Context: an optimization exercise on an open-source flow, tuned for small area. The choices shown serve that exercise and are no tape-out recipe. Function was checked by simulation only, so behaviour that the tests miss may differ from the original. Some runs may be left out. An edit can pass the tests and still lose a function that they never use.

==> flow/design.v <==
module clock_divider #(parameter FREQ = 2)
(
    input clk,
    input rst,
    output tick
);
localparam clk_freq = 50_000;  
localparam count_max = clk_freq/(2*FREQ);
reg [31:0] count;
reg clk_div;
always @(posedge clk)
    begin
        if(rst==1'b1)
            begin
            count <= 32'b0;
            end
        else if(count == count_max-1)
            begin
            count <= 32'b0;
            end
        else
            begin
            count <= count + 1;
            end
    end
always @(posedge clk)
    begin
        if(rst==1)
            begin
            clk_div <= 1'b0;
            end
        else if(count == count_max-1)
            begin
            clk_div <= ~clk_div;
            end
        else
            begin
            clk_div <= clk_div;
            end
    end
assign tick = (count == count_max-1) && !clk_div;
endmodule
module seg7(
	input [3:0] in,
	output reg [6:0] display
);
always @(in)
begin
	case(in)
		0:
			display = 7'b1000000;
		1:
			display = 7'h79;
		2:
			display = 7'h24;
		3:
			display = 7'h30;
		4:
			display = 7'h19;
		5:
			display = 7'h12;
		6:
			display = 7'h02;
		7:
			display = 7'h78;
		8:
			display = 7'h00;	
		9:
			display = 7'h18;
		default:
			display = 7'h11;
	endcase
end
endmodule
module rom (
    input clk,
    input rst,
    output reg [19:0] rom_x, rom_y, rom_z  
);
    reg [15:0] rom [0:31]; 
    reg [4:0] index_x;
	 reg [4:0] index_y;
	 reg [4:0] index_z;
	wire clkdiv;
	clock_divider #(.FREQ(1)) clk_div (
		.clk(clk),
		.rst(rst),
		.tick(clkdiv)
	);
    initial begin
        $readmemb("xyz.mem", rom);
    end
	always @(posedge clk)
	begin
			 rom_x <= rom[index_x];
			 rom_y <= rom[index_y];
			 rom_z <= rom[index_z];
	end
    always @(posedge clk) begin
        if (rst) begin
            index_x <= 0;
				index_y <= 1;
				index_z <= 2;
        end 
        else if (clkdiv) begin
            if (index_z <= 30) begin  
               index_x <= index_x + 3;
					index_y <= index_y + 3;
					index_z <= index_z + 3;
					end
					else begin
					index_x <= 0;
				   index_y <= 1;
				   index_z <= 2;
				   end
          end
        end
endmodule
module pwm (
    input clk,          
    input select,
	 input rst,
	 input grab,
	 input signx, signy, signz,
	 input [15:0] data_x, data_y, data_z,
    output reg out1, out2, out3, out4
);
localparam FREQ = 100;
localparam PERIOD = 20'd999_999;
localparam MIN_PULSE = 20'd25_000;  
localparam MAX_PULSE = 20'd125_000;  
localparam CENTER_PULSE = 20'd65_000;
localparam COUNTER_CODO = 20'd10_000; 
localparam STEP = 20'd1_000;
reg [19:0] counter;
reg [19:0] target_pulsex;
reg [19:0] target_pulsey;
reg [19:0] target_pulsez;
reg [19:0] target_pulseg;
wire [19:0] rom_x;
wire [19:0] rom_y;
wire [19:0] rom_z;
wire clkdiv;
clock_divider #(.FREQ(FREQ)) clk_div (
	.clk(clk),
	.rst(rst),
	.tick(clkdiv)
);
rom romemory (
	.clk(clk),
	.rst(rst),
	.rom_x(rom_x),
	.rom_y(rom_y),
	.rom_z(rom_z)
);
always @(posedge clk) begin
    if (rst)
        counter <= 0;
    else if (counter < PERIOD)
        counter <= counter + 1;
    else
        counter <= 0;
end
always @(posedge clk) begin
    if (rst) begin
        target_pulsex <= CENTER_PULSE;
		  target_pulsey <= CENTER_PULSE;
		  target_pulsez <= CENTER_PULSE;
		  target_pulseg <= CENTER_PULSE;
    end
    else if (clkdiv) begin
	 if(grab)
		target_pulseg <= MAX_PULSE;
	 else
		target_pulseg <= MIN_PULSE;
        if (select == 0) begin
				if(signx == 0)
					target_pulsex <= (data_x*185)+75000;
				else
					target_pulsex <= ((data_x*-1)*185)+75000;
				if(signy == 0)
					target_pulsey <= (data_y*185)+75000;
				else
					target_pulsey <= ((data_y*-1)*185)+75000;
				if(signz == 0)
					target_pulsez <= (data_z*185)+75000;
				else
					target_pulsez <= ((data_z*-1)*185)+75000;
       end
		 else
		 begin
			target_pulsex <= rom_x;
			target_pulsey <= rom_y;
			target_pulsez <= rom_z;
		 end
    end
end
always @(*) begin
    out1 = (counter < target_pulsex);
	 out2 = (counter < target_pulsey);
	 out3 = (counter < target_pulsez);
	 out4 = (counter < target_pulseg);
end
endmodule
module accel (
   input                clk,
   input                rst,
   input        [15:0]  data_x,
   input        [15:0]  data_y,
   input        [15:0]  data_z,
   input                select,    
   input                grab,      
   output       [6:0]   HEX0,
   output       [6:0]   HEX1,
   output       [6:0]   HEX2,
   output       [6:0]   HEX3,
   output       [6:0]   HEX4,
   output       [6:0]   HEX5,
   output       [9:0]   LEDR,
   output               servo_x,   
   output               servo_y,   
   output               servo_z,   
   output               servo_g    
   );
wire clk_2_hz;
clock_divider #(.FREQ(2)) DIVISOR_REFRESH 
(
.clk(clk),
.rst(rst),
.tick(clk_2_hz)
);
reg [15:0] data_x_reg, data_y_reg, data_z_reg;
reg signx, signy, signz;
always @(posedge clk)
begin
	if (rst)
	begin
		data_x_reg <= 0;
		data_y_reg <= 0;
		data_z_reg <= 0;
		signx <= 0;
		signy <= 0;
		signz <= 0;
	end
	else if (clk_2_hz)
	begin
	if(data_x[15] == 1)
	begin
		data_x_reg <= (~data_x + 1);
		signx <= 1;
	end
	else
	begin
		data_x_reg <= data_x;
		signx <= 0;
	end
	if(data_y[15] == 1)
	begin
		data_y_reg <= (~data_y + 1);
		signy <= 1;
	end
	else
	begin
		data_y_reg <= data_y;
		signy <= 0;
	end
	if(data_z[15] == 1)
	begin
		data_z_reg <= (~data_z + 1);
		signz <= 1;
	end
	else
	begin
		data_z_reg <= data_z;
		signz <= 0;
	end
	end
end
wire [3:0] unidades_x = data_x_reg %10;
wire [3:0] decenas_x = (data_x_reg/10)%10;
wire [3:0] centenas_x = (data_x_reg /100)%10;
wire [3:0] decenas_y = (data_y_reg/10)%10;
wire [3:0] centenas_y = (data_y_reg/100)%10;
seg7 s0 (
   .in      (unidades_x),
   .display (HEX0) );
seg7 s1 (
   .in      (decenas_x),
   .display (HEX1) );
seg7 s2 (
   .in      (centenas_x),
   .display (HEX2) );
seg7 s3 (
   .in      ({3'b000, signx}),
   .display (HEX3) );
seg7 s4 ( .in(decenas_y), .display(HEX4) );
seg7 s5 ( .in(centenas_y), .display(HEX5) );
assign LEDR = data_z_reg[9:0];
pwm control(
	.clk(clk),
	.select(select),
	.rst(rst),
	.data_x(data_x_reg),
	.data_y(data_y_reg),
	.data_z(data_z_reg),
	.grab(grab),
	.out1(servo_x),
	.out2(servo_y),
	.out3(servo_z),
	.out4(servo_g),
	.signx(signx),
	.signy(signy),
	.signz(signz)
);
endmodule
==> flow/xyz.mem <==
0110000111101000
1111101000110000
0110110001100100
1111110001000000
0110000101100000
1111101010111000
0110010010100000
1111000111110000
0110101101010100
1111110111110100
0110111111010000
1111111111010100
0110100111110000
1111010110111000
0110110111101000
1111100111101000
0110010110100000
1111010011100000
0110110011001000
1111110010100000
0110110100101000
1111010100110000
0110111001111000
1111010111011000
0110001001001000
1111000110010000
0110001101110000
1111010110111000
0110001100110000
1111010110101000
0000000000000000
0000000000000000
==> flow/run.sh <==
#!/bin/bash
# synth_recipe.tcl (not shown) runs the flow's synth.tcl, then flattens the netlist and writes it again
# the make line also repeats each setting of config.mk as NAME=value (left out here)
make -C /OpenROAD-flow-scripts/flow DESIGN_CONFIG=/design/flow/config.mk WORK_HOME=/design/flow/orfs CLKGATE_MAP_FILE= SYNTH_SCRIPT=/design/flow/synth_recipe.tcl finish
==> flow/config.mk <==
export PLATFORM = sky130hd
export DESIGN_NAME = accel
export DESIGN_NICKNAME = accel
export VERILOG_FILES = /design/flow/design.v
export SDC_FILE = /design/flow/constraint.sdc
export NUM_CORES = 4
export LEC_CHECK = 0
export CAP_MARGIN = 20
export CORE_MARGIN = 2
export CORE_UTILIZATION = 40
export SLEW_MARGIN = 20
==> flow/constraint.sdc <==
create_clock -name core_clock -period 25.0 [get_ports {clk}]
set_input_delay 5.0000 -clock core_clock [delete_from_list [all_inputs] [get_ports {clk}]]
set_output_delay 5.0000 -clock core_clock [all_outputs]
set_load 0.01 [all_outputs]
==> flow_metrics.tcl, run 1 <==
set metrics [dict create \
    fin_hold_ws_ns 0.453 \
    path_class "flop to output port" \
    viasPerCell 5.74 \
    regToRegEndpoint "control.target_pulsez[19]$_SDFFE_PP0P_" \
    largest_class "multi-input gates" \
    die_h_um 401 \
    required_ns 20.00 \
    crit_path_end "HEX4[4]" \
    clock_area_frac 0.0189 \
    hpwlAfterDp_mm 150 \
    tritoncts.num_buffers 38 \
    synthMuxAreaShare 0.0266 \
    critPathLaunch "data_y_reg[5]$_SDFFE_PP0P_" \
    synth-simple-area-share 0.206 \
    synth_top_area_share 0.139 \
    synth_common_cells "inv_1 (870), nor2_1 (799), ha_1 (619), nand2_1 (615), a21oi_1 (563)" \
    initial_utilization 0.403 \
    num-multi-input-gates 6743 \
    fin_crit_ns 24.32 \
    r2r_setup_slack_ns 14.58 \
    grt_max_degree 80 \
    critPathSlowestCell "or4_1" \
    gp_congestion 0.953 \
    drc_errors 0 \
    routed_wl_mm 188 \
    syn-cell-area_mm2 0.0630 \
    nClkBuffers 52 \
    path_depth 68 \
    worst_ep_arrival_time_ns 19.32 \
    synth_edf_count 0 \
    antenna_found_initial 4 \
    hold_depth 1 \
    cts.sinks 286 \
    track_usage 0.227 \
    max_freq_mhz 41.1 \
    synthArstFlopShare 0 \
    synth-main-ff-cell "dfxtp_1" \
    cts_setup_buffers 10 \
    dp.cells 10300 \
    fp-row-count 145 \
    holdBufCountCts 0 \
    post-place-ws_ns -0.158 \
    critPathTopFamily "simple AND/OR/NAND/NOR gates" \
    synth_xor_area_frac 0.103 \
    rsz0062_at_grt "yes" \
    slew_violations 0 \
    synth-compound-area-share 0.228 \
    fillCellCount 15800 \
    status "timing/DRC/antenna clean" \
    wl_per_cell_um 18.1 \
    hp-class "flop to flop" \
    fin_ws_ns 0.680 \
    ys_seq_area_frac 0.0909 \
    worstSetupStartpointType "flop" \
    top_regs "DIVISOR_REFRESH.count (32), control.clk_div.count (32), control.romemory.clk_div.count (32)" \
    buf_share 0.0407 \
    multi_input_comb_area_mm2 0.0529 \
    syn2layout_area_growth_pct 8.88 \
    hold_viol 0 \
    grt_pass1_vias 57500 \
    coreArea_mm2 0.156 \
    path_clk_slew_ns 0.06 \
    syn_area_per_cell_um2 7.63 \
    grt_overflow_total 0 \
    path_common_cell "buf_4" \
    multi_input_area_share 0.771 \
    yosysTopAreaCell "fa_1" \
    n_all_inverters 878 \
    insertion_delay_ns 0.59 \
    boundaryPins 108 \
    root_buffer "clkbuf_16" \
    nWellTaps 2058 \
    worstMarginPinSlew_ns 1.03 \
    yosys_warnings 7 \
    synthDistinctLibCells 164 \
    buffers 332 \
    ys_seq_elements 286 \
    fin_nets 9388 \
    drv_cap 0 \
    vias 59500 \
    endpoint_kind "output port" \
    ctsResizeCount 18 \
    port_buffers 104 \
    clockBufferDepth 3 \
    synth_area_leaders "fa_1 (14%), ha_1 (12%), dfxtp_1 (9.1%)" \
    cts_tree "built" \
    final_antenna_net_count 0 \
    placed_cell_area_mm2 0.0665 \
    finalSetupViolations 0 \
    layout_common_cells "inv_1 (868), nor2_1 (791), ha_1 (618)" \
    worst-path-buf-inv 11 \
    finClkSkew_ns 0.0359 \
    final_layout_size_suffix_gt1_frac 0.0744 \
]
-- run 1: how the worst min path moves through the flow --
stage	start	end	slack, ns
CTS	control.target_pulseg[12]$_SDFFE_PP1P_	control.target_pulseg[12]$_SDFFE_PP1P_	0.46
floorplan	control.target_pulseg[12]$_SDFFE_PP1P_	control.target_pulseg[12]$_SDFFE_PP1P_	0.43
detailed placement	control.target_pulseg[12]$_SDFFE_PP1P_	control.target_pulseg[12]$_SDFFE_PP1P_	0.44
global placement	control.target_pulseg[12]$_SDFFE_PP1P_	control.target_pulseg[12]$_SDFFE_PP1P_	0.44
global route	control.target_pulsex[6]$_SDFFE_PP1P_	control.target_pulsex[6]$_SDFFE_PP1P_	0.48
finish	control.target_pulseg[12]$_SDFFE_PP1P_	control.target_pulseg[12]$_SDFFE_PP1P_	0.45
-- run 1: metal layers --
| metal | track usage | wire [um] | vias to the layer above | share of wire |
|---|---|---|---|---|
| met3 | 0.0224 | 8800 | 299 | 0.047 |
| li1 | - | - | 29000 | - |
| met1 | 0.309 | 86600 | 28700 | 0.46 |
| met5 | 0 | 51 | - | 0.00027 |
| met4 | 0.0530 | 4530 | 6 | 0.024 |
| met2 | 0.385 | 87700 | 1538 | 0.47 |
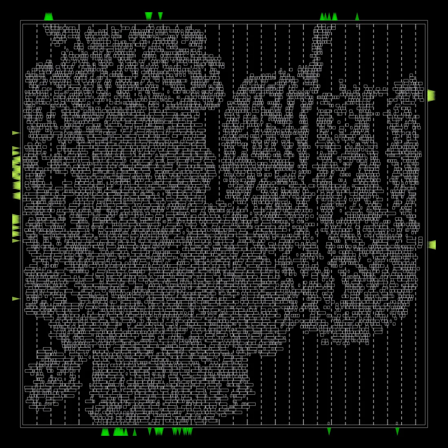
Figure 1: run 1, placement view.
FF+latch count: 286
Layout Cells excl Fill: 10.4k
fraction of area in registers: 0.0835

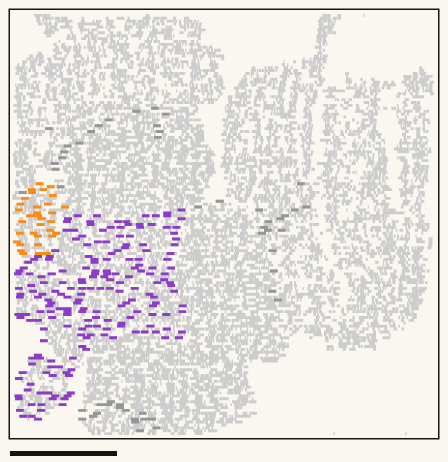
Figure 2: run 1, sequential cells colored by instance or generate block.
The bar under the picture is 100 um long. Other sequential cells in the stronger gray, the rest of the logic in the fainter gray.
orange -> DIVISOR_REFRESH  # sequential cells 33, where middle left
purple -> control  # sequential cells 201
not colored = 52
Final Core Density: 0.439
DIE AREA: 0.161 mm2

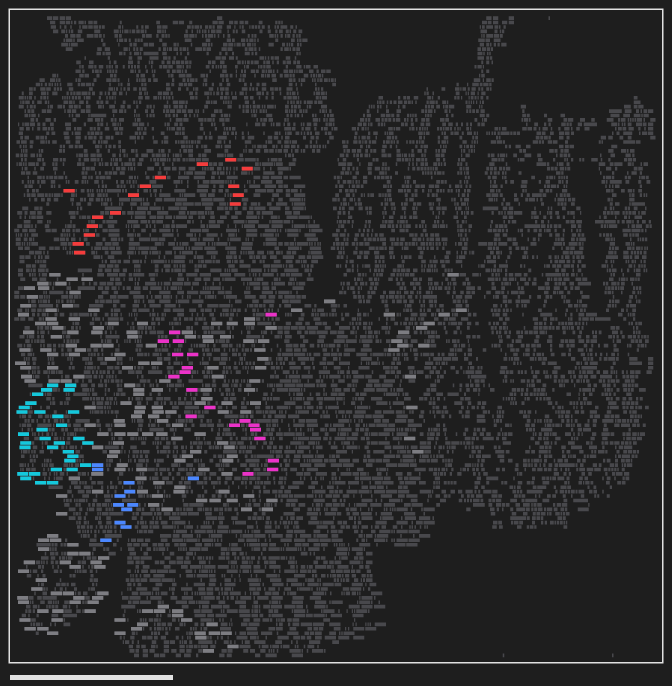
Figure 3: run 1, sequential cells grouped by signal name.
The bar under the picture is 100 um long. Other sequential cells in the stronger gray, the rest of the logic in the fainter gray.
blue -> control.romemory.rom_z  # sequential cells 12, where lower left
cyan -> control.romemory.clk_div.count  # sequential cells 32
red -> data_x_reg  # sequential cells 16
magenta -> control.target_pulsey  # sequential cells 20
not colored = 206
register area: 0.00573 mm2

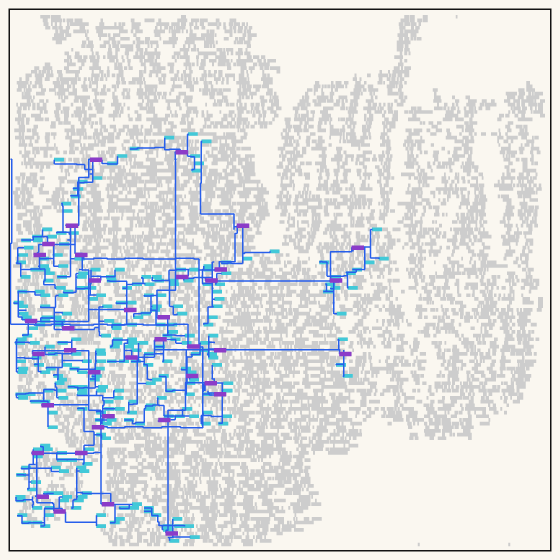
Figure 4: run 1, clock network drawn from the DEF.
blue -> clock wires  # length 4910 um
cyan -> flip-flops  # count 286
purple -> clock drivers  # count 38
routed clock nets = 39

## Run 2: files that changed since run 1, shown whole
==> flow/design.v <==
module clock_divider (
    input             clk,
    input             rst,
    output reg [19:0] c,
    output reg [6:0]  b,
    output reg [4:0]  a,
    output            tick500,   
    output            sample,    
    output            romstep    
);
function [19:0] inc20;
    input [19:0] x;
    integer i;
    reg all;
    begin
        all = 1'b1;
        for (i = 0; i < 20; i = i + 1) begin
            inc20[i] = x[i] ^ all;
            all = all & x[i];
        end
    end
endfunction
wire cwrap = c[19] & c[18] & c[17] & c[16] & c[14] & c[9] &
             c[5] & c[4] & c[3] & c[2] & c[1] & c[0];
wire bwrap = b[6] & b[5] & b[4] & b[3] & b[2];
wire awrap = a[4] & a[3];
always @(posedge clk) begin
    if (rst | cwrap)
        c <= 20'd0;
    else
        c <= inc20(c);
end
always @(posedge clk) begin
    if (rst | bwrap)
        b <= 7'd0;
    else
        b <= b + 7'd1;
end
always @(posedge clk) begin
    if (rst | (bwrap & awrap))
        a <= 5'd0;
    else if (bwrap)
        a <= a + 5'd1;
end
assign tick500 = bwrap & ~c[1] & c[0];
assign sample  = bwrap & awrap & ~c[2] & c[1] & c[0];
assign romstep = bwrap & awrap & ~c[3] & c[2] & c[1] & c[0];
endmodule
module seg7(
	input [3:0] in,
	output reg [6:0] display
);
always @(in)
begin
	case(in)
		0:
			display = 7'b1000000;
		1:
			display = 7'h79;
		2:
			display = 7'h24;
		3:
			display = 7'h30;
		4:
			display = 7'h19;
		5:
			display = 7'h12;
		6:
			display = 7'h02;
		7:
			display = 7'h78;
		8:
			display = 7'h00;	
		9:
			display = 7'h18;
		default:
			display = 7'h11;
	endcase
end
endmodule
module rom (
    input      [4:0]  idx,
    output     [15:0] rom_x, rom_y, rom_z
);
    reg [15:0] mem [0:31];
    initial begin
        $readmemb("xyz.mem", mem);
    end
    assign rom_x = mem[idx];
    assign rom_y = mem[idx + 5'd1];
    assign rom_z = mem[idx + 5'd2];
endmodule
module pwm (
    input             clk,
    input             rst,
    input             select,
    input             grab,
    input             tick,       
    input             sample,     
    input             romstep,    
    input      [19:0] counter,
    input      [6:0]  step,       
    input      [15:0] data_x, data_y, data_z,   
    output            out1, out2, out3, out4
);
reg        tinit;    
reg        gsel;     
reg        busy;     
reg [4:0]  idx;      
reg [19:0] scr_x, scr_y, scr_z;
reg [19:0] tgt_x, tgt_y, tgt_z;
reg [6:0]  dl;       
reg [2:0]  cy;       
always @(posedge clk) begin
    if (rst)
        tinit <= 1'b1;
    else if (tick)
        tinit <= 1'b0;
end
always @(posedge clk) begin
    if (rst)
        idx <= 5'd0;
    else if (romstep) begin
        if (idx == 5'd29)           
            idx <= 5'd0;
        else
            idx <= idx + 5'd3;
    end
end
wire [15:0] rom_x, rom_y, rom_z;
rom romemory (.idx(idx), .rom_x(rom_x), .rom_y(rom_y), .rom_z(rom_z));
wire act_x = busy & (step < 7'd20);
wire act_y = busy & (step >= 7'd20) & (step < 7'd40);
wire act_z = busy & (step >= 7'd40);
wire last  = (step == 7'd19) | (step == 7'd39) | (step == 7'd59);
localparam [59:0] KB = {20'd75000, 20'd75000, 20'd75000};
wire kbit = KB[step[5:0]];
wire sbit = act_x ? scr_x[0] : act_y ? scr_y[0] : scr_z[0];
wire [3:0] sum = sbit + dl[2] + dl[3] + dl[4] + dl[6] + kbit + cy;
always @(posedge clk) begin
    if (rst)
        busy <= 1'b1;
    else if (sample)
        busy <= 1'b1;
    else if (step == 7'd59)
        busy <= 1'b0;
end
always @(posedge clk) begin
    if (rst | ~busy | last) begin
        dl <= 7'd0;
        cy <= 3'd0;
    end
    else begin
        dl <= {dl[5:0], sbit};
        cy <= sum[3:1];
    end
end
always @(posedge clk) begin
    if (rst) begin
        scr_x <= 20'd0;
        scr_y <= 20'd0;
        scr_z <= 20'd0;
    end
    else if (sample) begin
        scr_x <= {{4{data_x[15]}}, data_x};
        scr_y <= {{4{data_y[15]}}, data_y};
        scr_z <= {{4{data_z[15]}}, data_z};
    end
    else begin
        if (act_x) scr_x <= {sum[0], scr_x[19:1]};
        if (act_y) scr_y <= {sum[0], scr_y[19:1]};
        if (act_z) scr_z <= {sum[0], scr_z[19:1]};
    end
end
always @(posedge clk) begin
    if (tick) begin
        gsel  <= grab;
        tgt_x <= select ? {4'd0, rom_x} : scr_x;
        tgt_y <= select ? {4'd0, rom_y} : scr_y;
        tgt_z <= select ? {4'd0, rom_z} : scr_z;
    end
end
function lt20;
    input [19:0] p, q;
    integer i;
    reg r;
    begin
        r = 1'b0;
        for (i = 0; i < 20; i = i + 1)
            r = (p[i] ^ q[i]) ? q[i] : r;
        lt20 = r;
    end
endfunction
wire lt_c = counter < 20'd65000;
wire lt_g = gsel ? (counter < 20'd125000) : (counter < 20'd25000);
assign out1 = tinit ? lt_c : lt20(counter, tgt_x);
assign out2 = tinit ? lt_c : lt20(counter, tgt_y);
assign out3 = tinit ? lt_c : lt20(counter, tgt_z);
assign out4 = tinit ? lt_c : lt_g;
endmodule
module accel (
   input                clk,
   input                rst,
   input        [15:0]  data_x,
   input        [15:0]  data_y,
   input        [15:0]  data_z,
   input                select,    
   input                grab,      
   output       [6:0]   HEX0,
   output       [6:0]   HEX1,
   output       [6:0]   HEX2,
   output       [6:0]   HEX3,
   output       [6:0]   HEX4,
   output       [6:0]   HEX5,
   output       [9:0]   LEDR,
   output               servo_x,   
   output               servo_y,   
   output               servo_z,   
   output               servo_g    
   );
wire [19:0] counter;
wire [6:0] step;
wire [4:0] blk;
wire tick, sample, romstep;
clock_divider timebase (
    .clk(clk), .rst(rst), .c(counter), .b(step), .a(blk),
    .tick500(tick), .sample(sample), .romstep(romstep));
function [15:0] absv;
    input [15:0] v;
    integer i;
    reg any;
    begin
        any = 1'b0;
        for (i = 0; i < 16; i = i + 1) begin
            absv[i] = v[i] ^ (v[15] & any);
            any = any | v[i];
        end
    end
endfunction
function [3:0] add3;
    input [3:0] d;
    reg ge5;
    begin
        ge5 = d[3] | (d[2] & (d[1] | d[0]));
        add3[3] = ge5;
        add3[2] = (d[2] & ~d[1] & ~d[0]) | (d[3] & d[0]);
        add3[1] = (d[1] & ~d[2]) | (d[2] & d[1] & d[0]) | (d[3] & ~d[0]);
        add3[0] = d[0] ^ ge5;
    end
endfunction
function [11:0] bcd3;
    input [15:0] m;
    integer i;
    reg [11:0] d;
    begin
        d = 12'd0;
        for (i = 15; i >= 0; i = i - 1) begin
            d[3:0]  = add3(d[3:0]);
            d[7:4]  = add3(d[7:4]);
            d[11:8] = add3(d[11:8]);
            d = {d[10:0], m[i]};
        end
        bcd3 = d;
    end
endfunction
wire [15:0] mag_x = absv(data_x);
wire [15:0] mag_y = absv(data_y);
wire [15:0] mag_z = absv(data_z);
wire [11:0] bx = bcd3(mag_x);
wire [11:0] by = bcd3(mag_y);
reg [11:0] dig_x;    
reg        signx;
reg [7:0]  dig_y;    
reg [9:0]  led_z;    
always @(posedge clk) begin
    if (rst) begin
        dig_x <= 12'd0;
        signx <= 1'b0;
        dig_y <= 8'd0;
        led_z <= 10'd0;
    end
    else if (sample) begin
        dig_x <= bx;
        signx <= data_x[15];
        dig_y <= by[11:4];
        led_z <= mag_z[9:0];
    end
end
seg7 s0 (.in(dig_x[3:0]),      .display(HEX0));
seg7 s1 (.in(dig_x[7:4]),      .display(HEX1));
seg7 s2 (.in(dig_x[11:8]),     .display(HEX2));
seg7 s3 (.in({3'b000, signx}), .display(HEX3));
seg7 s4 (.in(dig_y[3:0]),      .display(HEX4));
seg7 s5 (.in(dig_y[7:4]),      .display(HEX5));
assign LEDR = led_z;
pwm control (
    .clk(clk), .rst(rst), .select(select), .grab(grab),
    .tick(tick), .sample(sample), .romstep(romstep), .counter(counter),
    .step(step), .data_x(data_x), .data_y(data_y), .data_z(data_z),
    .out1(servo_x), .out2(servo_y), .out3(servo_z), .out4(servo_g));
endmodule
==> flow/config.mk <==
export PLATFORM = sky130hd
export DESIGN_NAME = accel
export DESIGN_NICKNAME = accel
export VERILOG_FILES = /design/flow/design.v
export SDC_FILE = /design/flow/constraint.sdc
export NUM_CORES = 4
export LEC_CHECK = 0
export ABC_AREA = 1
export CAP_MARGIN = 20
export CORE_MARGIN = 2
export CORE_UTILIZATION = 40
export SLEW_MARGIN = 20
export SYNTH_HIERARCHICAL = 1
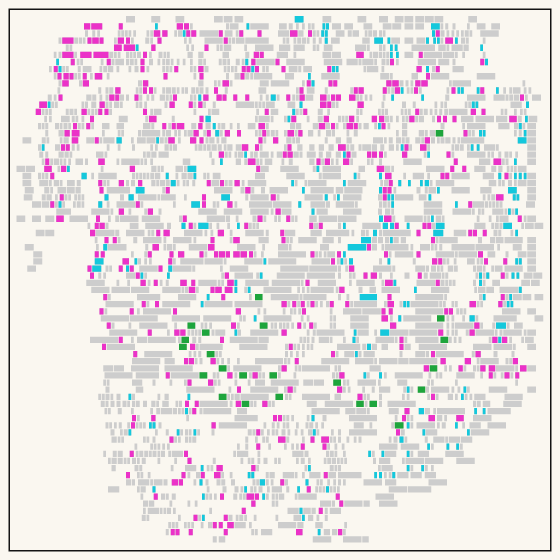
Figure 5: run 2, gate-type map.
magenta -> inverting AOI/OAI gates  # cells 444, most used o21ai_0, where all over the die
cyan -> NOR gates  # cells 228, most used nor2_1, where all over the die
green -> AND-OR and OR-AND gates  # cells 23, most used a22o_1
commonest non-fill, non-tap cell in the layout: nand2_1
Layout Cells excl Fill: 3115
multi-input gate share of the layout cell area: 0.522

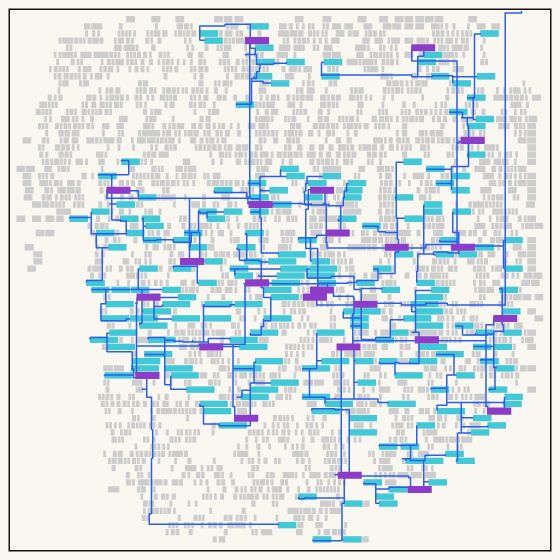
Figure 6: run 2, clock network drawn from the DEF.
purple -> clock drivers  # count 24
cyan -> flip-flops  # count 201
blue -> clock wires  # length 3060 um
routed clock nets = 25
Skew-Pair Late Insertion Delay: 0.53 ns
Fin Clk Skew: 0.0159 ns

==> flow_metrics.tcl, run 2 <==
set metrics [dict create \
    track_usage 0.217 \
    fillCellCount 4157 \
    required_ns 25.42 \
    hold_viol 0 \
    gp_congestion 0.908 \
    worst-path-buf-inv 3 \
    r2r_setup_slack_ns 20.96 \
    path_class "primary input to flop" \
    fin_hold_ws_ns 0.412 \
    endpoint_kind "flop" \
    viasPerCell 5.07 \
    synth_common_cells "nand2_1 (667), inv_1 (370), nor2_1 (185), nand3_1 (164), o21ai_0 (153)" \
    buffers 114 \
    wl_per_cell_um 14.9 \
    cts_setup_buffers 0 \
    port_buffers 104 \
    hold_depth 2 \
    tritoncts.num_buffers 24 \
    clockBufferDepth 3 \
    ys_seq_elements 201 \
    buf_share 0.0599 \
    die_h_um 206 \
    drc_errors 0 \
    ys_seq_area_frac 0.283 \
    hpwlAfterDp_mm 35.5 \
    syn-cell-area_mm2 0.0163 \
    critPathLaunch "data_x[0]" \
    synth_top_area_share 0.171 \
    largest_class "multi-input gates" \
    synth_area_leaders "dfxtp_1 (17%), nand2_1 (15%), edfxtp_1 (11%)" \
    min_from "control.dl[5]$_SDFF_PP0_" \
    post-place-ws_ns 14.10 \
    hp-class "flop to flop" \
    final_antenna_net_count 0 \
    synthDistinctLibCells 60 \
    critPathTopFamily "simple AND/OR/NAND/NOR gates" \
    synth_edf_count 61 \
    cts.sinks 201 \
    grt_pass1_vias 14700 \
    synthArstFlopShare 0 \
    multi_input_comb_area_mm2 0.00963 \
    syn2layout_area_growth_pct 12.9 \
    syn_area_per_cell_um2 6.55 \
    nClkBuffers 28 \
    yosys_warnings 11 \
    antenna_found_initial 1 \
    status "timing/DRC/antenna clean" \
    fp-row-count 74 \
    layout_common_cells "nand2_1 (667), inv_1 (370), nor2_1 (185)" \
    final_layout_size_suffix_gt1_frac 0.112 \
    rsz0062_at_grt "no" \
    worstSetupStartpointType "primary input" \
    worst_ep_arrival_time_ns 10.83 \
    cts_tree "built" \
    dp.cells 3071 \
    initial_utilization 0.403 \
    holdPathEnd "control.dl[6]$_SDFF_PP0_" \
    vias 15800 \
    path_common_cell "nand2_1" \
    placed_cell_area_mm2 0.0177 \
    root_buffer "clkbuf_16" \
    max_freq_mhz 96.0 \
    worstMarginPinSlew_ns 1.03 \
    die-area_mm2 0.0425 \
    yosysTopAreaCell "dfxtp_1" \
]
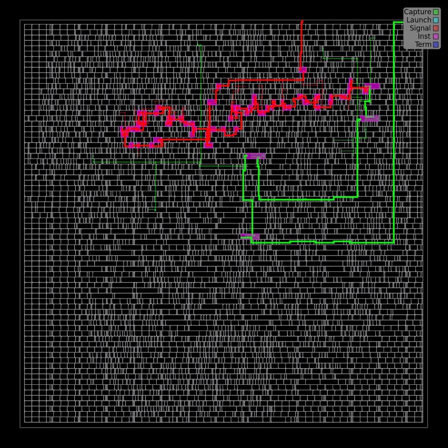
Figure 7: run 2, path with the least slack.
TNS Setup: 0 ns
Final Core Density: 0.455
Setup WS post-layout: 14.59 ns
final period demand of the worst path: 10.41 ns

## run 2: changes by cell type after synthesis, sizes merged, moves of 146 or more
| cell | delta |
|---|---|
| clkbuf | -210 |
| inv | -449 |
| xor2 | -181 |
| nor3 | -184 |
| ha | -557 |
| xnor2 | -511 |
| fa | -434 |
| dfxtp | -146 |
| o21ai | -196 |
| nor2 | -605 |
| a21oi | -494 |
## run 2: cell families after synthesis
| group | synth area share |
|---|---|
| XOR/XNOR | 0.0229 |
| flip-flops | 0.283 |
| multiplexers | 0.0172 |
| buffers and inverters | 0.130 |
| adder cells (fa/ha/maj) | 0.0523 |
| AO/OA/AOI/OAI | 0.172 |
| AND/OR/NAND/NOR | 0.321 |
| other | 0.000459 |
## run 2: per-layer routing
layer | up-vias | global-route usage | wire length, um
met4 | 2 | 0.0564 | 994
li1 | 8206 | - | -
met1 | 7176 | 0.302 | 22400
met2 | 356 | 0.360 | 20700
met5 | - | 0 | 11
met3 | 54 | 0.0225 | 2330
--- run 3 (changed files replaced; the others as in run 2) ---
==> flow/design.v <==
module clock_divider (
    input             clk,
    input             rst,
    output reg [19:0] c,
    output reg [6:0]  b,
    output reg [4:0]  a,
    output            tick500,   
    output            sample,    
    output            romstep    
);
function [19:0] inc;
    input [19:0] x;
    integer i;
    reg all;
    begin
        all = 1'b1;
        for (i = 0; i < 20; i = i + 1) begin
            inc[i] = x[i] ^ all;
            all = all & x[i];
        end
    end
endfunction
wire cwrap = c[19] & c[18] & c[17] & c[16] & c[14] & c[9] &
             c[5] & c[4] & c[3] & c[2] & c[1] & c[0];
wire bwrap = b[6] & b[5] & b[4] & b[3] & b[2];
wire awrap = a[4] & a[3];
always @(posedge clk) begin
    if (rst | cwrap)
        c <= 20'd0;
    else
        c <= inc(c);
end
always @(posedge clk) begin
    if (rst | bwrap)
        b <= 7'd0;
    else
        b <= inc({13'd0, b});
end
always @(posedge clk) begin
    if (rst | (bwrap & awrap))
        a <= 5'd0;
    else if (bwrap)
        a <= inc({15'd0, a});
end
assign tick500 = bwrap & ~c[1] & c[0];
assign sample  = bwrap & awrap & ~c[2] & c[1] & c[0];
assign romstep = bwrap & awrap & ~c[3] & c[2] & c[1] & c[0];
endmodule
module seg7(
    input  [3:0] in,
    output [6:0] display
);
wire [3:0] d = in;
assign display[0] = ~(d[3] | (d[2] & d[0]) | (~d[2] & ~d[0]) | d[1]);
assign display[1] = ~((~d[1] & ~d[0]) | ~d[2] | (d[1] & d[0]));
assign display[2] = ~d[2] & d[1] & ~d[0];
assign display[3] = (d[2] & ~d[1] & ~d[0]) | (~d[2] & ~d[1] & d[0]) | (d[2] & d[1] & d[0]);
assign display[4] = (d[2] & ~d[1]) | d[0];
assign display[5] = (~d[2] & d[1]) | (~d[3] & ~d[2] & d[0]) | (d[1] & d[0]);
assign display[6] = (~d[3] & ~d[2] & ~d[1]) | (d[2] & d[1] & d[0]);
endmodule
module rom (
    input  [4:0]  idx,
    output [15:0] rom_x, rom_y, rom_z
);
    reg [15:0] mem [0:31];
    initial begin
        $readmemb("xyz.mem", mem);
    end
    wire [31:0] oh = 32'd1 << idx;
    function [15:0] pick;
        input [31:0] o;
        input integer off;
        integer i;
        reg [15:0] r;
        begin
            r = 16'd0;
            for (i = 0; i < 32; i = i + 1)
                r = r | ({16{o[i]}} & mem[(i + off) % 32]);
            pick = r;
        end
    endfunction
    assign rom_x = pick(oh, 0);
    assign rom_y = pick(oh, 1);
    assign rom_z = pick(oh, 2);
endmodule
module pwm (
    input             clk,
    input             rst,
    input             select,
    input             grab,
    input             tick,       
    input             sample,     
    input             romstep,    
    input      [19:0] counter,
    input      [6:0]  step,       
    input      [15:0] data_x, data_y, data_z,   
    output            out1, out2, out3, out4
);
reg        tinit;    
reg        gsel;     
reg        busy;     
reg [4:0]  idx;      
reg [19:0] scr_x, scr_y, scr_z;
reg [19:0] tgt_x, tgt_y, tgt_z;
reg [6:0]  dl;       
reg [2:0]  cy;       
always @(posedge clk) begin
    if (rst)
        tinit <= 1'b1;
    else if (tick)
        tinit <= 1'b0;
end
always @(posedge clk) begin
    if (rst)
        idx <= 5'd0;
    else if (romstep) begin
        if (idx == 5'd29)           
            idx <= 5'd0;
        else
            idx <= idx + 5'd3;
    end
end
wire [15:0] rom_x, rom_y, rom_z;
rom romemory (.idx(idx), .rom_x(rom_x), .rom_y(rom_y), .rom_z(rom_z));
wire act_x = busy & (step < 7'd20);
wire act_y = busy & (step >= 7'd20) & (step < 7'd40);
wire act_z = busy & (step >= 7'd40);
wire last  = (step == 7'd19) | (step == 7'd39) | (step == 7'd59);
localparam [63:0] KB = {4'd0, 20'd75000, 20'd75000, 20'd75000};
wire kbit = KB[step[5:0]];
wire sbit = act_x ? scr_x[0] : act_y ? scr_y[0] : scr_z[0];
wire [3:0] sum = sbit + dl[2] + dl[3] + dl[4] + dl[6] + kbit + cy;
always @(posedge clk) begin
    if (rst | sample)
        busy <= 1'b1;
    else if (step == 7'd59)
        busy <= 1'b0;
end
always @(posedge clk) begin
    if (rst | ~busy | last) begin
        dl <= 7'd0;
        cy <= 3'd0;
    end
    else begin
        dl <= {dl[5:0], sbit};
        cy <= sum[3:1];
    end
end
wire        load = rst | sample;
wire [15:0] ix = rst ? 16'd0 : data_x;
wire [15:0] iy = rst ? 16'd0 : data_y;
wire [15:0] iz = rst ? 16'd0 : data_z;
always @(posedge clk) begin
    if (load) begin
        scr_x <= {{4{ix[15]}}, ix};
        scr_y <= {{4{iy[15]}}, iy};
        scr_z <= {{4{iz[15]}}, iz};
    end
    else begin
        scr_x <= {act_x ? sum[0] : scr_x[0], scr_x[19:1]};
        scr_y <= {act_y ? sum[0] : scr_y[0], scr_y[19:1]};
        scr_z <= {act_z ? sum[0] : scr_z[0], scr_z[19:1]};
    end
end
always @(posedge clk) begin
    if (tick) begin
        gsel  <= grab;
        tgt_x <= select ? {4'd0, rom_x} : {scr_x[10:0], scr_x[19:11]};
        tgt_y <= select ? {4'd0, rom_y} : {scr_y[10:0], scr_y[19:11]};
        tgt_z <= select ? {4'd0, rom_z} : {scr_z[10:0], scr_z[19:11]};
    end
end
function lt20;
    input [19:0] p, q;
    integer i;
    reg r;
    begin
        r = 1'b0;
        for (i = 0; i < 20; i = i + 1)
            r = (p[i] ^ q[i]) ? q[i] : r;
        lt20 = r;
    end
endfunction
wire lt_c = lt20(counter, 20'd65000);
wire lt_g = gsel ? lt20(counter, 20'd125000) : lt20(counter, 20'd25000);
assign out1 = tinit ? lt_c : lt20(counter, tgt_x);
assign out2 = tinit ? lt_c : lt20(counter, tgt_y);
assign out3 = tinit ? lt_c : lt20(counter, tgt_z);
assign out4 = tinit ? lt_c : lt_g;
endmodule
module bcd (
    input  [15:0] v,
    output [11:0] d
);
function [3:0] add3;
    input [3:0] d;
    reg ge5;
    begin
        ge5 = d[3] | (d[2] & (d[1] | d[0]));
        add3[3] = ge5;
        add3[2] = (d[2] & ~d[1] & ~d[0]) | (d[3] & d[0]);
        add3[1] = (d[1] & ~d[2]) | (d[2] & d[1] & d[0]) | (d[3] & ~d[0]);
        add3[0] = d[0] ^ ge5;
    end
endfunction
function [11:0] add12;
    input [11:0] a, b;
    input ci;
    integer i;
    reg cy;
    begin
        cy = ci;
        for (i = 0; i < 12; i = i + 1) begin
            add12[i] = a[i] ^ b[i] ^ cy;
            cy = (a[i] & b[i]) | (a[i] & cy) | (b[i] & cy);
        end
    end
endfunction
wire        s = v[15];
wire [15:0] x = v ^ {16{s}};
wire [11:0] t = add12({2'b00, x[9:0]}, {3'b000, x[15:10], 3'b000}, s);
wire [11:0] m = add12(t, {2'b00, x[15:10], 4'b0000}, 1'b0);
reg [11:0] r;
integer i;
always @(*) begin
    r = 12'd0;
    for (i = 11; i >= 0; i = i - 1) begin
        r[3:0]  = add3(r[3:0]);
        r[7:4]  = add3(r[7:4]);
        r[11:8] = add3(r[11:8]);
        r = {r[10:0], m[i]};
    end
end
assign d = r;
endmodule
module accel (
   input                clk,
   input                rst,
   input        [15:0]  data_x,
   input        [15:0]  data_y,
   input        [15:0]  data_z,
   input                select,    
   input                grab,      
   output       [6:0]   HEX0,
   output       [6:0]   HEX1,
   output       [6:0]   HEX2,
   output       [6:0]   HEX3,
   output       [6:0]   HEX4,
   output       [6:0]   HEX5,
   output       [9:0]   LEDR,
   output               servo_x,   
   output               servo_y,   
   output               servo_z,   
   output               servo_g    
   );
wire [19:0] counter;
wire [6:0] step;
wire [4:0] blk;
wire tick, sample, romstep;
clock_divider timebase (
    .clk(clk), .rst(rst), .c(counter), .b(step), .a(blk),
    .tick500(tick), .sample(sample), .romstep(romstep));
wire [11:0] bx, by;
bcd conv_x (.v(data_x), .d(bx));
bcd conv_y (.v(data_y), .d(by));
reg [9:0] mag_z;
reg any;
integer i;
always @(*) begin
    any = 1'b0;
    for (i = 0; i < 10; i = i + 1) begin
        mag_z[i] = data_z[i] ^ (data_z[15] & any);
        any = any | data_z[i];
    end
end
reg [11:0] dig_x;    
reg        signx;
reg [7:0]  dig_y;    
reg [9:0]  led_z;    
always @(posedge clk) begin
    if (rst) begin
        dig_x <= 12'd0;
        signx <= 1'b0;
        dig_y <= 8'd0;
        led_z <= 10'd0;
    end
    else if (sample) begin
        dig_x <= bx;
        signx <= data_x[15];
        dig_y <= by[11:4];
        led_z <= mag_z;
    end
end
seg7 s0 (.in(dig_x[3:0]),  .display(HEX0));
seg7 s1 (.in(dig_x[7:4]),  .display(HEX1));
seg7 s2 (.in(dig_x[11:8]), .display(HEX2));
seg7 s4 (.in(dig_y[3:0]),  .display(HEX4));
seg7 s5 (.in(dig_y[7:4]),  .display(HEX5));
assign HEX3 = {1'b1, signx, signx, signx, 2'b00, signx};
assign LEDR = led_z;
pwm control (
    .clk(clk), .rst(rst), .select(select), .grab(grab),
    .tick(tick), .sample(sample), .romstep(romstep), .counter(counter),
    .step(step), .data_x(data_x), .data_y(data_y), .data_z(data_z),
    .out1(servo_x), .out2(servo_y), .out3(servo_z), .out4(servo_g));
endmodule
==> flow/config.mk <==
export PLATFORM = sky130hd
export DESIGN_NAME = accel
export DESIGN_NICKNAME = accel
export VERILOG_FILES = /design/flow/design.v
export SDC_FILE = /design/flow/constraint.sdc
export NUM_CORES = 4
export LEC_CHECK = 0
export ABC_AREA = 1
export CAP_MARGIN = 20
export CORE_MARGIN = 2
export CORE_UTILIZATION = 40
export SLEW_MARGIN = 20
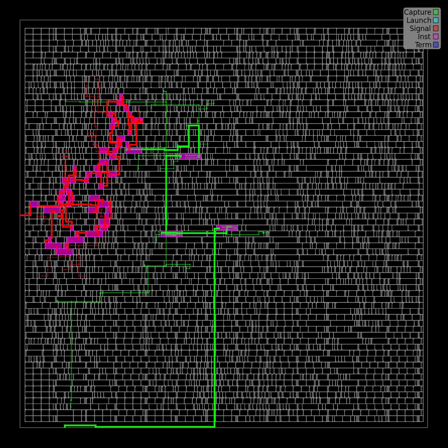
Figure 8: run 3, path with the least slack.
Final Core Density: 0.478
final period demand of the worst path: 11.81 ns
Layout Cells excl Fill: 2459

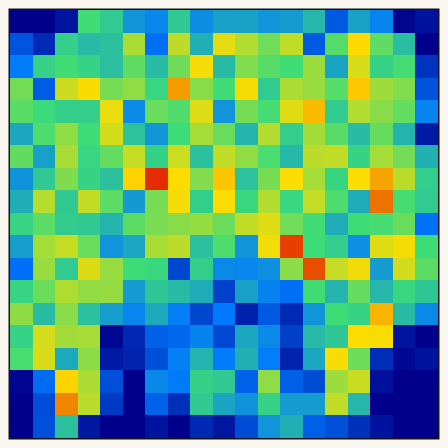
Figure 9: run 3, cell density map.
The die is cut into 19 by 19 equal tiles; dark blue is low, red is high, 0 to 100% covered.
nearly empty tiles = 6.1%
fullest tile = 95%
tiles over 75% full = 4.2%
mean over tiles = 43%
emptiest ninth of the die = bottom center

==> flow_metrics.tcl, run 3 <==
set metrics [dict create \
    nClkBuffers 29 \
    fp-row-count 66 \
    met3_usage 0.0342 \
    required_ns 25.40 \
    final_layout_size_suffix_gt1_frac 0.0809 \
    boundaryPins 108 \
    buffers 118 \
    fin_nets 2122 \
    synth-simple-area-share 0.272 \
    wl_per_cell_um 16.9 \
    busiest_layer "met2" \
    path_common_cell "nand2_2" \
    synth_area_leaders "dfxtp_1 (21%), edfxtp_1 (14%), nand2_1 (9.9%)" \
    fillCellCount 3335 \
    syn2layout_area_growth_pct 17.6 \
    synthMuxAreaShare 0 \
    grt_pass1_vias 12000 \
    met1Wirelength_mm 19.5 \
    n_antenna_cell 1 \
    holdPathEnd "control.dl[6]$_SDFF_PP0_" \
    fin_ws_ns 13.19 \
    sh_seq_area 0.298 \
    syn-cell-area_mm2 0.0133 \
    hold_viol 0 \
    ctsResizeCount 0 \
    worstSetupStartpointType "primary input" \
    grt_max_degree 54 \
    dp.cells 2414 \
    rsz0062_at_grt "no" \
    insertion_delay_ns 0.52 \
    tritoncts.num_buffers 24 \
    yosys_warnings 5 \
    grt_first_pass_wirelength_mm 64.9 \
    port_buffers 104 \
    ys_seq_elements 201 \
    ys_seq_area_frac 0.350 \
    final_area_mm2 0.0156 \
    multi_input_comb_area_mm2 0.00715 \
    synth_common_cells "nand2_1 (351), inv_1 (328), nor2_1 (232), o21ai_0 (150), dfxtp_1 (140)" \
    met2_usage 0.401 \
    hpwlAfterDp_mm 32.6 \
    cts-htree-levels 1 \
    hold_depth 2 \
    endpoint_kind "flop" \
    synth_fa_ha_area_frac 0.0754 \
    cts_tree "built" \
    multi_input_area_share 0.459 \
    n_all_inverters 350 \
    top_layer "met5" \
    hp-class "flop to flop" \
    synthArstFlopShare 0 \
    grt_overflow_total 0 \
    yosysTopAreaCell "dfxtp_1" \
    die-area_mm2 0.0346 \
    fin_crit_sh 0.473 \
    first_pass_iters 5 \
    relSlewSlack 0.379 \
    seq_area_mm2 0.00463 \
    synth_top_family_by_area "simple AND/OR/NAND/NOR gates" \
    synth-main-ff-cell "dfxtp_1" \
    num-multi-input-gates 1303 \
    synth_xor_area_frac 0.0257 \
    clock_area_frac 0.0504 \
    final_antenna_net_count 0 \
    buf_share 0.0733 \
    layout_common_cells "nand2_1 (350), inv_1 (328), nor2_1 (231)" \
    holdBufCountCts 0 \
    seq_cells 201 \
    nWellTaps 442 \
    finalSetupViolations 0 \
    synth_edf_count 61 \
    gp_congestion 0.935 \
    clockBufferDepth 3 \
    drv_cap 0 \
    track_usage 0.241 \
    placed_cell_area_mm2 0.0148 \
    die_h_um 186 \
    drc_errors 0 \
    critPathMaxFanout 20 \
    final_common_cell "nand2_1" \
    slew_violations 0 \
    vias 12800 \
    routed_wl_mm 41.7 \
    wl_met3_mm 2.44 \
    finClkSkew_ns 0.0166 \
    r2r_start "timebase.c[1]$_SDFF_PP0_" \
    path_class "primary input to flop" \
    worstMarginPinSlew_ns 0.929 \
    r2r_setup_slack_ns 20.65 \
    max_freq_mhz 84.6 \
    syn_area_per_cell_um2 6.98 \
    wl_met2_mm 19.0 \
    cts.sinks 201 \
    path_clk_slew_ns 0.06 \
    cts_setup_buffers 0 \
    coreArea_mm2 0.0326 \
    drt_iter0_drc 904 \
    viasPerCell 5.21 \
    synth.most_common_cell "nand2_1" \
    initial_utilization 0.406 \
    min_from "control.dl[5]$_SDFF_PP0_" \
    worst_ep_arrival_time_ns 12.22 \
    largest_class "multi-input gates" \
    syn_inst 1898 \
    r2r_cells 20 \
    fin_hold_ws_ns 0.408 \
    critPathSlowestCell "clkdlybuf4s50_1" \
    antenna_found_initial 2 \
    synth-compound-area-share 0.162 \
    die_width_um 186 \
    synth_top_area_share 0.212 \
    synthDistinctLibCells 53 \
    post-place-ws_ns 12.66 \
    root_buffer "clkbuf_16" \
    regToRegEndpoint "timebase.c[19]$_SDFF_PP0_" \
    critPathMaxStageDelay_ns 0.89 \
    grt_use_met1 0.334 \
    status "timing/DRC/antenna clean" \
    setup_tns_ns 0 \
]
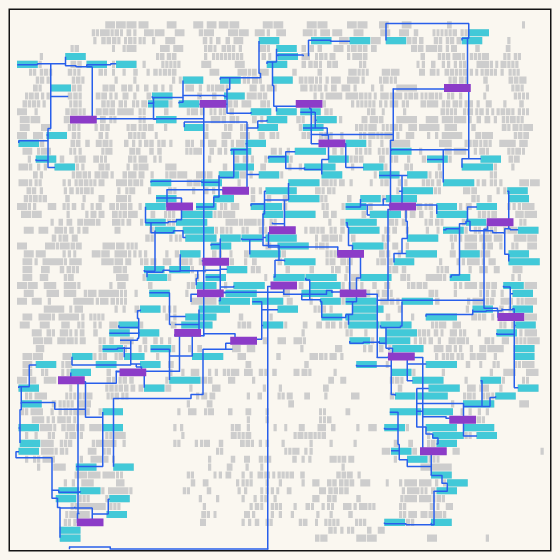
Figure 10: run 3, clock network drawn from the DEF.
purple -> clock drivers  # count 24
blue -> clock wires  # length 2840 um
cyan -> flip-flops  # count 201
routed clock nets = 25

[run 3: worst max-delay path, delay by kind of cell]
family                   cells  cell delay (ns)
AND/OR/NAND/NOR             36             2.94
adder cells (fa/ha/maj)      9             2.66
buffers and inverters        6             1.27
AO/OA/AOI/OAI                1             0.20
XOR/XNOR                     1             0.15
[run 3: worst max path at each step]
stage / slack (ns) / startpoint / end / cells past startpoint
final: 13.19 / data_x[15] / dig_x[1]$_SDFFE_PP0P_ / 53
after global routing: 12.51 / data_x[15] / dig_x[5]$_SDFFE_PP0P_ / 50
after CTS: 13.21 / data_x[15] / dig_x[1]$_SDFFE_PP0P_ / 53
after detailed placement: 12.66 / data_x[15] / dig_x[1]$_SDFFE_PP0P_ / 53
after global placement: 12.91 / data_x[15] / dig_x[1]$_SDFFE_PP0P_ / 53
after floorplan: 13.68 / data_x[15] / dig_x[5]$_SDFFE_PP0P_ / 56
==> run 4, diff against run 3 <==
==> flow/flow/run.sh (new file) <==
#!/bin/bash
# Layout flow: the standard ORFS flow (standard.sh) with three changes
# that only affect how small the layout comes out:
#  - synthesis is the standard flow's own script, except that ABC maps the logic with an
#    area recipe (flow/area.abc: deepsyn, choices, area mapping);
#  - every port still gets a buffer, but the smallest one (buf_1);
#  - clock tree: clkbuf_8 buffers, clusters of at most 14 sinks, no dummy
#    loads.
# Each tool's full output goes to the ORFS logs and to flow.log here.
set -euo pipefail
WORK=$PWD

# synth_recipe.tcl with ABC's -script argument pointed at flow/area.abc
{
    echo 'proc abc {args} {'
    echo '    set i [lsearch -exact $args -script]'
    echo "    if {\$i >= 0} { lset args [expr {\$i + 1}] {$WORK/flow/area.abc} }"
    echo '    yosys abc {*}$args'
    echo '}'
    cat "$WORK/synth_recipe.tcl"
} > "$WORK/flow_synth.tcl"

bash "$WORK/standard.sh" \
    "SYNTH_SCRIPT=$WORK/flow_synth.tcl" \
    "BUFFER_PORTS_ARGS=-buffer_cell sky130_fd_sc_hd__buf_1" \
    "CTS_ARGS=-sink_clustering_enable -repair_clock_nets -dont_use_dummy_load -buf_list sky130_fd_sc_hd__clkbuf_8 -sink_clustering_size 20 -sink_clustering_max_diameter 40" \
    finish > "$WORK/flow.log" 2>&1
==> flow/flow/area.abc (new file) <==
strash
&get -n
&deepsyn -T 60
&dch -f
&nf -R 1000 -p -F 8 -A 8 -E 100
&put
topo
==> flow/standard.sh (new file) <==
#!/bin/bash
# synth_recipe.tcl (not shown) runs the flow's synth.tcl, then flattens the netlist and writes it again
# the make line also repeats each setting of config.mk as NAME=value (left out here)
make -C /OpenROAD-flow-scripts/flow DESIGN_CONFIG=/design/flow/config.mk WORK_HOME=/design/flow/orfs CLKGATE_MAP_FILE= SYNTH_SCRIPT=/design/flow/synth_recipe.tcl "${@:-finish}"
--- a/flow/config.mk
+++ b/flow/config.mk
@@ -6,5 +6,4 @@
 export NUM_CORES = 4
 export LEC_CHECK = 0
-export ABC_AREA = 1
 export CAP_MARGIN = 20
 export CORE_MARGIN = 2
removed: flow/run.sh
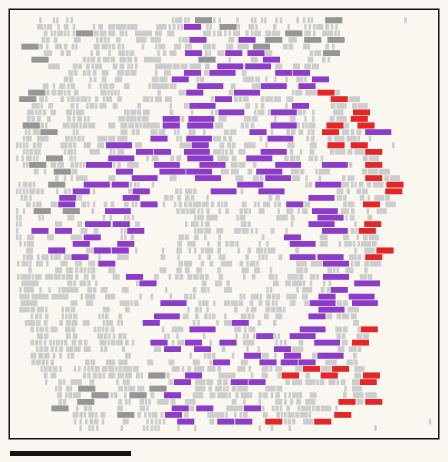
Figure 11: run 4, sequential cells colored by instance or generate block.
The bar under the picture is 50 um long. Other sequential cells in the stronger gray, the rest of the logic in the fainter gray.
red -> timebase  # sequential cells 32, where a vertical strip on the right
purple -> control  # sequential cells 138
Final Core Density: 0.451
DIE AREA: 0.0313 mm2
Layout Cells excl Fill: 1904

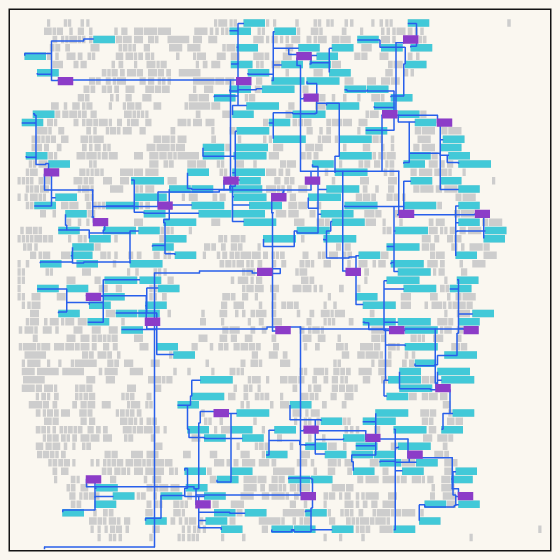
Figure 12: run 4, clock network drawn from the DEF.
cyan -> flip-flops  # count 201
purple -> clock drivers  # count 31
blue -> clock wires  # length 2700 um
flops lie = all over the die
routed clock nets = 32

==> flow_metrics.tcl, run 4 <==
set metrics [dict create \
    wl_per_cell_um 17.8 \
    synth_top_family_by_area "compound AO/OA/AOI/OAI gates" \
    drc_errors 0 \
    slew_violations 0 \
    status "timing/DRC/antenna clean" \
    synth.most_common_cell "nand2_1" \
    met2_usage 0.335 \
    ctsResizeCount 0 \
    path_clk_slew_ns 0.07 \
    synth_fa_ha_area_frac 0.0960 \
    syn_area_per_cell_um2 8.72 \
    crit_path_end "dig_x[7]$_SDFFE_PP0P_" \
    top_layer "met4" \
    synth_edf_count 61 \
    min_from "control.scr_x[17]$_DFF_P_" \
    max_freq_mhz 75.3 \
    ys_seq_elements 201 \
    synthMuxAreaShare 0.00596 \
    syn2layout_area_growth_pct 11.5 \
    drt_iter0_drc 1138 \
    vias 10800 \
    coreArea_mm2 0.0296 \
    met1Wirelength_mm 15.4 \
    busiest_layer "met2" \
    worst_ep_arrival_time_ns 13.75 \
    fin_nets 1640 \
    worstSetupStartpointType "primary input" \
    port_buffers 104 \
    n_antenna_cell 0 \
    dp.cells 1873 \
    rsz0062_at_grt "no" \
    routed_wl_mm 33.9 \
    hold_viol 0 \
    synth_area_leaders "dfxtp_1 (23%), edfxtp_1 (15%), ha_1 (6.2%)" \
    r2r_cells 14 \
    placed_cell_area_mm2 0.0129 \
    hpwlAfterDp_mm 25.2 \
    yosysTopAreaCell "dfxtp_1" \
    first_pass_iters 8 \
    die_width_um 177 \
    finClkSkew_ns 0.0514 \
    path_common_cell "fa_1" \
    final_antenna_net_count 0 \
    tritoncts.num_buffers 31 \
    met3_usage 0.0365 \
    boundaryPins 108 \
    grt_max_degree 77 \
    gp_congestion 0.957 \
    clockBufferDepth 3 \
    relSlewSlack 0.392 \
    insertion_delay_ns 0.60 \
    r2r_setup_slack_ns 20.55 \
    synth_common_cells "nand2_1 (154), nor2_1 (142), dfxtp_1 (140), o21ai_0 (103)" \
    fin_crit_sh 0.531 \
    initial_utilization 0.405 \
    fillCellCount 3003 \
    hp-class "flop to flop" \
    grt_pass1_vias 10200 \
    cts.sinks 201 \
    synth-main-ff-cell "dfxtp_1" \
    finalSetupViolations 0 \
    syn-cell-area_mm2 0.0120 \
    track_usage 0.215 \
    final_layout_size_suffix_gt1_frac 0.0317 \
    grt_overflow_total 0 \
    worstMarginPinSlew_ns 0.909 \
    antenna_found_initial 0 \
    grt_use_met1 0.300 \
    cts_setup_buffers 0 \
    critPathSlowestCell "buf_1" \
    cts_tree "built" \
    critPathTopFamily "compound AO/OA/AOI/OAI gates" \
]
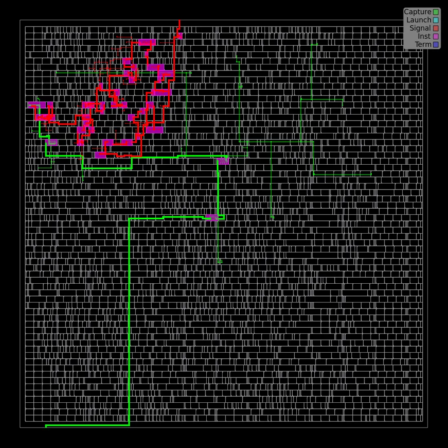
Figure 13: run 4, path with the least slack.
final period demand of the worst path: 13.29 ns
Setup WS post-layout: 11.71 ns

==> run 4: changes by cell type in the layout (fill, tap and decap cells not counted), sizes merged, moves of 38 or more <==
cell           delta
nor2             -90
o21ai            -64
nand3            -56
and2             +38
a22o             +44
clkdlybuf4s50   -103
clkinv           +65
inv             -348
buf             +101
nand2           -249
==> run 4: layout make-up <==
type	count	area share
well taps	390	0.0366
repair buffers	117	0.0367
inverters	79	0.0222
flip-flops and latches	201	0.348
multi-input cells	1086	0.525
clock buffers	31	0.0320
==> run 4: through the flow <==
step                hold WS, ns   util
floorplan                 0.407      -
global placement          0.413  0.437
detailed placement        0.422  0.437
CTS                       0.431  0.451
global route              0.451  0.451
finish                    0.415  0.451
==> run 5, diff against run 4 <==
--- a/flow/flow/run.sh
+++ b/flow/flow/run.sh
@@ -24,4 +24,4 @@
     "SYNTH_SCRIPT=$WORK/flow_synth.tcl" \
     "BUFFER_PORTS_ARGS=-buffer_cell sky130_fd_sc_hd__buf_1" \
-    "CTS_ARGS=-sink_clustering_enable -repair_clock_nets -dont_use_dummy_load -buf_list sky130_fd_sc_hd__clkbuf_8 -sink_clustering_size 20 -sink_clustering_max_diameter 40" \
+    "CTS_ARGS=-sink_clustering_enable -repair_clock_nets -dont_use_dummy_load -buf_list sky130_fd_sc_hd__clkbuf_4 -sink_clustering_size 10 -sink_clustering_max_diameter 50" \
     finish > "$WORK/flow.log" 2>&1
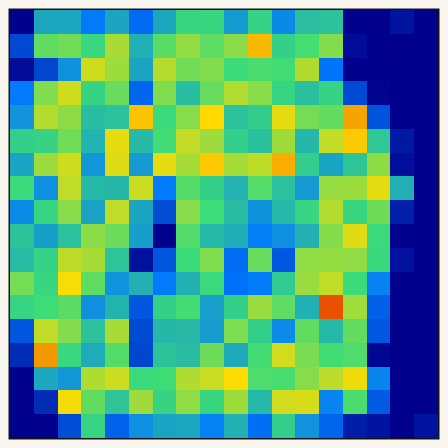
Figure 14: run 5, cell density map.
The die is cut into 18 by 18 equal tiles; dark blue is low, red is high, 0 to 100% covered.
nearly empty tiles = 13%
fullest tile = 91%
emptiest ninth of the die = upper right
mean over tiles = 40%
tiles over 75% full = 2.8%
densest ninth of the die = top center
Final Core Density: 0.444
core region area: 0.0296 mm2
Initial Util: 0.405

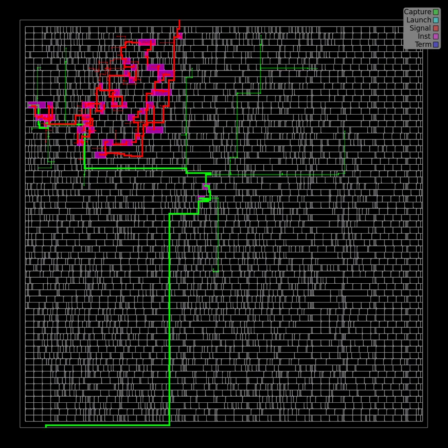
Figure 15: run 5, path with the least slack.
final period demand of the worst path: 13.24 ns
Layout Cells excl Fill: 1902
Setup WS post-layout: 11.76 ns

==> flow_metrics.tcl, run 5 <==
set metrics [dict create \
    status "timing/DRC/antenna clean" \
    finClkSkew_ns 0.0602 \
    met3_usage 0.0333 \
    holdPathEnd "control.dl[2]$_SDFF_PP0_" \
    top_layer "met4" \
    r2r_setup_slack_ns 20.52 \
    synth_area_leaders "dfxtp_1 (23%), edfxtp_1 (15%), ha_1 (6.2%)" \
    synth_fa_ha_area_frac 0.0960 \
    synth_top_family_by_area "compound AO/OA/AOI/OAI gates" \
    synth_common_cells "nand2_1 (154), nor2_1 (142), dfxtp_1 (140), o21ai_0 (103)" \
    max_freq_mhz 75.5 \
    grt_pass1_vias 10100 \
    grt_overflow_total 0 \
    insertion_delay_ns 0.69 \
    hp-class "flop to flop" \
    setup_tns_ns 0 \
    grt_first_pass_wirelength_mm 54.4 \
    worstMarginPinSlew_ns 0.923 \
    crit_path_end "dig_x[7]$_SDFFE_PP0P_" \
    fin_nets 1637 \
    ys_seq_elements 201 \
    gp_congestion 0.957 \
    critPathSlowestCell "a32oi_1" \
    busiest_layer "met2" \
    relSlewSlack 0.382 \
    layout_common_cells "nand2_1 (154), nor2_1 (140), dfxtp_1 (140)" \
    synth-simple-area-share 0.202 \
    synthArstFlopShare 0 \
    met1Wirelength_mm 15.7 \
    hpwlAfterDp_mm 25.2 \
    syn-cell-area_mm2 0.0120 \
    synth_edf_count 61 \
    final_common_cell "nand2_1" \
    finalSetupViolations 0 \
    min_from "control.dl[1]$_SDFF_PP0_" \
    die_h_um 177 \
    final_antenna_net_count 0 \
    endpoint_kind "flop" \
    cts-htree-levels 1 \
    hold_depth 1 \
    r2r_start "timebase.b[5]$_SDFF_PP0_" \
    synth.most_common_cell "nand2_1" \
    hold_viol 0 \
    seq_area_mm2 0.00463 \
    synth-compound-area-share 0.230 \
    vias 10800 \
    cts_tree "built" \
    path_clk_slew_ns 0.11 \
    r2r_cells 14 \
    worst_ep_arrival_time_ns 13.80 \
    drv_cap 0 \
    drc_errors 0 \
    synthDistinctLibCells 64 \
    fin_crit_sh 0.530 \
    antenna_found_initial 1 \
    wl_met2_mm 15.1 \
    yosys_warnings 5 \
    synth_xor_area_frac 0.0483 \
    port_buffers 104 \
    rsz0062_at_grt "no" \
    track_usage 0.215 \
    ctsResizeCount 0 \
    met2_usage 0.334 \
    cts_setup_buffers 0 \
    worstSetupStartpointType "primary input" \
    ys_seq_area_frac 0.387 \
    yosysTopAreaCell "dfxtp_1" \
    routed_wl_mm 34.0 \
    synthMuxAreaShare 0.00596 \
    critPathLaunch "data_x[15]" \
    boundaryPins 108 \
    syn_area_per_cell_um2 8.72 \
    syn2layout_area_growth_pct 9.67 \
    multi_input_comb_area_mm2 0.00700 \
    grt_max_degree 77 \
    synth-main-ff-cell "dfxtp_1" \
    fillCellCount 3018 \
    cts.sinks 201 \
    final_layout_size_suffix_gt1_frac 0.0298 \
    wl_per_cell_um 17.9 \
    grt_use_met1 0.301 \
    die_width_um 177 \
    wl_met3_mm 2.13 \
    drt_iter0_drc 1046 \
    root_buffer "clkbuf_4" \
    tritoncts.num_buffers 28 \
    die-area_mm2 0.0313 \
    syn_inst 1372 \
    slew_violations 0 \
    clockBufferDepth 3 \
    fp-row-count 63 \
    first_pass_iters 6 \
    path_common_cell "fa_1" \
    critPathMaxFanout 14 \
]
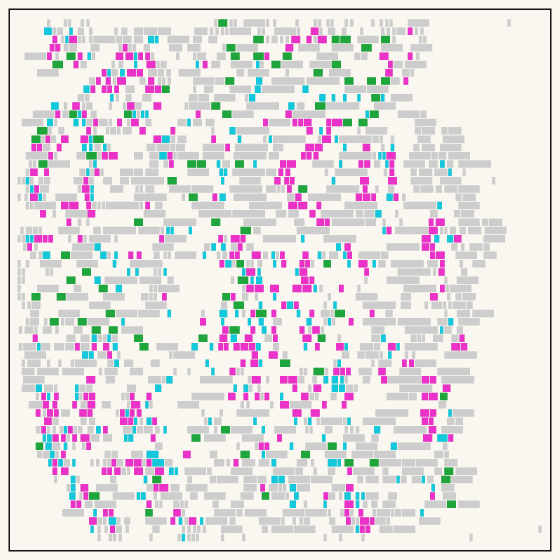
Figure 16: run 5, gate-type map.
green -> AND-OR and OR-AND gates  # cells 84, most used a22o_1
magenta -> inverting AOI/OAI gates  # cells 326, most used o21ai_0, where all over the die
cyan -> NOR gates  # cells 223, most used nor2_1
multi-input gate share of the layout cell area: 0.534

-- run 5: cell types whose count changed in the layout (fill, tap and decap cells not counted) --
cell	previous run	this run
diode_2	0	1
clkbuf_4	0	28
clkbuf_8	31	0
-- run 5: worst max-delay path: cells and delay by family --
family	cells	cell delay (ns)
compound gates	13	2.98
xor+xnor	2	0.39
buf+inv	4	0.83
simple gates	12	2.03
fa+ha+maj	8	2.56
-- run 5: per-stage QoR --
stage | std cells | hold slack, ns | instance area (um2) | setup slack, ns | util
2_1_floorplan | 1373 | 0.407 | 12000 | 12.73 | -
3_3_place_gp | 1873 | 0.413 | 12900 | 11.55 | 0.437
3_5_place_dp | 1873 | 0.422 | 12900 | 11.20 | 0.437
4_1_cts | 1901 | 0.440 | 13100 | 11.88 | 0.444
5_1_grt | 1902 | 0.457 | 13100 | 10.87 | 0.444
6_report | 1902 | 0.442 | 13100 | 11.76 | 0.444
-- run 5: layout make-up --
class                   count  area share
repair buffers            117      0.0373
flip-flops and latches    201       0.353
diodes                      1    0.000191
inverters                  79      0.0226
multi-input cells        1086       0.534
clock buffers              28      0.0160
well taps                 390      0.0372
==> run 6, diff against run 5 <==
--- a/flow/flow/run.sh
+++ b/flow/flow/run.sh
@@ -24,4 +24,4 @@
     "SYNTH_SCRIPT=$WORK/flow_synth.tcl" \
     "BUFFER_PORTS_ARGS=-buffer_cell sky130_fd_sc_hd__buf_1" \
-    "CTS_ARGS=-sink_clustering_enable -repair_clock_nets -dont_use_dummy_load -buf_list sky130_fd_sc_hd__clkbuf_4 -sink_clustering_size 10 -sink_clustering_max_diameter 50" \
+    "CTS_ARGS=-sink_clustering_enable -repair_clock_nets -dont_use_dummy_load -buf_list sky130_fd_sc_hd__clkbuf_8 -sink_clustering_size 14 -sink_clustering_max_diameter 60" \
     finish > "$WORK/flow.log" 2>&1
==> flow/flow/area.abc (replaced) <==
strash
&get -n
&deepsyn -T 60
&put
dch -f
map -a
topo
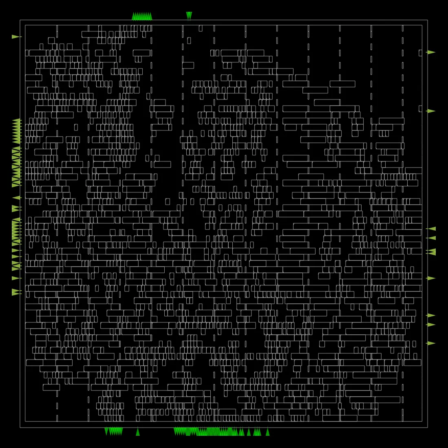
Figure 17: run 6, placement view.
Final Core Density: 0.445
n_taps: 396
fraction of area in registers: 0.343

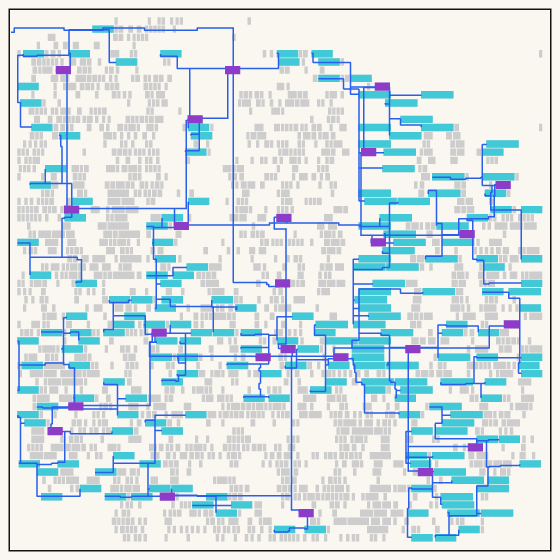
Figure 18: run 6, clock network drawn from the DEF.
cyan -> flip-flops  # count 201
blue -> clock wires  # length 2800 um
purple -> clock drivers  # count 24
routed clock nets = 25

==> flow_metrics.tcl, run 6 <==
set metrics [dict create \
    yosys_warnings 5 \
    final_common_cell "clkinv_1" \
    yosysTopAreaCell "dfxtp_1" \
    syn_area_per_cell_um2 7.42 \
    endpoint_kind "flop" \
    final_antenna_net_count 0 \
    syn-cell-area_mm2 0.0123 \
    insertion_delay_ns 0.56 \
    fin_hold_ws_ns 0.374 \
    post-place-ws_ns 11.45 \
    crit_path_end "dig_x[7]$_SDFFE_PP0P_" \
    cts.sinks 201 \
    fp-row-count 64 \
    routed_wl_mm 38.5 \
    r2r_setup_slack_ns 20.63 \
    finalSetupViolations 0 \
    hold_depth 2 \
    fin_nets 1909 \
    synth_common_cells "clkinv_1 (306), nor2_1 (284), nand2_1 (219), dfxtp_1 (140), o21ai_0 (136)" \
    relSlewSlack 0.430 \
    die_width_um 179 \
    min_from "control.dl[5]$_SDFF_PP0_" \
    viasPerCell 5.51 \
    worst-path-buf-inv 11 \
    placed_cell_area_mm2 0.0132 \
    cts_setup_buffers 0 \
    critPathMaxFanout 14 \
    critPathTopFamily "simple AND/OR/NAND/NOR gates" \
    drv_cap 0 \
    max_freq_mhz 76.6 \
    syn2layout_area_growth_pct 10.2 \
    drt_iter0_drc 905 \
    gp_congestion 1.05 \
    hp-class "flop to flop" \
    root_buffer "clkbuf_8" \
    n_antenna_cell 0 \
    grt_pass1_vias 11000 \
    fin_crit_sh 0.522 \
    finClkSkew_ns 0.0584 \
    r2r_cells 20 \
    critPathLaunch "data_x[15]" \
    ys_seq_elements 201 \
    final_area_mm2 0.0135 \
    synthDistinctLibCells 45 \
    synth_edf_count 61 \
    grt_max_degree 68 \
    first_pass_iters 6 \
    cts-htree-levels 1 \
    syn_inst 1652 \
    path_depth 49 \
    die_h_um 179 \
    path_common_cell "clkinv_1" \
    worst_ep_arrival_time_ns 13.44 \
    track_usage 0.239 \
    drc_errors 0 \
    tritoncts.num_buffers 24 \
    wl_per_cell_um 17.7 \
    status "timing/DRC/antenna clean" \
    synth-main-ff-cell "dfxtp_1" \
    grt_first_pass_wirelength_mm 59.1 \
    port_buffers 104 \
    slew_violations 0 \
    worstSetupStartpointType "primary input" \
    worstMarginPinSlew_ns 0.852 \
    ys_seq_area_frac 0.378 \
    die-area_mm2 0.0321 \
    boundaryPins 108 \
    clockBufferDepth 3 \
    holdPathEnd "control.dl[6]$_SDFF_PP0_" \
    fillCellCount 3077 \
    synth.most_common_cell "clkinv_1" \
]
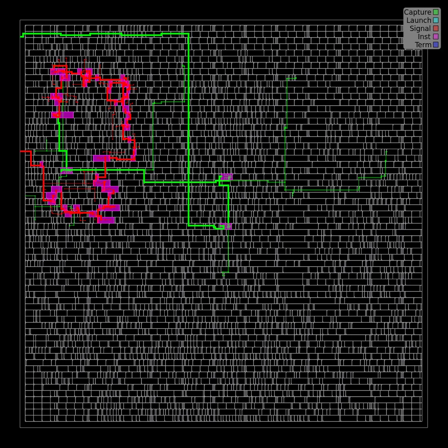
Figure 19: run 6, path with the least slack.
final period demand of the worst path: 13.05 ns
Setup WS post-layout: 11.95 ns
Layout Cells excl Fill: 2179

## run 6: final cells by class
class	count	area [um2]	share of cell area
inverters	306	1150	0.0850
well taps	396	495	0.0367
repair buffers	113	458	0.0339
multi-input cells	1139	6450	0.477
flip-flops and latches	201	4630	0.343
clock buffers	24	330	0.0244
## run 6: cell families after synthesis
kind of cell    share of synthesized area
compound gates                      0.213
xor+xnor                           0.0314
fa+ha+maj                          0.0814
buf+inv                            0.0980
flops                               0.378
mux                              0.000817
other cells                      0.000613
simple gates                        0.196
## run 6: per-layer routing
metal	GRT usage	vias up	share of wire
li1	-	5889	-
met1	0.331	5503	0.45
met2	0.372	486	0.43
met3	0.0367	118	0.069
met4	0.0976	0	0.045
met5	0	-	0
## run 6: tightest hold or removal path: stages (launching register included)
cell and delay (ns):
dfxtp_1 0.30, clkinv_1 0.03, nor2_1 0.03
==> run 7, diff against run 6 <==
--- a/flow/design.v
+++ b/flow/design.v
@@ -96,5 +96,6 @@
     input      [6:0]  step,       
     input      [15:0] data_x, data_y, data_z,   
-    output            out1, out2, out3, out4
+    output            out1, out2, out3, out4,
+    output reg [19:0] scr_y
 );
 reg        tinit;    
@@ -102,5 +103,5 @@
 reg        busy;     
 reg [4:0]  idx;      
-reg [19:0] scr_x, scr_y, scr_z;
+reg [19:0] scr_x, scr_z;
 reg [19:0] tgt_x, tgt_y, tgt_z;
 reg [6:0]  dl;       
@@ -262,7 +263,10 @@
     .clk(clk), .rst(rst), .c(counter), .b(step), .a(blk),
     .tick500(tick), .sample(sample), .romstep(romstep));
-wire [11:0] bx, by;
-bcd conv_x (.v(data_x), .d(bx));
-bcd conv_y (.v(data_y), .d(by));
+wire [19:0] scr_y;
+reg         ycvt;    
+wire [11:0] bx;
+bcd conv (.v(ycvt ? scr_y[15:0] : data_x), .d(bx));
+always @(posedge clk)
+    ycvt <= sample & ~rst;
 reg [9:0] mag_z;
 reg any;
@@ -286,16 +290,20 @@
         led_z <= 10'd0;
     end
-    else if (sample) begin
-        dig_x <= bx;
-        signx <= data_x[15];
-        dig_y <= by[11:4];
-        led_z <= mag_z;
+    else begin
+        if (sample) begin
+            dig_x <= bx;
+            signx <= data_x[15];
+            led_z <= mag_z;
+        end
+        if (ycvt)
+            dig_y <= bx[11:4];
     end
 end
+wire [7:0] show_y = ycvt ? bx[11:4] : dig_y;
 seg7 s0 (.in(dig_x[3:0]),  .display(HEX0));
 seg7 s1 (.in(dig_x[7:4]),  .display(HEX1));
 seg7 s2 (.in(dig_x[11:8]), .display(HEX2));
-seg7 s4 (.in(dig_y[3:0]),  .display(HEX4));
-seg7 s5 (.in(dig_y[7:4]),  .display(HEX5));
+seg7 s4 (.in(show_y[3:0]), .display(HEX4));
+seg7 s5 (.in(show_y[7:4]), .display(HEX5));
 assign HEX3 = {1'b1, signx, signx, signx, 2'b00, signx};
 assign LEDR = led_z;
@@ -304,4 +312,5 @@
     .tick(tick), .sample(sample), .romstep(romstep), .counter(counter),
     .step(step), .data_x(data_x), .data_y(data_y), .data_z(data_z),
-    .out1(servo_x), .out2(servo_y), .out3(servo_z), .out4(servo_g));
+    .out1(servo_x), .out2(servo_y), .out3(servo_z), .out4(servo_g),
+    .scr_y(scr_y));
 endmodule
--- a/flow/flow/run.sh
+++ b/flow/flow/run.sh
@@ -5,5 +5,5 @@
 #    area recipe (flow/area.abc: deepsyn, choices, area mapping);
 #  - every port still gets a buffer, but the smallest one (buf_1);
-#  - clock tree: clkbuf_8 buffers, clusters of at most 14 sinks, no dummy
+#  - clock tree: clkbuf_4 buffers, small sink clusters, no dummy
 #    loads.
 # Each tool's full output goes to the ORFS logs and to flow.log here.
@@ -23,5 +23,6 @@
 bash "$WORK/standard.sh" \
     "SYNTH_SCRIPT=$WORK/flow_synth.tcl" \
+    CORE_UTILIZATION=65 PLACE_DENSITY=0.75 \
     "BUFFER_PORTS_ARGS=-buffer_cell sky130_fd_sc_hd__buf_1" \
-    "CTS_ARGS=-sink_clustering_enable -repair_clock_nets -dont_use_dummy_load -buf_list sky130_fd_sc_hd__clkbuf_8 -sink_clustering_size 14 -sink_clustering_max_diameter 60" \
+    "CTS_ARGS=-sink_clustering_enable -repair_clock_nets -dont_use_dummy_load -buf_list sky130_fd_sc_hd__clkbuf_4 -sink_clustering_size 8 -sink_clustering_max_diameter 40" \
     finish > "$WORK/flow.log" 2>&1
==> flow/flow/area.abc (replaced) <==
strash
&get -n
&deepsyn -I 10 -J 20
&dch -f
&nf -R 1000 -p -F 8 -A 8 -E 100
&put
topo
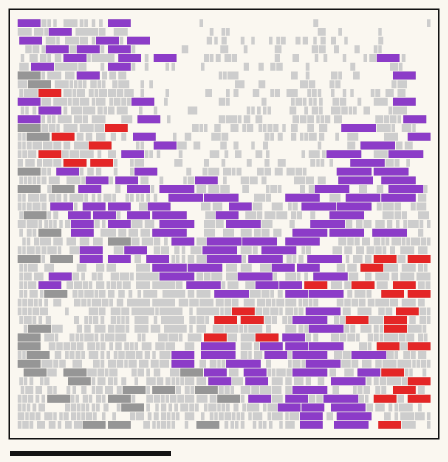
Figure 20: run 7, sequential cells colored by instance or generate block.
The bar under the picture is 50 um long. Other sequential cells in the stronger gray, the rest of the logic in the fainter gray.
purple -> control  # sequential cells 138, where all over the die
red -> timebase  # sequential cells 32
not colored = 32
DIE AREA: 0.0178 mm2
Layout Cells excl Fill: 1545
Final Core Density: 0.716

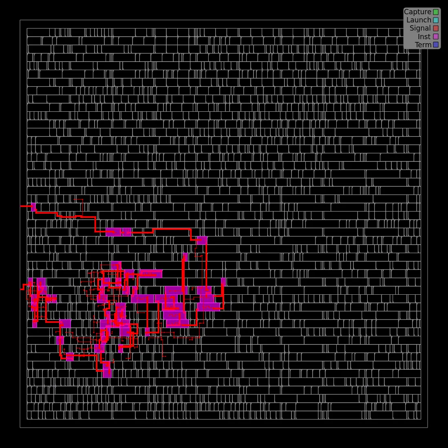
Figure 21: run 7, path with the least slack.
Setup WS post-layout: 3.70 ns
final period demand of the worst path: 21.30 ns

==> flow_metrics.tcl, run 7 <==
set metrics [dict create \
    max_freq_mhz 46.9 \
    synthArstFlopShare 0 \
    top_layer "met5" \
    track_usage 0.353 \
    setup_tns_ns 0 \
    synthDistinctLibCells 60 \
    final_common_cell "dfxtp_1" \
    busiest_layer "met2" \
    final_layout_size_suffix_gt1_frac 0.0333 \
    final_antenna_net_count 0 \
    wl_met2_mm 14.5 \
    ys_seq_elements 202 \
    cts-htree-levels 1 \
    worst_ep_arrival_time_ns 16.30 \
    relSlewSlack 0.393 \
    dp.cells 1512 \
    port_buffers 104 \
    met2_usage 0.569 \
    clockBufferDepth 3 \
    drv_cap 0 \
    status "timing/DRC/antenna clean" \
    cts_setup_buffers 0 \
    wl_per_cell_um 20.5 \
    required_ns 20.00 \
    met1Wirelength_mm 12.3 \
    initial_utilization 0.660 \
    synth_top_area_share 0.260 \
    synth_common_cells "dfxtp_1 (141), nor2_1 (122), nand2_1 (115), o21ai_0 (91), clkinv_1 (81)" \
    path_class "primary input to output port" \
    critPathSlowestCell "fa_1" \
    fin_nets 1440 \
    placed_cell_area_mm2 0.0116 \
    viasPerCell 6.37 \
    synth-main-ff-cell "dfxtp_1" \
    hold_viol 0 \
    ctsResizeCount 0 \
    layout_common_cells "dfxtp_1 (141), nor2_1 (121), nand2_1 (115)" \
    syn_inst 1186 \
    path_clk_slew_ns 0.08 \
    insertion_delay_ns 0.65 \
    critPathMaxFanout 15 \
    ys_seq_area_frac 0.428 \
    synth.most_common_cell "dfxtp_1" \
    synth_xor_area_frac 0.0290 \
    synth_edf_count 61 \
    path_common_cell "fa_1" \
    grt_overflow_total 0 \
    synth-compound-area-share 0.192 \
    endpoint_kind "output port" \
    synth_fa_ha_area_frac 0.0981 \
    synth-simple-area-share 0.195 \
    routed_wl_mm 31.6 \
    slew_violations 0 \
    worstSetupStartpointType "primary input" \
    post-place-ws_ns 3.81 \
    fp-row-count 47 \
    cts_tree "built" \
    holdBufCountCts 0 \
    wl_met3_mm 3.36 \
    grt_pass1_vias 9423 \
    critPathMaxStageDelay_ns 0.53 \
    syn-cell-area_mm2 0.0109 \
    finalSetupViolations 0 \
    root_buffer "clkbuf_4" \
    grt_use_met1 0.455 \
    synthMuxAreaShare 0.0241 \
    yosysTopAreaCell "dfxtp_1" \
    met3_usage 0.0944 \
    fin_crit_sh 0.852 \
    die_width_um 133 \
    hp-class "flop to flop" \
    vias 9836 \
    first_pass_iters 7 \
    grt_first_pass_wirelength_mm 49.2 \
    gp_congestion 0.987 \
    synth_top_family_by_area "simple AND/OR/NAND/NOR gates" \
    boundaryPins 108 \
    rsz0062_at_grt "no" \
    grt_max_degree 77 \
    final_area_mm2 0.0118 \
    synth_area_leaders "dfxtp_1 (26%), edfxtp_1 (17%), ha_1 (5.8%)" \
    syn_area_per_cell_um2 9.16 \
    tritoncts.num_buffers 31 \
    finClkSkew_ns 0.0562 \
    antenna_found_initial 4 \
    hpwlAfterDp_mm 24.0 \
    syn2layout_area_growth_pct 8.54 \
    cts.sinks 202 \
    yosys_warnings 5 \
    die_h_um 133 \
    drc_errors 0 \
    worstMarginPinSlew_ns 0.910 \
    fin_hold_ws_ns 0.446 \
    drt_iter0_drc 1023 \
]
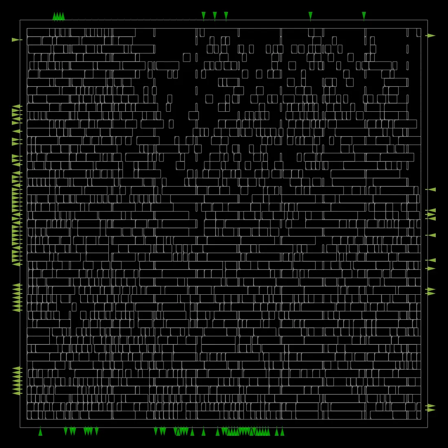
Figure 22: run 7, placement view.
Filler cells: 1237
n_taps: 220
fraction of area in registers: 0.395
core region area: 0.0165 mm2

[run 7: critical path, delay by kind of cell]
family,cells,cell delay [ns]
and+or+nand+nor,15,2.51
muxes,2,0.61
adders and majority gates,10,3.49
xor gates and xnor gates,6,1.27
AOI/OAI and AO/OA,10,2.41
buffers and inverters,8,0.97
[run 7: layout make-up]
type                       count  area [um2]  area share
antenna                        2        5.00    0.000424
clock buffer                  31         233      0.0197
inverter                      81         304      0.0258
multi-input combinational    897        5870       0.498
sequential                   202        4650       0.395
tap                          220         275      0.0233
timing repair buffer         112         452      0.0383
[run 7: cells by family after synthesis]
family	after synthesis
AO/OA/AOI/OAI	312
other	2
AND/OR/NAND/NOR	439
XOR/XNOR	36
multiplexers	26
flip-flops	202
adder cells (fa/ha/maj)	81
buffers and inverters	88
[run 7: path summary, 6_finish.rpt]
path                            startpoint                  endpoint  slack (ns)  cells after the start
hold / removal    control.dl[1]$_SDFF_PP0_  control.dl[2]$_SDFF_PP0_        0.45                      1
setup reg to reg              ycvt$_DFF_P_       dig_y[1]$_SDFF_PP0_       13.75                     47
setup / recovery                data_x[15]                   HEX5[5]        3.70                     51
hold reg to reg   control.dl[1]$_SDFF_PP0_  control.dl[2]$_SDFF_PP0_        0.45                      1
==> run 8, diff against run 7 <==
--- a/flow/flow/run.sh
+++ b/flow/flow/run.sh
@@ -23,5 +23,4 @@
 bash "$WORK/standard.sh" \
     "SYNTH_SCRIPT=$WORK/flow_synth.tcl" \
-    CORE_UTILIZATION=65 PLACE_DENSITY=0.75 \
     "BUFFER_PORTS_ARGS=-buffer_cell sky130_fd_sc_hd__buf_1" \
     "CTS_ARGS=-sink_clustering_enable -repair_clock_nets -dont_use_dummy_load -buf_list sky130_fd_sc_hd__clkbuf_4 -sink_clustering_size 8 -sink_clustering_max_diameter 40" \
==> flow/flow/area.abc (replaced) <==
strash
&get -n
&deepsyn -T 60
&dch -f
&nf -R 1000 -p -F 8 -A 8 -E 100
&put
topo
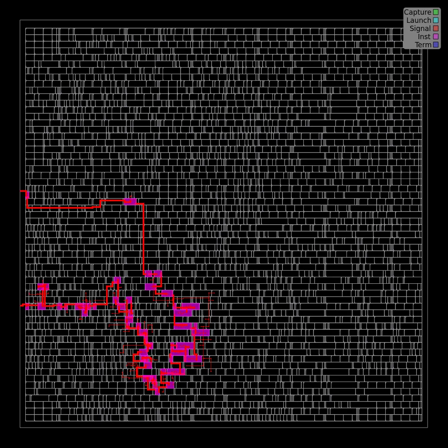
Figure 23: run 8, path with the least slack.
Layout Cells excl Fill: 1660
final period demand of the worst path: 21.12 ns
Setup WS post-layout: 3.88 ns
Final Core Density: 0.449

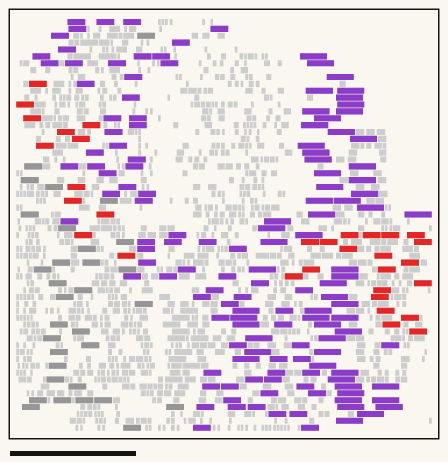
Figure 24: run 8, sequential cells colored by instance or generate block.
The bar under the picture is 50 um long. Other sequential cells in the stronger gray, the rest of the logic in the fainter gray.
red -> timebase  # sequential cells 32
purple -> control  # sequential cells 138

==> flow_metrics.tcl, run 8 <==
set metrics [dict create \
    status "timing/DRC/antenna clean" \
    critPathSlowestCell "fa_1" \
    cts-htree-levels 2 \
    wl_met3_mm 2.09 \
    drt_iter0_drc 773 \
    synth_edf_count 61 \
    die_h_um 169 \
    wl_per_cell_um 18.9 \
    routed_wl_mm 31.4 \
    dp.cells 1622 \
    worst_ep_arrival_time_ns 16.12 \
    path_class "primary input to output port" \
    fin_nets 1435 \
    grt_pass1_vias 8839 \
    hold_depth 1 \
    path_clk_slew_ns 0.08 \
    grt_max_degree 77 \
    holdPathEnd "control.dl[2]$_SDFF_PP0_" \
    cts_setup_buffers 0 \
    final_common_cell "dfxtp_1" \
    nClkBuffers 37 \
    setup_tns_ns 0 \
    ctsResizeCount 0 \
    hold_viol 0 \
    crit_path_end "HEX4[0]" \
    fillCellCount 2694 \
    synth.most_common_cell "dfxtp_1" \
    met2_usage 0.347 \
    final_antenna_net_count 0 \
    synth-main-ff-cell "dfxtp_1" \
    hp-class "flop to flop" \
    synth_top_area_share 0.258 \
    endpoint_kind "output port" \
    top_layer "met4" \
    synth_common_cells "dfxtp_1 (141), nand2_1 (125), nor2_1 (102), o21ai_0 (81), clkinv_1 (75)" \
    grt_use_met1 0.295 \
    track_usage 0.218 \
    layout_common_cells "dfxtp_1 (141), nand2_1 (125), buf_1 (103)" \
    nWellTaps 341 \
    initial_utilization 0.407 \
    syn2layout_area_growth_pct 10.3 \
    boundaryPins 108 \
    cts.sinks 202 \
    ys_seq_elements 202 \
    fp-row-count 60 \
    met1Wirelength_mm 14.4 \
    syn-cell-area_mm2 0.0109 \
    seq_cells 202 \
    synth-simple-area-share 0.196 \
    vias 9307 \
    num-multi-input-gates 892 \
    die-area_mm2 0.0287 \
    synthArstFlopShare 0 \
    required_ns 20.00 \
    cts_tree "built" \
    synth_xor_area_frac 0.0288 \
    clockBufferDepth 3 \
    critPathMaxFanout 15 \
    viasPerCell 5.61 \
    multi_input_area_share 0.495 \
    die_width_um 169 \
    tritoncts.num_buffers 37 \
    worstMarginPinSlew_ns 0.807 \
    worstSetupStartpointType "primary input" \
    seq_area_mm2 0.00465 \
    coreArea_mm2 0.0269 \
    fin_crit_sh 0.845 \
    synth_fa_ha_area_frac 0.121 \
    max_freq_mhz 47.3 \
    syn_inst 1175 \
    min_from "control.dl[1]$_SDFF_PP0_" \
    hpwlAfterDp_mm 23.8 \
    root_buffer "clkbuf_4" \
    r2r_start "ycvt$_DFF_P_" \
    met3_usage 0.0462 \
    multi_input_comb_area_mm2 0.00596 \
    path_common_cell "fa_1" \
    finalSetupViolations 0 \
    wl_met2_mm 13.9 \
    buf_share 0.0375 \
    regToRegEndpoint "dig_y[1]$_SDFF_PP0_" \
    syn_area_per_cell_um2 9.30 \
    synthMuxAreaShare 0.0222 \
    clock_area_frac 0.0230 \
    largest_class "multi-input gates" \
    antenna_found_initial 1 \
    busiest_layer "met2" \
    synth_area_leaders "dfxtp_1 (26%), edfxtp_1 (17%), ha_1 (5.7%)" \
    drv_cap 0 \
    critPathLaunch "data_x[15]" \
    grt_overflow_total 0 \
    drc_errors 0 \
    finClkSkew_ns 0.151 \
    ys_seq_area_frac 0.426 \
    r2r_cells 47 \
    sh_seq_area 0.386 \
    gp_congestion 0.996 \
    synthDistinctLibCells 60 \
    yosysTopAreaCell "dfxtp_1" \
    synth_top_family_by_area "simple AND/OR/NAND/NOR gates" \
    relSlewSlack 0.457 \
    port_buffers 104 \
    grt_first_pass_wirelength_mm 48.9 \
    rsz0062_at_grt "no" \
    insertion_delay_ns 0.66 \
    first_pass_iters 9 \
    r2r_setup_slack_ns 13.65 \
    n_all_inverters 75 \
    n_antenna_cell 1 \
    synth-compound-area-share 0.175 \
    final_layout_size_suffix_gt1_frac 0.0387 \
    yosys_warnings 5 \
    buffers 112 \
    holdBufCountCts 0 \
    slew_violations 0 \
    critPathMaxStageDelay_ns 0.52 \
]
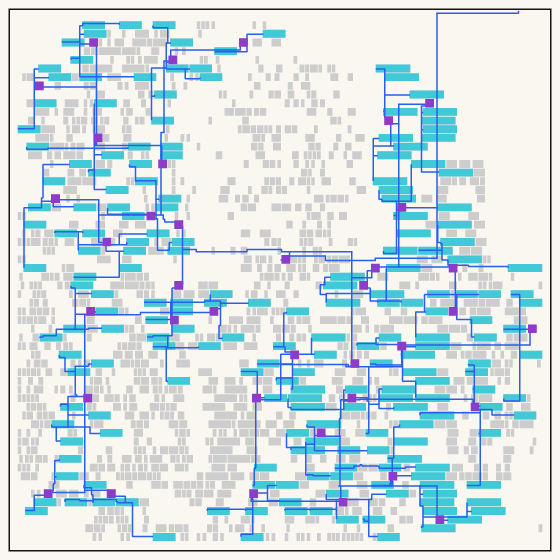
Figure 25: run 8, clock network drawn from the DEF.
cyan -> flip-flops  # count 202
purple -> clock drivers  # count 37
blue -> clock wires  # length 2690 um
routed clock nets = 38

[run 8: changes by cell type in the layout (fill, tap and decap cells not counted), moves of 7 or more]
| cell | change |
|---|---|
| a22o_1 | +11 |
| a41oi_1 | +7 |
| maj3_1 | +26 |
| nand2_1 | +10 |
| nor2_1 | -20 |
| nor2b_1 | +10 |
| o21ai_0 | -10 |
| o22ai_1 | -14 |
[run 8: cells by family (layout without fill, tap and decap cells)]
kind of cell / count (synthesis) / count (layout)
buf+inv: 82 / 224
mux: 24 / 24
other cells: 2 / 4
xor+xnor: 36 / 36
compound gates: 285 / 285
simple gates: 437 / 437
flops: 202 / 202
fa+ha+maj: 107 / 107
[run 8: worst max-delay path, delay by kind of cell]
family	cells	cell delay, ns
simple gates	15	2.48
buf+inv	8	1.08
xor+xnor	8	1.43
mux	1	0.20
fa+ha+maj	10	3.43
compound gates	9	2.49
[run 8: metrics by stage]
stage	utilization	area [um2]	setup slack (ns)	hold slack, ns
global route	0.449	12100	2.86	0.384
detailed placement	0.438	11800	3.95	0.412
floorplan	-	10900	4.32	0.407
CTS	0.449	12100	3.91	0.386
finish	0.449	12100	3.88	0.399
global placement	0.438	11800	4.30	0.413
==> run 9, diff against run 8 <==
--- a/flow/flow/run.sh
+++ b/flow/flow/run.sh
@@ -24,4 +24,4 @@
     "SYNTH_SCRIPT=$WORK/flow_synth.tcl" \
     "BUFFER_PORTS_ARGS=-buffer_cell sky130_fd_sc_hd__buf_1" \
-    "CTS_ARGS=-sink_clustering_enable -repair_clock_nets -dont_use_dummy_load -buf_list sky130_fd_sc_hd__clkbuf_4 -sink_clustering_size 8 -sink_clustering_max_diameter 40" \
+    "CTS_ARGS=-sink_clustering_enable -repair_clock_nets -dont_use_dummy_load -buf_list sky130_fd_sc_hd__clkbuf_4 -sink_clustering_size 10 -sink_clustering_max_diameter 50" \
     finish > "$WORK/flow.log" 2>&1
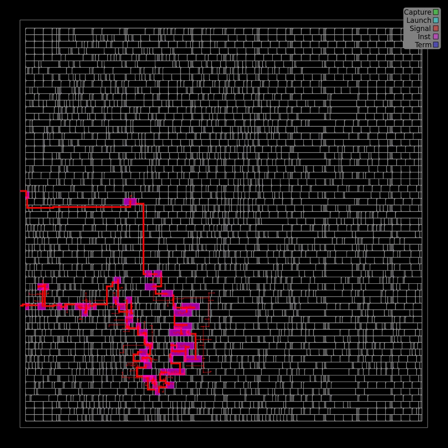
Figure 26: run 9, path with the least slack.
Final Core Density: 0.446
Setup WS post-layout: 3.89 ns
final period demand of the worst path: 21.11 ns

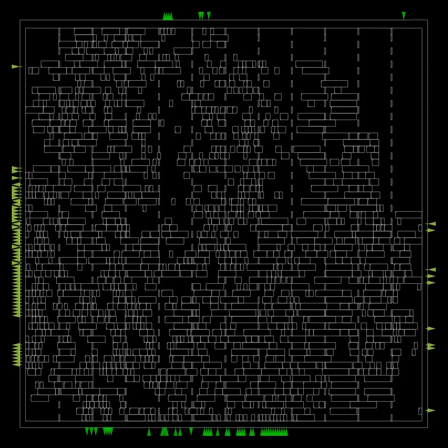
Figure 27: run 9, placement view.
fraction of area in registers: 0.388
# rows: 60
n_taps: 341
Filler cells: 2700

==> flow_metrics.tcl, run 9 <==
set metrics [dict create \
    coreArea_mm2 0.0269 \
    synth_area_leaders "dfxtp_1 (26%), edfxtp_1 (17%), ha_1 (5.7%)" \
    hp-class "flop to flop" \
    min_from "control.scr_x[17]$_DFF_P_" \
    synth_edf_count 61 \
    setup_tns_ns 0 \
    synth_xor_area_frac 0.0288 \
    synthDistinctLibCells 60 \
    met1Wirelength_mm 14.4 \
    die_width_um 169 \
    slew_violations 0 \
    synthArstFlopShare 0 \
    antenna_found_initial 1 \
    final_antenna_net_count 0 \
    hold_viol 0 \
    holdPathEnd "control.scr_x[16]$_DFF_P_" \
    endpoint_kind "output port" \
    syn2layout_area_growth_pct 9.78 \
    port_buffers 104 \
    synth_fa_ha_area_frac 0.121 \
    insertion_delay_ns 0.70 \
    hpwlAfterDp_mm 23.8 \
    track_usage 0.217 \
    met2_usage 0.352 \
    fin_crit_sh 0.844 \
    cts_setup_buffers 0 \
    synth_common_cells "dfxtp_1 (141), nand2_1 (125), nor2_1 (102), o21ai_0 (81), clkinv_1 (75)" \
    viasPerCell 5.60 \
    path_clk_slew_ns 0.10 \
    r2r_cells 47 \
    syn-cell-area_mm2 0.0109 \
    cts_tree "built" \
    hold_depth 2 \
    critPathLaunch "data_x[15]" \
    met3_usage 0.0373 \
    status "timing/DRC/antenna clean" \
    synthMuxAreaShare 0.0222 \
    synth.most_common_cell "dfxtp_1" \
    grt_first_pass_wirelength_mm 48.9 \
    fin_nets 1427 \
    drv_cap 0 \
    finClkSkew_ns 0.0902 \
    drt_iter0_drc 769 \
    path_common_cell "fa_1" \
    routed_wl_mm 31.2 \
    syn_area_per_cell_um2 9.30 \
    worst_ep_arrival_time_ns 16.11 \
    path_class "primary input to output port" \
    cts.sinks 202 \
    grt_overflow_total 0 \
    clockBufferDepth 3 \
    final_common_cell "dfxtp_1" \
    holdBufCountCts 0 \
    top_layer "met4" \
    initial_utilization 0.407 \
    synth-simple-area-share 0.196 \
    drc_errors 0 \
    cts-htree-levels 1 \
    rsz0062_at_grt "no" \
    die_h_um 169 \
    relSlewSlack 0.449 \
    synth_top_area_share 0.258 \
    die-area_mm2 0.0287 \
    wl_met3_mm 1.98 \
    critPathSlowestCell "fa_1" \
    regToRegEndpoint "dig_y[1]$_SDFF_PP0_" \
    synth_top_family_by_area "simple AND/OR/NAND/NOR gates" \
    layout_common_cells "dfxtp_1 (141), nand2_1 (125), buf_1 (103)" \
    wl_met2_mm 13.8 \
    synth-compound-area-share 0.175 \
    fin_hold_ws_ns 0.392 \
    grt_use_met1 0.297 \
    critPathMaxFanout 15 \
    critPathMaxStageDelay_ns 0.53 \
    busiest_layer "met2" \
    worst-path-buf-inv 8 \
    worstSetupStartpointType "primary input" \
    r2r_start "ycvt$_DFF_P_" \
    grt_pass1_vias 8818 \
    worstMarginPinSlew_ns 0.819 \
    required_ns 20.00 \
    max_freq_mhz 47.4 \
    first_pass_iters 6 \
    tritoncts.num_buffers 29 \
    r2r_setup_slack_ns 13.73 \
]
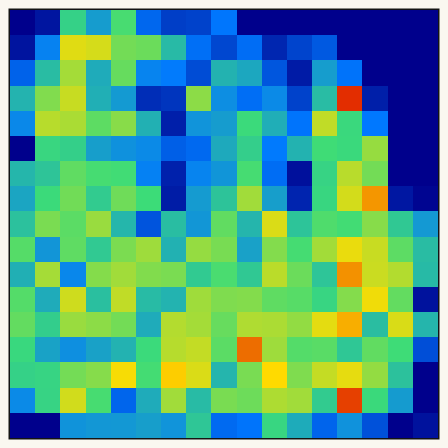
Figure 28: run 9, cell density map.
The die is cut into 17 by 17 equal tiles; dark blue is low, red is high, 0 to 100% covered.
tiles over 75% full = 2.8%
emptiest ninth of the die = upper right
mean over tiles = 40%
nearly empty tiles = 11%
densest ninth of the die = bottom center
fullest tile = 95%

run 9: cell counts after synthesis:
No cell type changed its count.
run 9: layout make-up:
type	instances	area [um2]
multi-input cells	892	5960
fillers	2700	14900
inverters	75	282
clock buffers	29	218
flip-flops and latches	202	4650
repair buffers	112	452
diodes	1	2.50
well taps	341	427
run 9: kinds of logic (layout without fill, tap and decap cells):
group / after synthesis / count (layout)
AOI/OAI and AO/OA: 285 / 285
xor gates and xnor gates: 36 / 36
adders and majority gates: 107 / 107
buffers and inverters: 82 / 216
DFF: 202 / 202
muxes: 24 / 24
other: 2 / 4
and+or+nand+nor: 437 / 437
run 9: metrics by stage:
stage	instance area, um2	worst slack [ns]	instances	util
final	12000	3.89	1652	0.446
after global routing	12000	2.86	1652	0.446
after CTS	12000	3.91	1651	0.446
after detailed placement	11800	3.95	1622	0.438
after global placement	11800	4.30	1622	0.438
after floorplan	10900	4.32	1176	-
run 9: worst max-delay path by stage:
stage	to	slack, ns	cells past startpoint
CTS	HEX4[0]	3.91	51
detailed placement	HEX4[0]	3.95	51
floorplan	HEX4[0]	4.32	48
global route	HEX4[0]	2.86	51
global placement	HEX4[0]	4.30	51
finish	HEX4[0]	3.89	51
==> run 10, diff against run 9 <==
--- a/flow/flow/run.sh
+++ b/flow/flow/run.sh
@@ -23,4 +23,5 @@
 bash "$WORK/standard.sh" \
     "SYNTH_SCRIPT=$WORK/flow_synth.tcl" \
+    CORE_UTILIZATION=65 PLACE_DENSITY=0.75 \
     "BUFFER_PORTS_ARGS=-buffer_cell sky130_fd_sc_hd__buf_1" \
     "CTS_ARGS=-sink_clustering_enable -repair_clock_nets -dont_use_dummy_load -buf_list sky130_fd_sc_hd__clkbuf_4 -sink_clustering_size 10 -sink_clustering_max_diameter 50" \
==> flow/flow/area.abc (replaced) <==
strash
&get -n
&deepsyn -I 10 -J 20
&dch -f
&nf -R 1000 -p -F 8 -A 8 -E 100
&put
topo
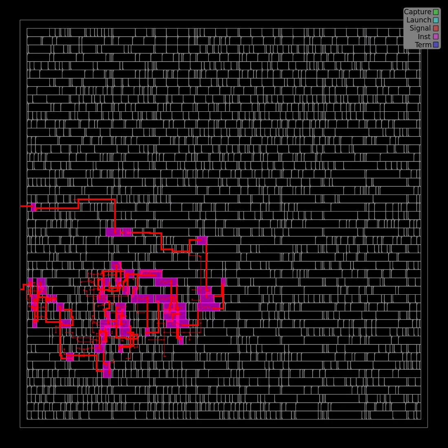
Figure 29: run 10, path with the least slack.
Layout Cells excl Fill: 1539
Setup WS post-layout: 3.71 ns
Final Core Density: 0.714
final period demand of the worst path: 21.29 ns

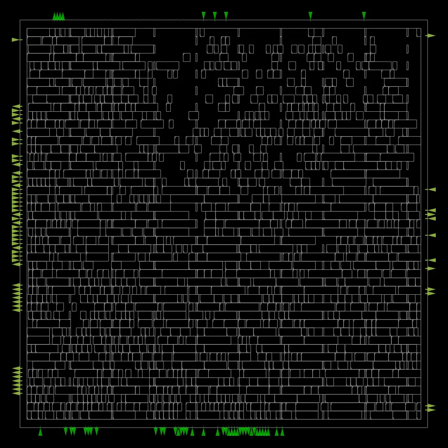
Figure 30: run 10, placement view.
fraction of area in registers: 0.396
n_taps: 220

==> flow_metrics.tcl, run 10 <==
set metrics [dict create \
    slew_violations 0 \
    path_common_cell "fa_1" \
    met1Wirelength_mm 12.5 \
    insertion_delay_ns 0.66 \
    multi_input_comb_area_mm2 0.00587 \
    synth_top_area_share 0.260 \
    grt_overflow_total 0 \
    syn2layout_area_growth_pct 8.13 \
    hold_viol 0 \
    viasPerCell 6.46 \
    root_buffer "clkbuf_4" \
    tritoncts.num_buffers 25 \
    finClkSkew_ns 0.0464 \
    relSlewSlack 0.367 \
    synth_common_cells "dfxtp_1 (141), nor2_1 (122), nand2_1 (115), o21ai_0 (91), clkinv_1 (81)" \
    synthArstFlopShare 0 \
    dp.cells 1512 \
    gp_congestion 0.987 \
    track_usage 0.352 \
    port_buffers 104 \
    hp-class "flop to flop" \
    boundaryPins 108 \
    cts.sinks 202 \
    met3_usage 0.0822 \
    synth_edf_count 61 \
    grt_max_degree 77 \
    cts-htree-levels 1 \
    critPathMaxFanout 15 \
    grt_use_met1 0.461 \
    required_ns 20.00 \
    worst-path-buf-inv 8 \
    busiest_layer "met2" \
    worstSetupStartpointType "primary input" \
    coreArea_mm2 0.0165 \
    setup_tns_ns 0 \
    worstMarginPinSlew_ns 0.949 \
    critPathMaxStageDelay_ns 0.53 \
    ys_seq_elements 202 \
    synth-main-ff-cell "dfxtp_1" \
    cts_tree "built" \
    die-area_mm2 0.0178 \
    top_layer "met5" \
    wl_met2_mm 14.3 \
    synth-simple-area-share 0.195 \
    first_pass_iters 6 \
    synth_fa_ha_area_frac 0.0981 \
    critPathSlowestCell "fa_1" \
    clockBufferDepth 3 \
    hpwlAfterDp_mm 24.0 \
    synth_top_family_by_area "simple AND/OR/NAND/NOR gates" \
    rsz0062_at_grt "no" \
    fp-row-count 47 \
    synth_area_leaders "dfxtp_1 (26%), edfxtp_1 (17%), ha_1 (5.8%)" \
    worst_ep_arrival_time_ns 16.29 \
    holdBufCountCts 0 \
    final_antenna_net_count 0 \
    synthMuxAreaShare 0.0241 \
    die_width_um 133 \
    fin_crit_sh 0.851 \
    syn_area_per_cell_um2 9.16 \
    final_common_cell "dfxtp_1" \
    fillCellCount 1242 \
    synth-compound-area-share 0.192 \
    initial_utilization 0.660 \
    syn-cell-area_mm2 0.0109 \
    grt_pass1_vias 9411 \
    synth.most_common_cell "dfxtp_1" \
    layout_common_cells "dfxtp_1 (141), nor2_1 (121), nand2_1 (115)" \
    antenna_found_initial 4 \
    drt_iter0_drc 1056 \
    endpoint_kind "output port" \
    cts_setup_buffers 0 \
    synth_xor_area_frac 0.0290 \
    die_h_um 133 \
    wl_met3_mm 3.33 \
    grt_first_pass_wirelength_mm 49.2 \
    routed_wl_mm 31.7 \
    drv_cap 0 \
    fin_nets 1434 \
    max_freq_mhz 47.0 \
    post-place-ws_ns 3.81 \
    seq_area_mm2 0.00465 \
    met2_usage 0.559 \
    path_clk_slew_ns 0.11 \
    drc_errors 0 \
    synthDistinctLibCells 60 \
    path_class "primary input to output port" \
    status "timing/DRC/antenna clean" \
]
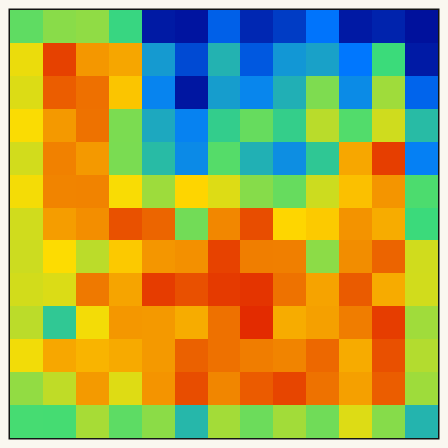
Figure 31: run 10, cell density map.
The die is cut into 13 by 13 equal tiles; dark blue is low, red is high, 0 to 100% covered.
mean over tiles = 65%
emptiest ninth of the die = top center
tiles over 75% full = 44%
fullest tile = 95%

run 10: worst min-delay path: stages, from the launching register on:
cell and delay, ns:
dfxtp_1 0.32, nand2_1 0.06, nand2_1 0.04
run 10: cell type report:
cell class / count / area share
Antenna cell: 2 / 0.000426
Multi-Input combinational cell: 897 / 0.500
Sequential cell: 202 / 0.396
Tap cell: 220 / 0.0234
Inverter: 81 / 0.0259
Clock buffer: 25 / 0.0160
Timing Repair Buffer: 112 / 0.0384
run 10: per-stage QoR:
stage / hold WS, ns / area (um2)
floorplan: 0.407 / 10900
global placement: 0.410 / 11600
detailed placement: 0.427 / 11600
CTS: 0.423 / 11700
global route: 0.447 / 11700
finish: 0.406 / 11700
run 10: final timing paths:
check                           slack [ns]                 startpoint  cells past startpoint                        end
worst max-delay path                  3.71                 data_x[15]                     51                    HEX5[5]
worst min-delay path                  0.41  control.scr_z[16]$_DFF_P_                      2  control.scr_z[15]$_DFF_P_
worst max register to register       13.72               ycvt$_DFF_P_                     47        dig_y[1]$_SDFF_PP0_
worst min register to register        0.41  control.scr_z[16]$_DFF_P_                      2  control.scr_z[15]$_DFF_P_
==> run 11, diff against run 10 <==
--- a/flow/flow/run.sh
+++ b/flow/flow/run.sh
@@ -3,5 +3,6 @@
 # that only affect how small the layout comes out:
 #  - synthesis is the standard flow's own script, except that ABC maps the logic with an
-#    area recipe (flow/area.abc: deepsyn, choices, area mapping);
+#    area recipe (flow/area.abc: two rounds of deepsyn, choices and area
+#    mapping);
 #  - every port still gets a buffer, but the smallest one (buf_1);
 #  - clock tree: clkbuf_4 buffers, small sink clusters, no dummy
==> flow/flow/area.abc (replaced) <==
strash
&get -n
&deepsyn -I 10 -J 20
&dch -f
&nf -R 1000 -p -F 8 -A 8 -E 100
&put
strash
&get -n
&deepsyn -I 10 -J 20
&dch -f
&nf -R 1000 -p -F 8 -A 8 -E 100
&put
topo
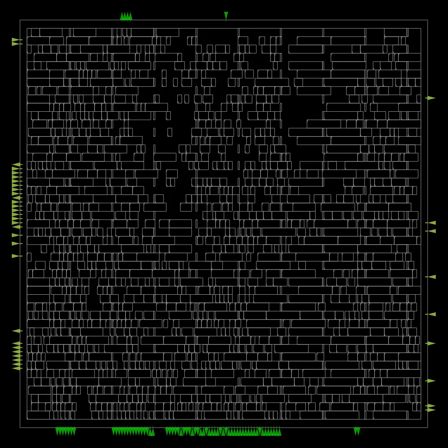
Figure 32: run 11, placement view.
fraction of area in registers: 0.396
FF+latch count: 202
Filler cells: 1260

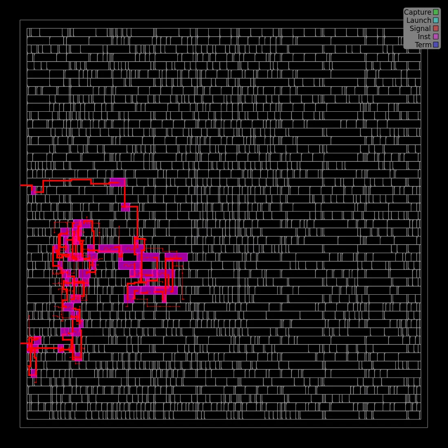
Figure 33: run 11, path with the least slack.
final period demand of the worst path: 20.86 ns
Final Core Density: 0.715
Setup WS post-layout: 4.14 ns

==> flow_metrics.tcl, run 11 <==
set metrics [dict create \
    fin_hold_ws_ns 0.419 \
    port_buffers 104 \
    final_layout_size_suffix_gt1_frac 0.0311 \
    ys_seq_elements 202 \
    synth_edf_count 61 \
    status "timing/DRC/antenna clean" \
    buf_share 0.0403 \
    relSlewSlack 0.390 \
    cts_tree "built" \
    synth_top_area_share 0.260 \
    n_antenna_cell 1 \
    hpwlAfterDp_mm 22.8 \
    cts.sinks 202 \
    syn2layout_area_growth_pct 8.31 \
    path_class "primary input to output port" \
    max_freq_mhz 47.9 \
    critPathMaxStageDelay_ns 0.53 \
    num-multi-input-gates 897 \
    synth-main-ff-cell "dfxtp_1" \
    drc_errors 0 \
    synth.most_common_cell "dfxtp_1" \
    cts_setup_buffers 0 \
    syn_area_per_cell_um2 9.16 \
    multi_input_comb_area_mm2 0.00587 \
    hp-class "flop to flop" \
    ctsResizeCount 0 \
    finClkSkew_ns 0.0719 \
    grt_pass1_vias 9269 \
    worstMarginPinSlew_ns 0.905 \
    syn-cell-area_mm2 0.0109 \
    drt_iter0_drc 815 \
    boundaryPins 108 \
    placed_cell_area_mm2 0.0116 \
    vias 9821 \
    track_usage 0.338 \
    holdBufCountCts 0 \
    yosysTopAreaCell "dfxtp_1" \
    nWellTaps 220 \
    rsz0062_at_grt "no" \
    yosys_warnings 5 \
    syn_inst 1186 \
    buffers 115 \
    path_clk_slew_ns 0.11 \
    ys_seq_area_frac 0.428 \
    nClkBuffers 25 \
    n_all_inverters 81 \
    antenna_found_initial 1 \
    busiest_layer "met2" \
    die-area_mm2 0.0178 \
    grt_overflow_total 0 \
    wl_met3_mm 2.59 \
    coreArea_mm2 0.0165 \
    setup_tns_ns 0 \
    wl_met2_mm 14.5 \
    layout_common_cells "dfxtp_1 (141), nand2_1 (135), buf_1 (103)" \
    worst_ep_arrival_time_ns 15.86 \
    final_antenna_net_count 0 \
    finalSetupViolations 0 \
    critPathMaxFanout 15 \
    grt_max_degree 79 \
    worstSetupStartpointType "primary input" \
    gp_congestion 1.04 \
    first_pass_iters 6 \
    largest_class "multi-input gates" \
    r2r_cells 49 \
    initial_utilization 0.660 \
    top_layer "met4" \
    met1Wirelength_mm 12.2 \
    met2_usage 0.577 \
    root_buffer "clkbuf_4" \
    hold_depth 1 \
    final_area_mm2 0.0118 \
    tritoncts.num_buffers 25 \
    fp-row-count 47 \
    synthArstFlopShare 0 \
    grt_use_met1 0.437 \
    grt_first_pass_wirelength_mm 47.7 \
    endpoint_kind "output port" \
    viasPerCell 6.37 \
    critPathSlowestCell "fa_1" \
    routed_wl_mm 30.3 \
    hold_viol 0 \
    insertion_delay_ns 0.66 \
    fin_nets 1437 \
    required_ns 20.00 \
    seq_area_mm2 0.00465 \
    cts-htree-levels 1 \
    met3_usage 0.0616 \
    fin_crit_sh 0.834 \
    die_width_um 133 \
    clockBufferDepth 3 \
    drv_cap 0 \
    slew_violations 0 \
    wl_per_cell_um 19.7 \
    post-place-ws_ns 4.30 \
    clock_area_frac 0.0159 \
    die_h_um 133 \
    synth_area_leaders "dfxtp_1 (26%), edfxtp_1 (17%), ha_1 (5.8%)" \
    synth_common_cells "dfxtp_1 (141), nand2_1 (135), nor2_1 (103), o21ai_0 (95), clkinv_1 (81)" \
    dp.cells 1515 \
    synthDistinctLibCells 62 \
]
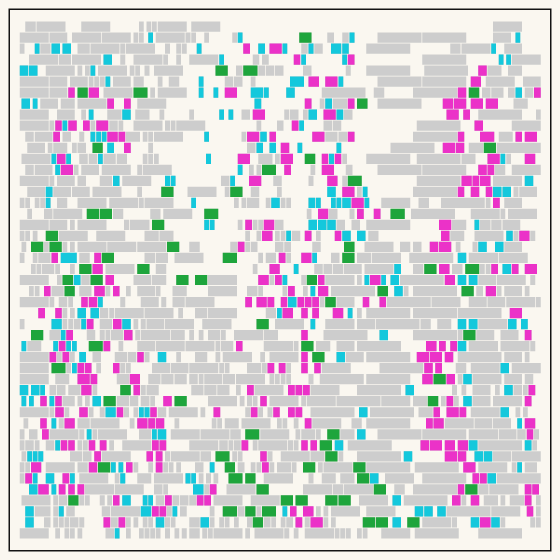
Figure 34: run 11, gate-type map.
magenta -> inverting AOI/OAI gates  # cells 246, most used o21ai_0, where all over the die
cyan -> NOR gates  # cells 201, most used nor2_1, where all over the die
green -> AND-OR and OR-AND gates  # cells 79, most used a22o_1, where all over the die
Layout Cells excl Fill: 1541
multi-input gate share of the layout cell area: 0.499
commonest non-fill, non-tap cell in the layout: dfxtp_1

run 11: worst max-delay path: cells and delay by family:
kind,cells,cell delay (ns)
AOI/OAI and AO/OA,10,2.46
xor gates and xnor gates,5,0.99
buffers and inverters,7,0.83
muxes,1,0.15
and+or+nand+nor,20,2.96
adders and majority gates,10,3.44
run 11: cell families (layout without fill, tap and decap cells):
family	Yosys count	in the layout	synth area share
fa+ha+maj	73	73	0.0908
flops	202	202	0.428
other cells	2	4	0.000691
buf+inv	88	221	0.0328
compound gates	325	325	0.201
simple gates	434	434	0.193
xor+xnor	33	33	0.0266
mux	29	29	0.0268
run 11: path summary, 6_finish.rpt:
check | startpoint | end | slack, ns
max reg2reg | ycvt$_DFF_P_ | dig_y[1]$_SDFF_PP0_ | 13.51
max | data_x[15] | HEX5[0] | 4.14
min reg2reg | control.scr_x[13]$_DFF_P_ | control.scr_x[12]$_DFF_P_ | 0.42
min | control.scr_x[13]$_DFF_P_ | control.scr_x[12]$_DFF_P_ | 0.42

==> screenshots <==
Sequential cells colored by instance or generate block.
The bar under the picture is 50 um long. Other sequential cells in the stronger gray, the rest of the logic in the fainter gray.
panel A
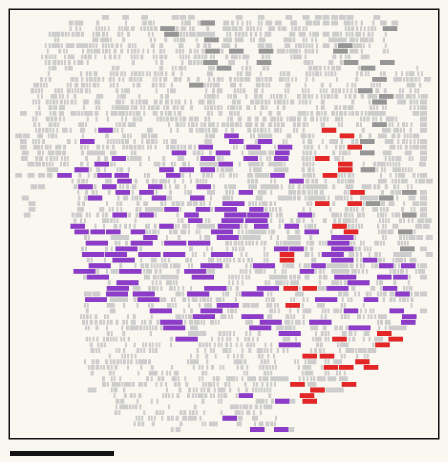
panel B
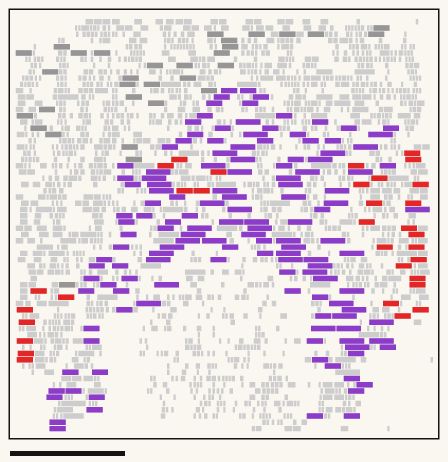
panel C
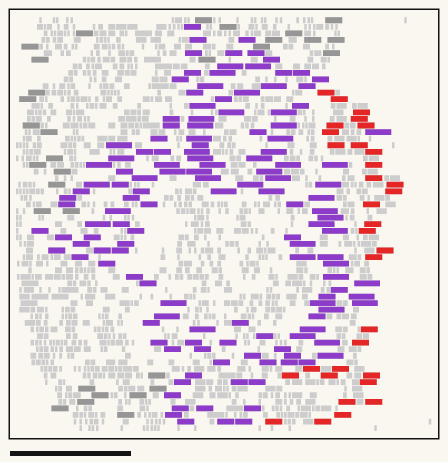
panel D
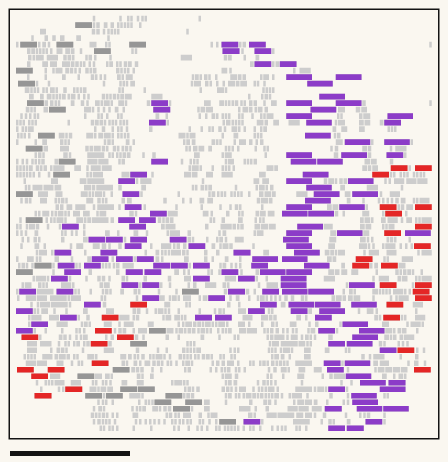
panel E
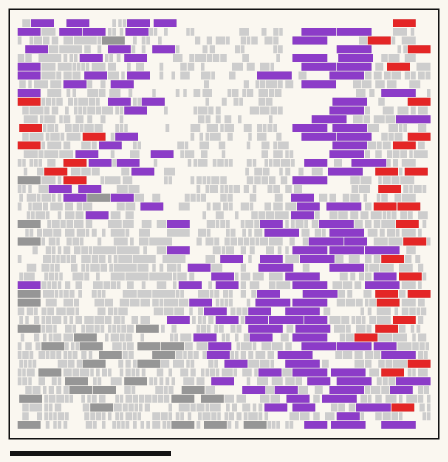
panel F
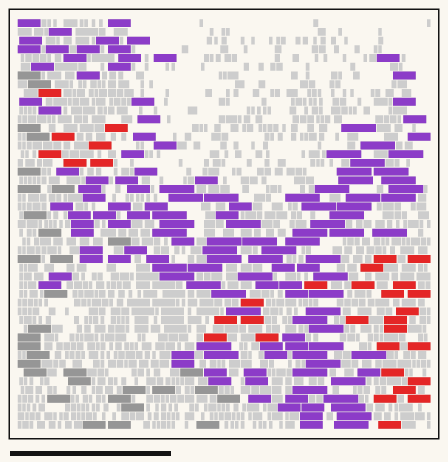
- panel B = run 3
- panel D = run 6
- panel A = run 2
- panel C = run 5
- panel E = run 11
- panel F = run 10
Of these, largest die: panel A

Key to panel F:
purple -> control  # sequential cells 138, where all over the die
red -> timebase  # sequential cells 32
not colored = 32


==> screenshots <==
Cell density map.
(a)
The die is cut into 20 by 20 equal tiles; dark blue is low, red is high, 0 to 100% covered.
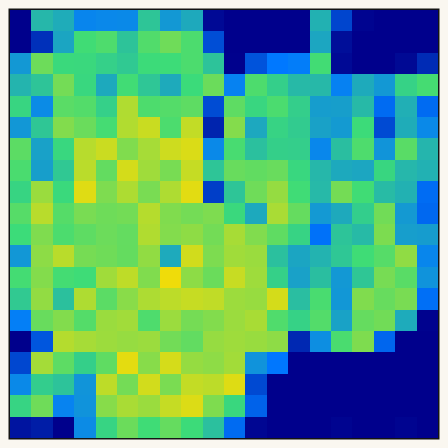
(b)
The die is cut into 17 by 17 equal tiles; dark blue is low, red is high, 0 to 100% covered.
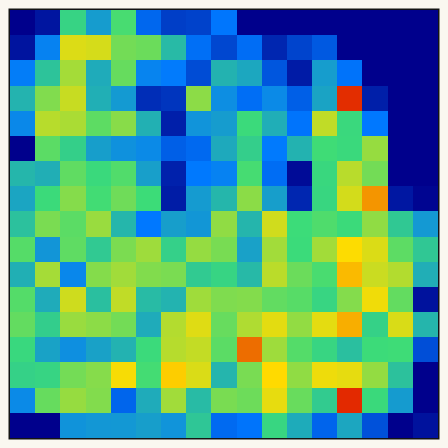
(c)
The die is cut into 18 by 18 equal tiles; dark blue is low, red is high, 0 to 100% covered.
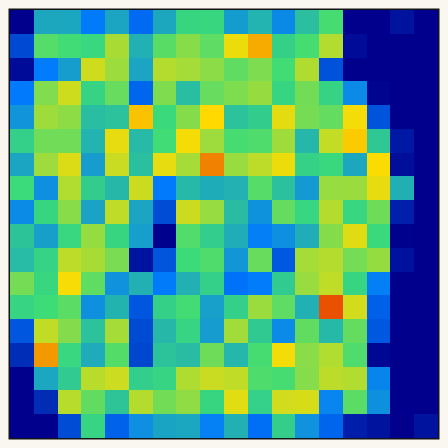
(d)
The die is cut into 18 by 18 equal tiles; dark blue is low, red is high, 0 to 100% covered.
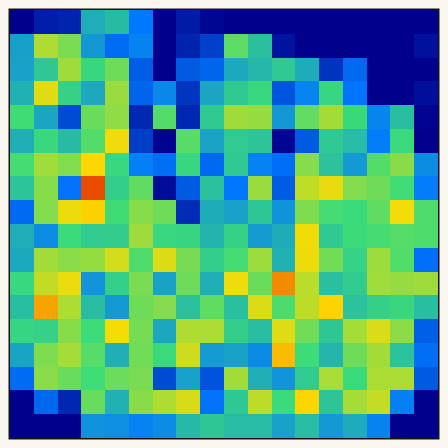
(e)
The die is cut into 13 by 13 equal tiles; dark blue is low, red is high, 0 to 100% covered.
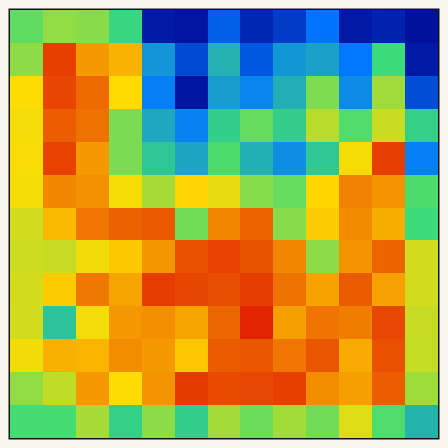
(f)
The die is cut into 21 by 21 equal tiles; dark blue is low, red is high, 0 to 100% covered.
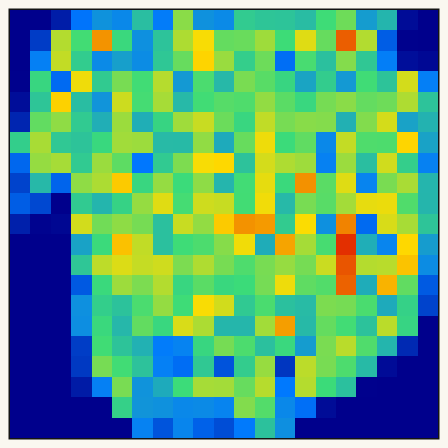
- highest utilization: (e)
(d): run 6
(b): run 8
(f): run 2
(a): run 1
(e): run 7
(c): run 4

==> what the ideal ports hide <==
How much do the figures lean on ideal ports? The routed layouts below were timed once more, with nothing changed but the port constraints.
Step 1 (the two cells are an assumption about what drives the block):
set clk [get_ports {clk}]
set_driving_cell -lib_cell sky130_fd_sc_hd__clkbuf_16 $clk
set_driving_cell -lib_cell sky130_fd_sc_hd__buf_2 [delete_from_list [all_inputs] $clk]
Step 2 also shifts input and output timing later by t, the mid clock arrival at the registers, as if the neighbouring blocks saw the same clock.
a / b / c = ideal / step 1 / step 2; a / b = the first two.
| run | shift t [ns] | setup WS [ns] | hold slack, ns | latest minus earliest clock arrival (ns) | pins driven straight from the clock port |
|---|---|---|---|---|---|
| run 1 | 0.631 | 0.680 / 0.618 / 1.250 | 0.453 / 0.453 / 0.453 | 0.035 / 0.035 | 1 |
| run 2 | 0.577 | 14.586 / 14.608 / 14.031 | 0.412 / 0.412 / 0.412 | 0.018 / 0.018 | 1 |
| run 3 | 0.557 | 13.185 / 13.208 / 12.651 | 0.408 / 0.408 / 0.408 | 0.019 / 0.018 | 1 |
| run 4 | 0.617 | 11.713 / 11.732 / 11.115 | 0.415 / 0.415 / 0.415 | 0.056 / 0.056 | 1 |
| run 5 | 0.705 | 11.760 / 11.775 / 11.071 | 0.442 / 0.442 / 0.442 | 0.065 / 0.065 | 1 |
| run 6 | 0.577 | 11.952 / 11.966 / 11.389 | 0.374 / 0.374 / 0.374 | 0.061 / 0.061 | 1 |
| run 7 | 0.664 | 3.698 / 3.678 / 3.678 | 0.446 / 0.446 / 0.446 | 0.057 / 0.057 | 1 |
| run 8 | 0.635 | 3.880 / 3.860 / 3.860 | 0.399 / 0.399 / 0.399 | 0.159 / 0.159 | 1 |
| run 9 | 0.697 | 3.891 / 3.871 / 3.871 | 0.392 / 0.392 / 0.392 | 0.097 / 0.097 | 1 |
| run 10 | 0.674 | 3.714 / 3.694 / 3.694 | 0.406 / 0.406 / 0.406 | 0.051 / 0.052 | 1 |
| run 11 | 0.668 | 4.142 / 4.121 / 4.121 | 0.419 / 0.419 / 0.419 | 0.072 / 0.072 | 1 |
After both steps setup and hold are still met in every run listed. For run 5, which loses most, drivers alone change the setup slack by +0.015 ns; drivers and shift together by -0.689 ns.
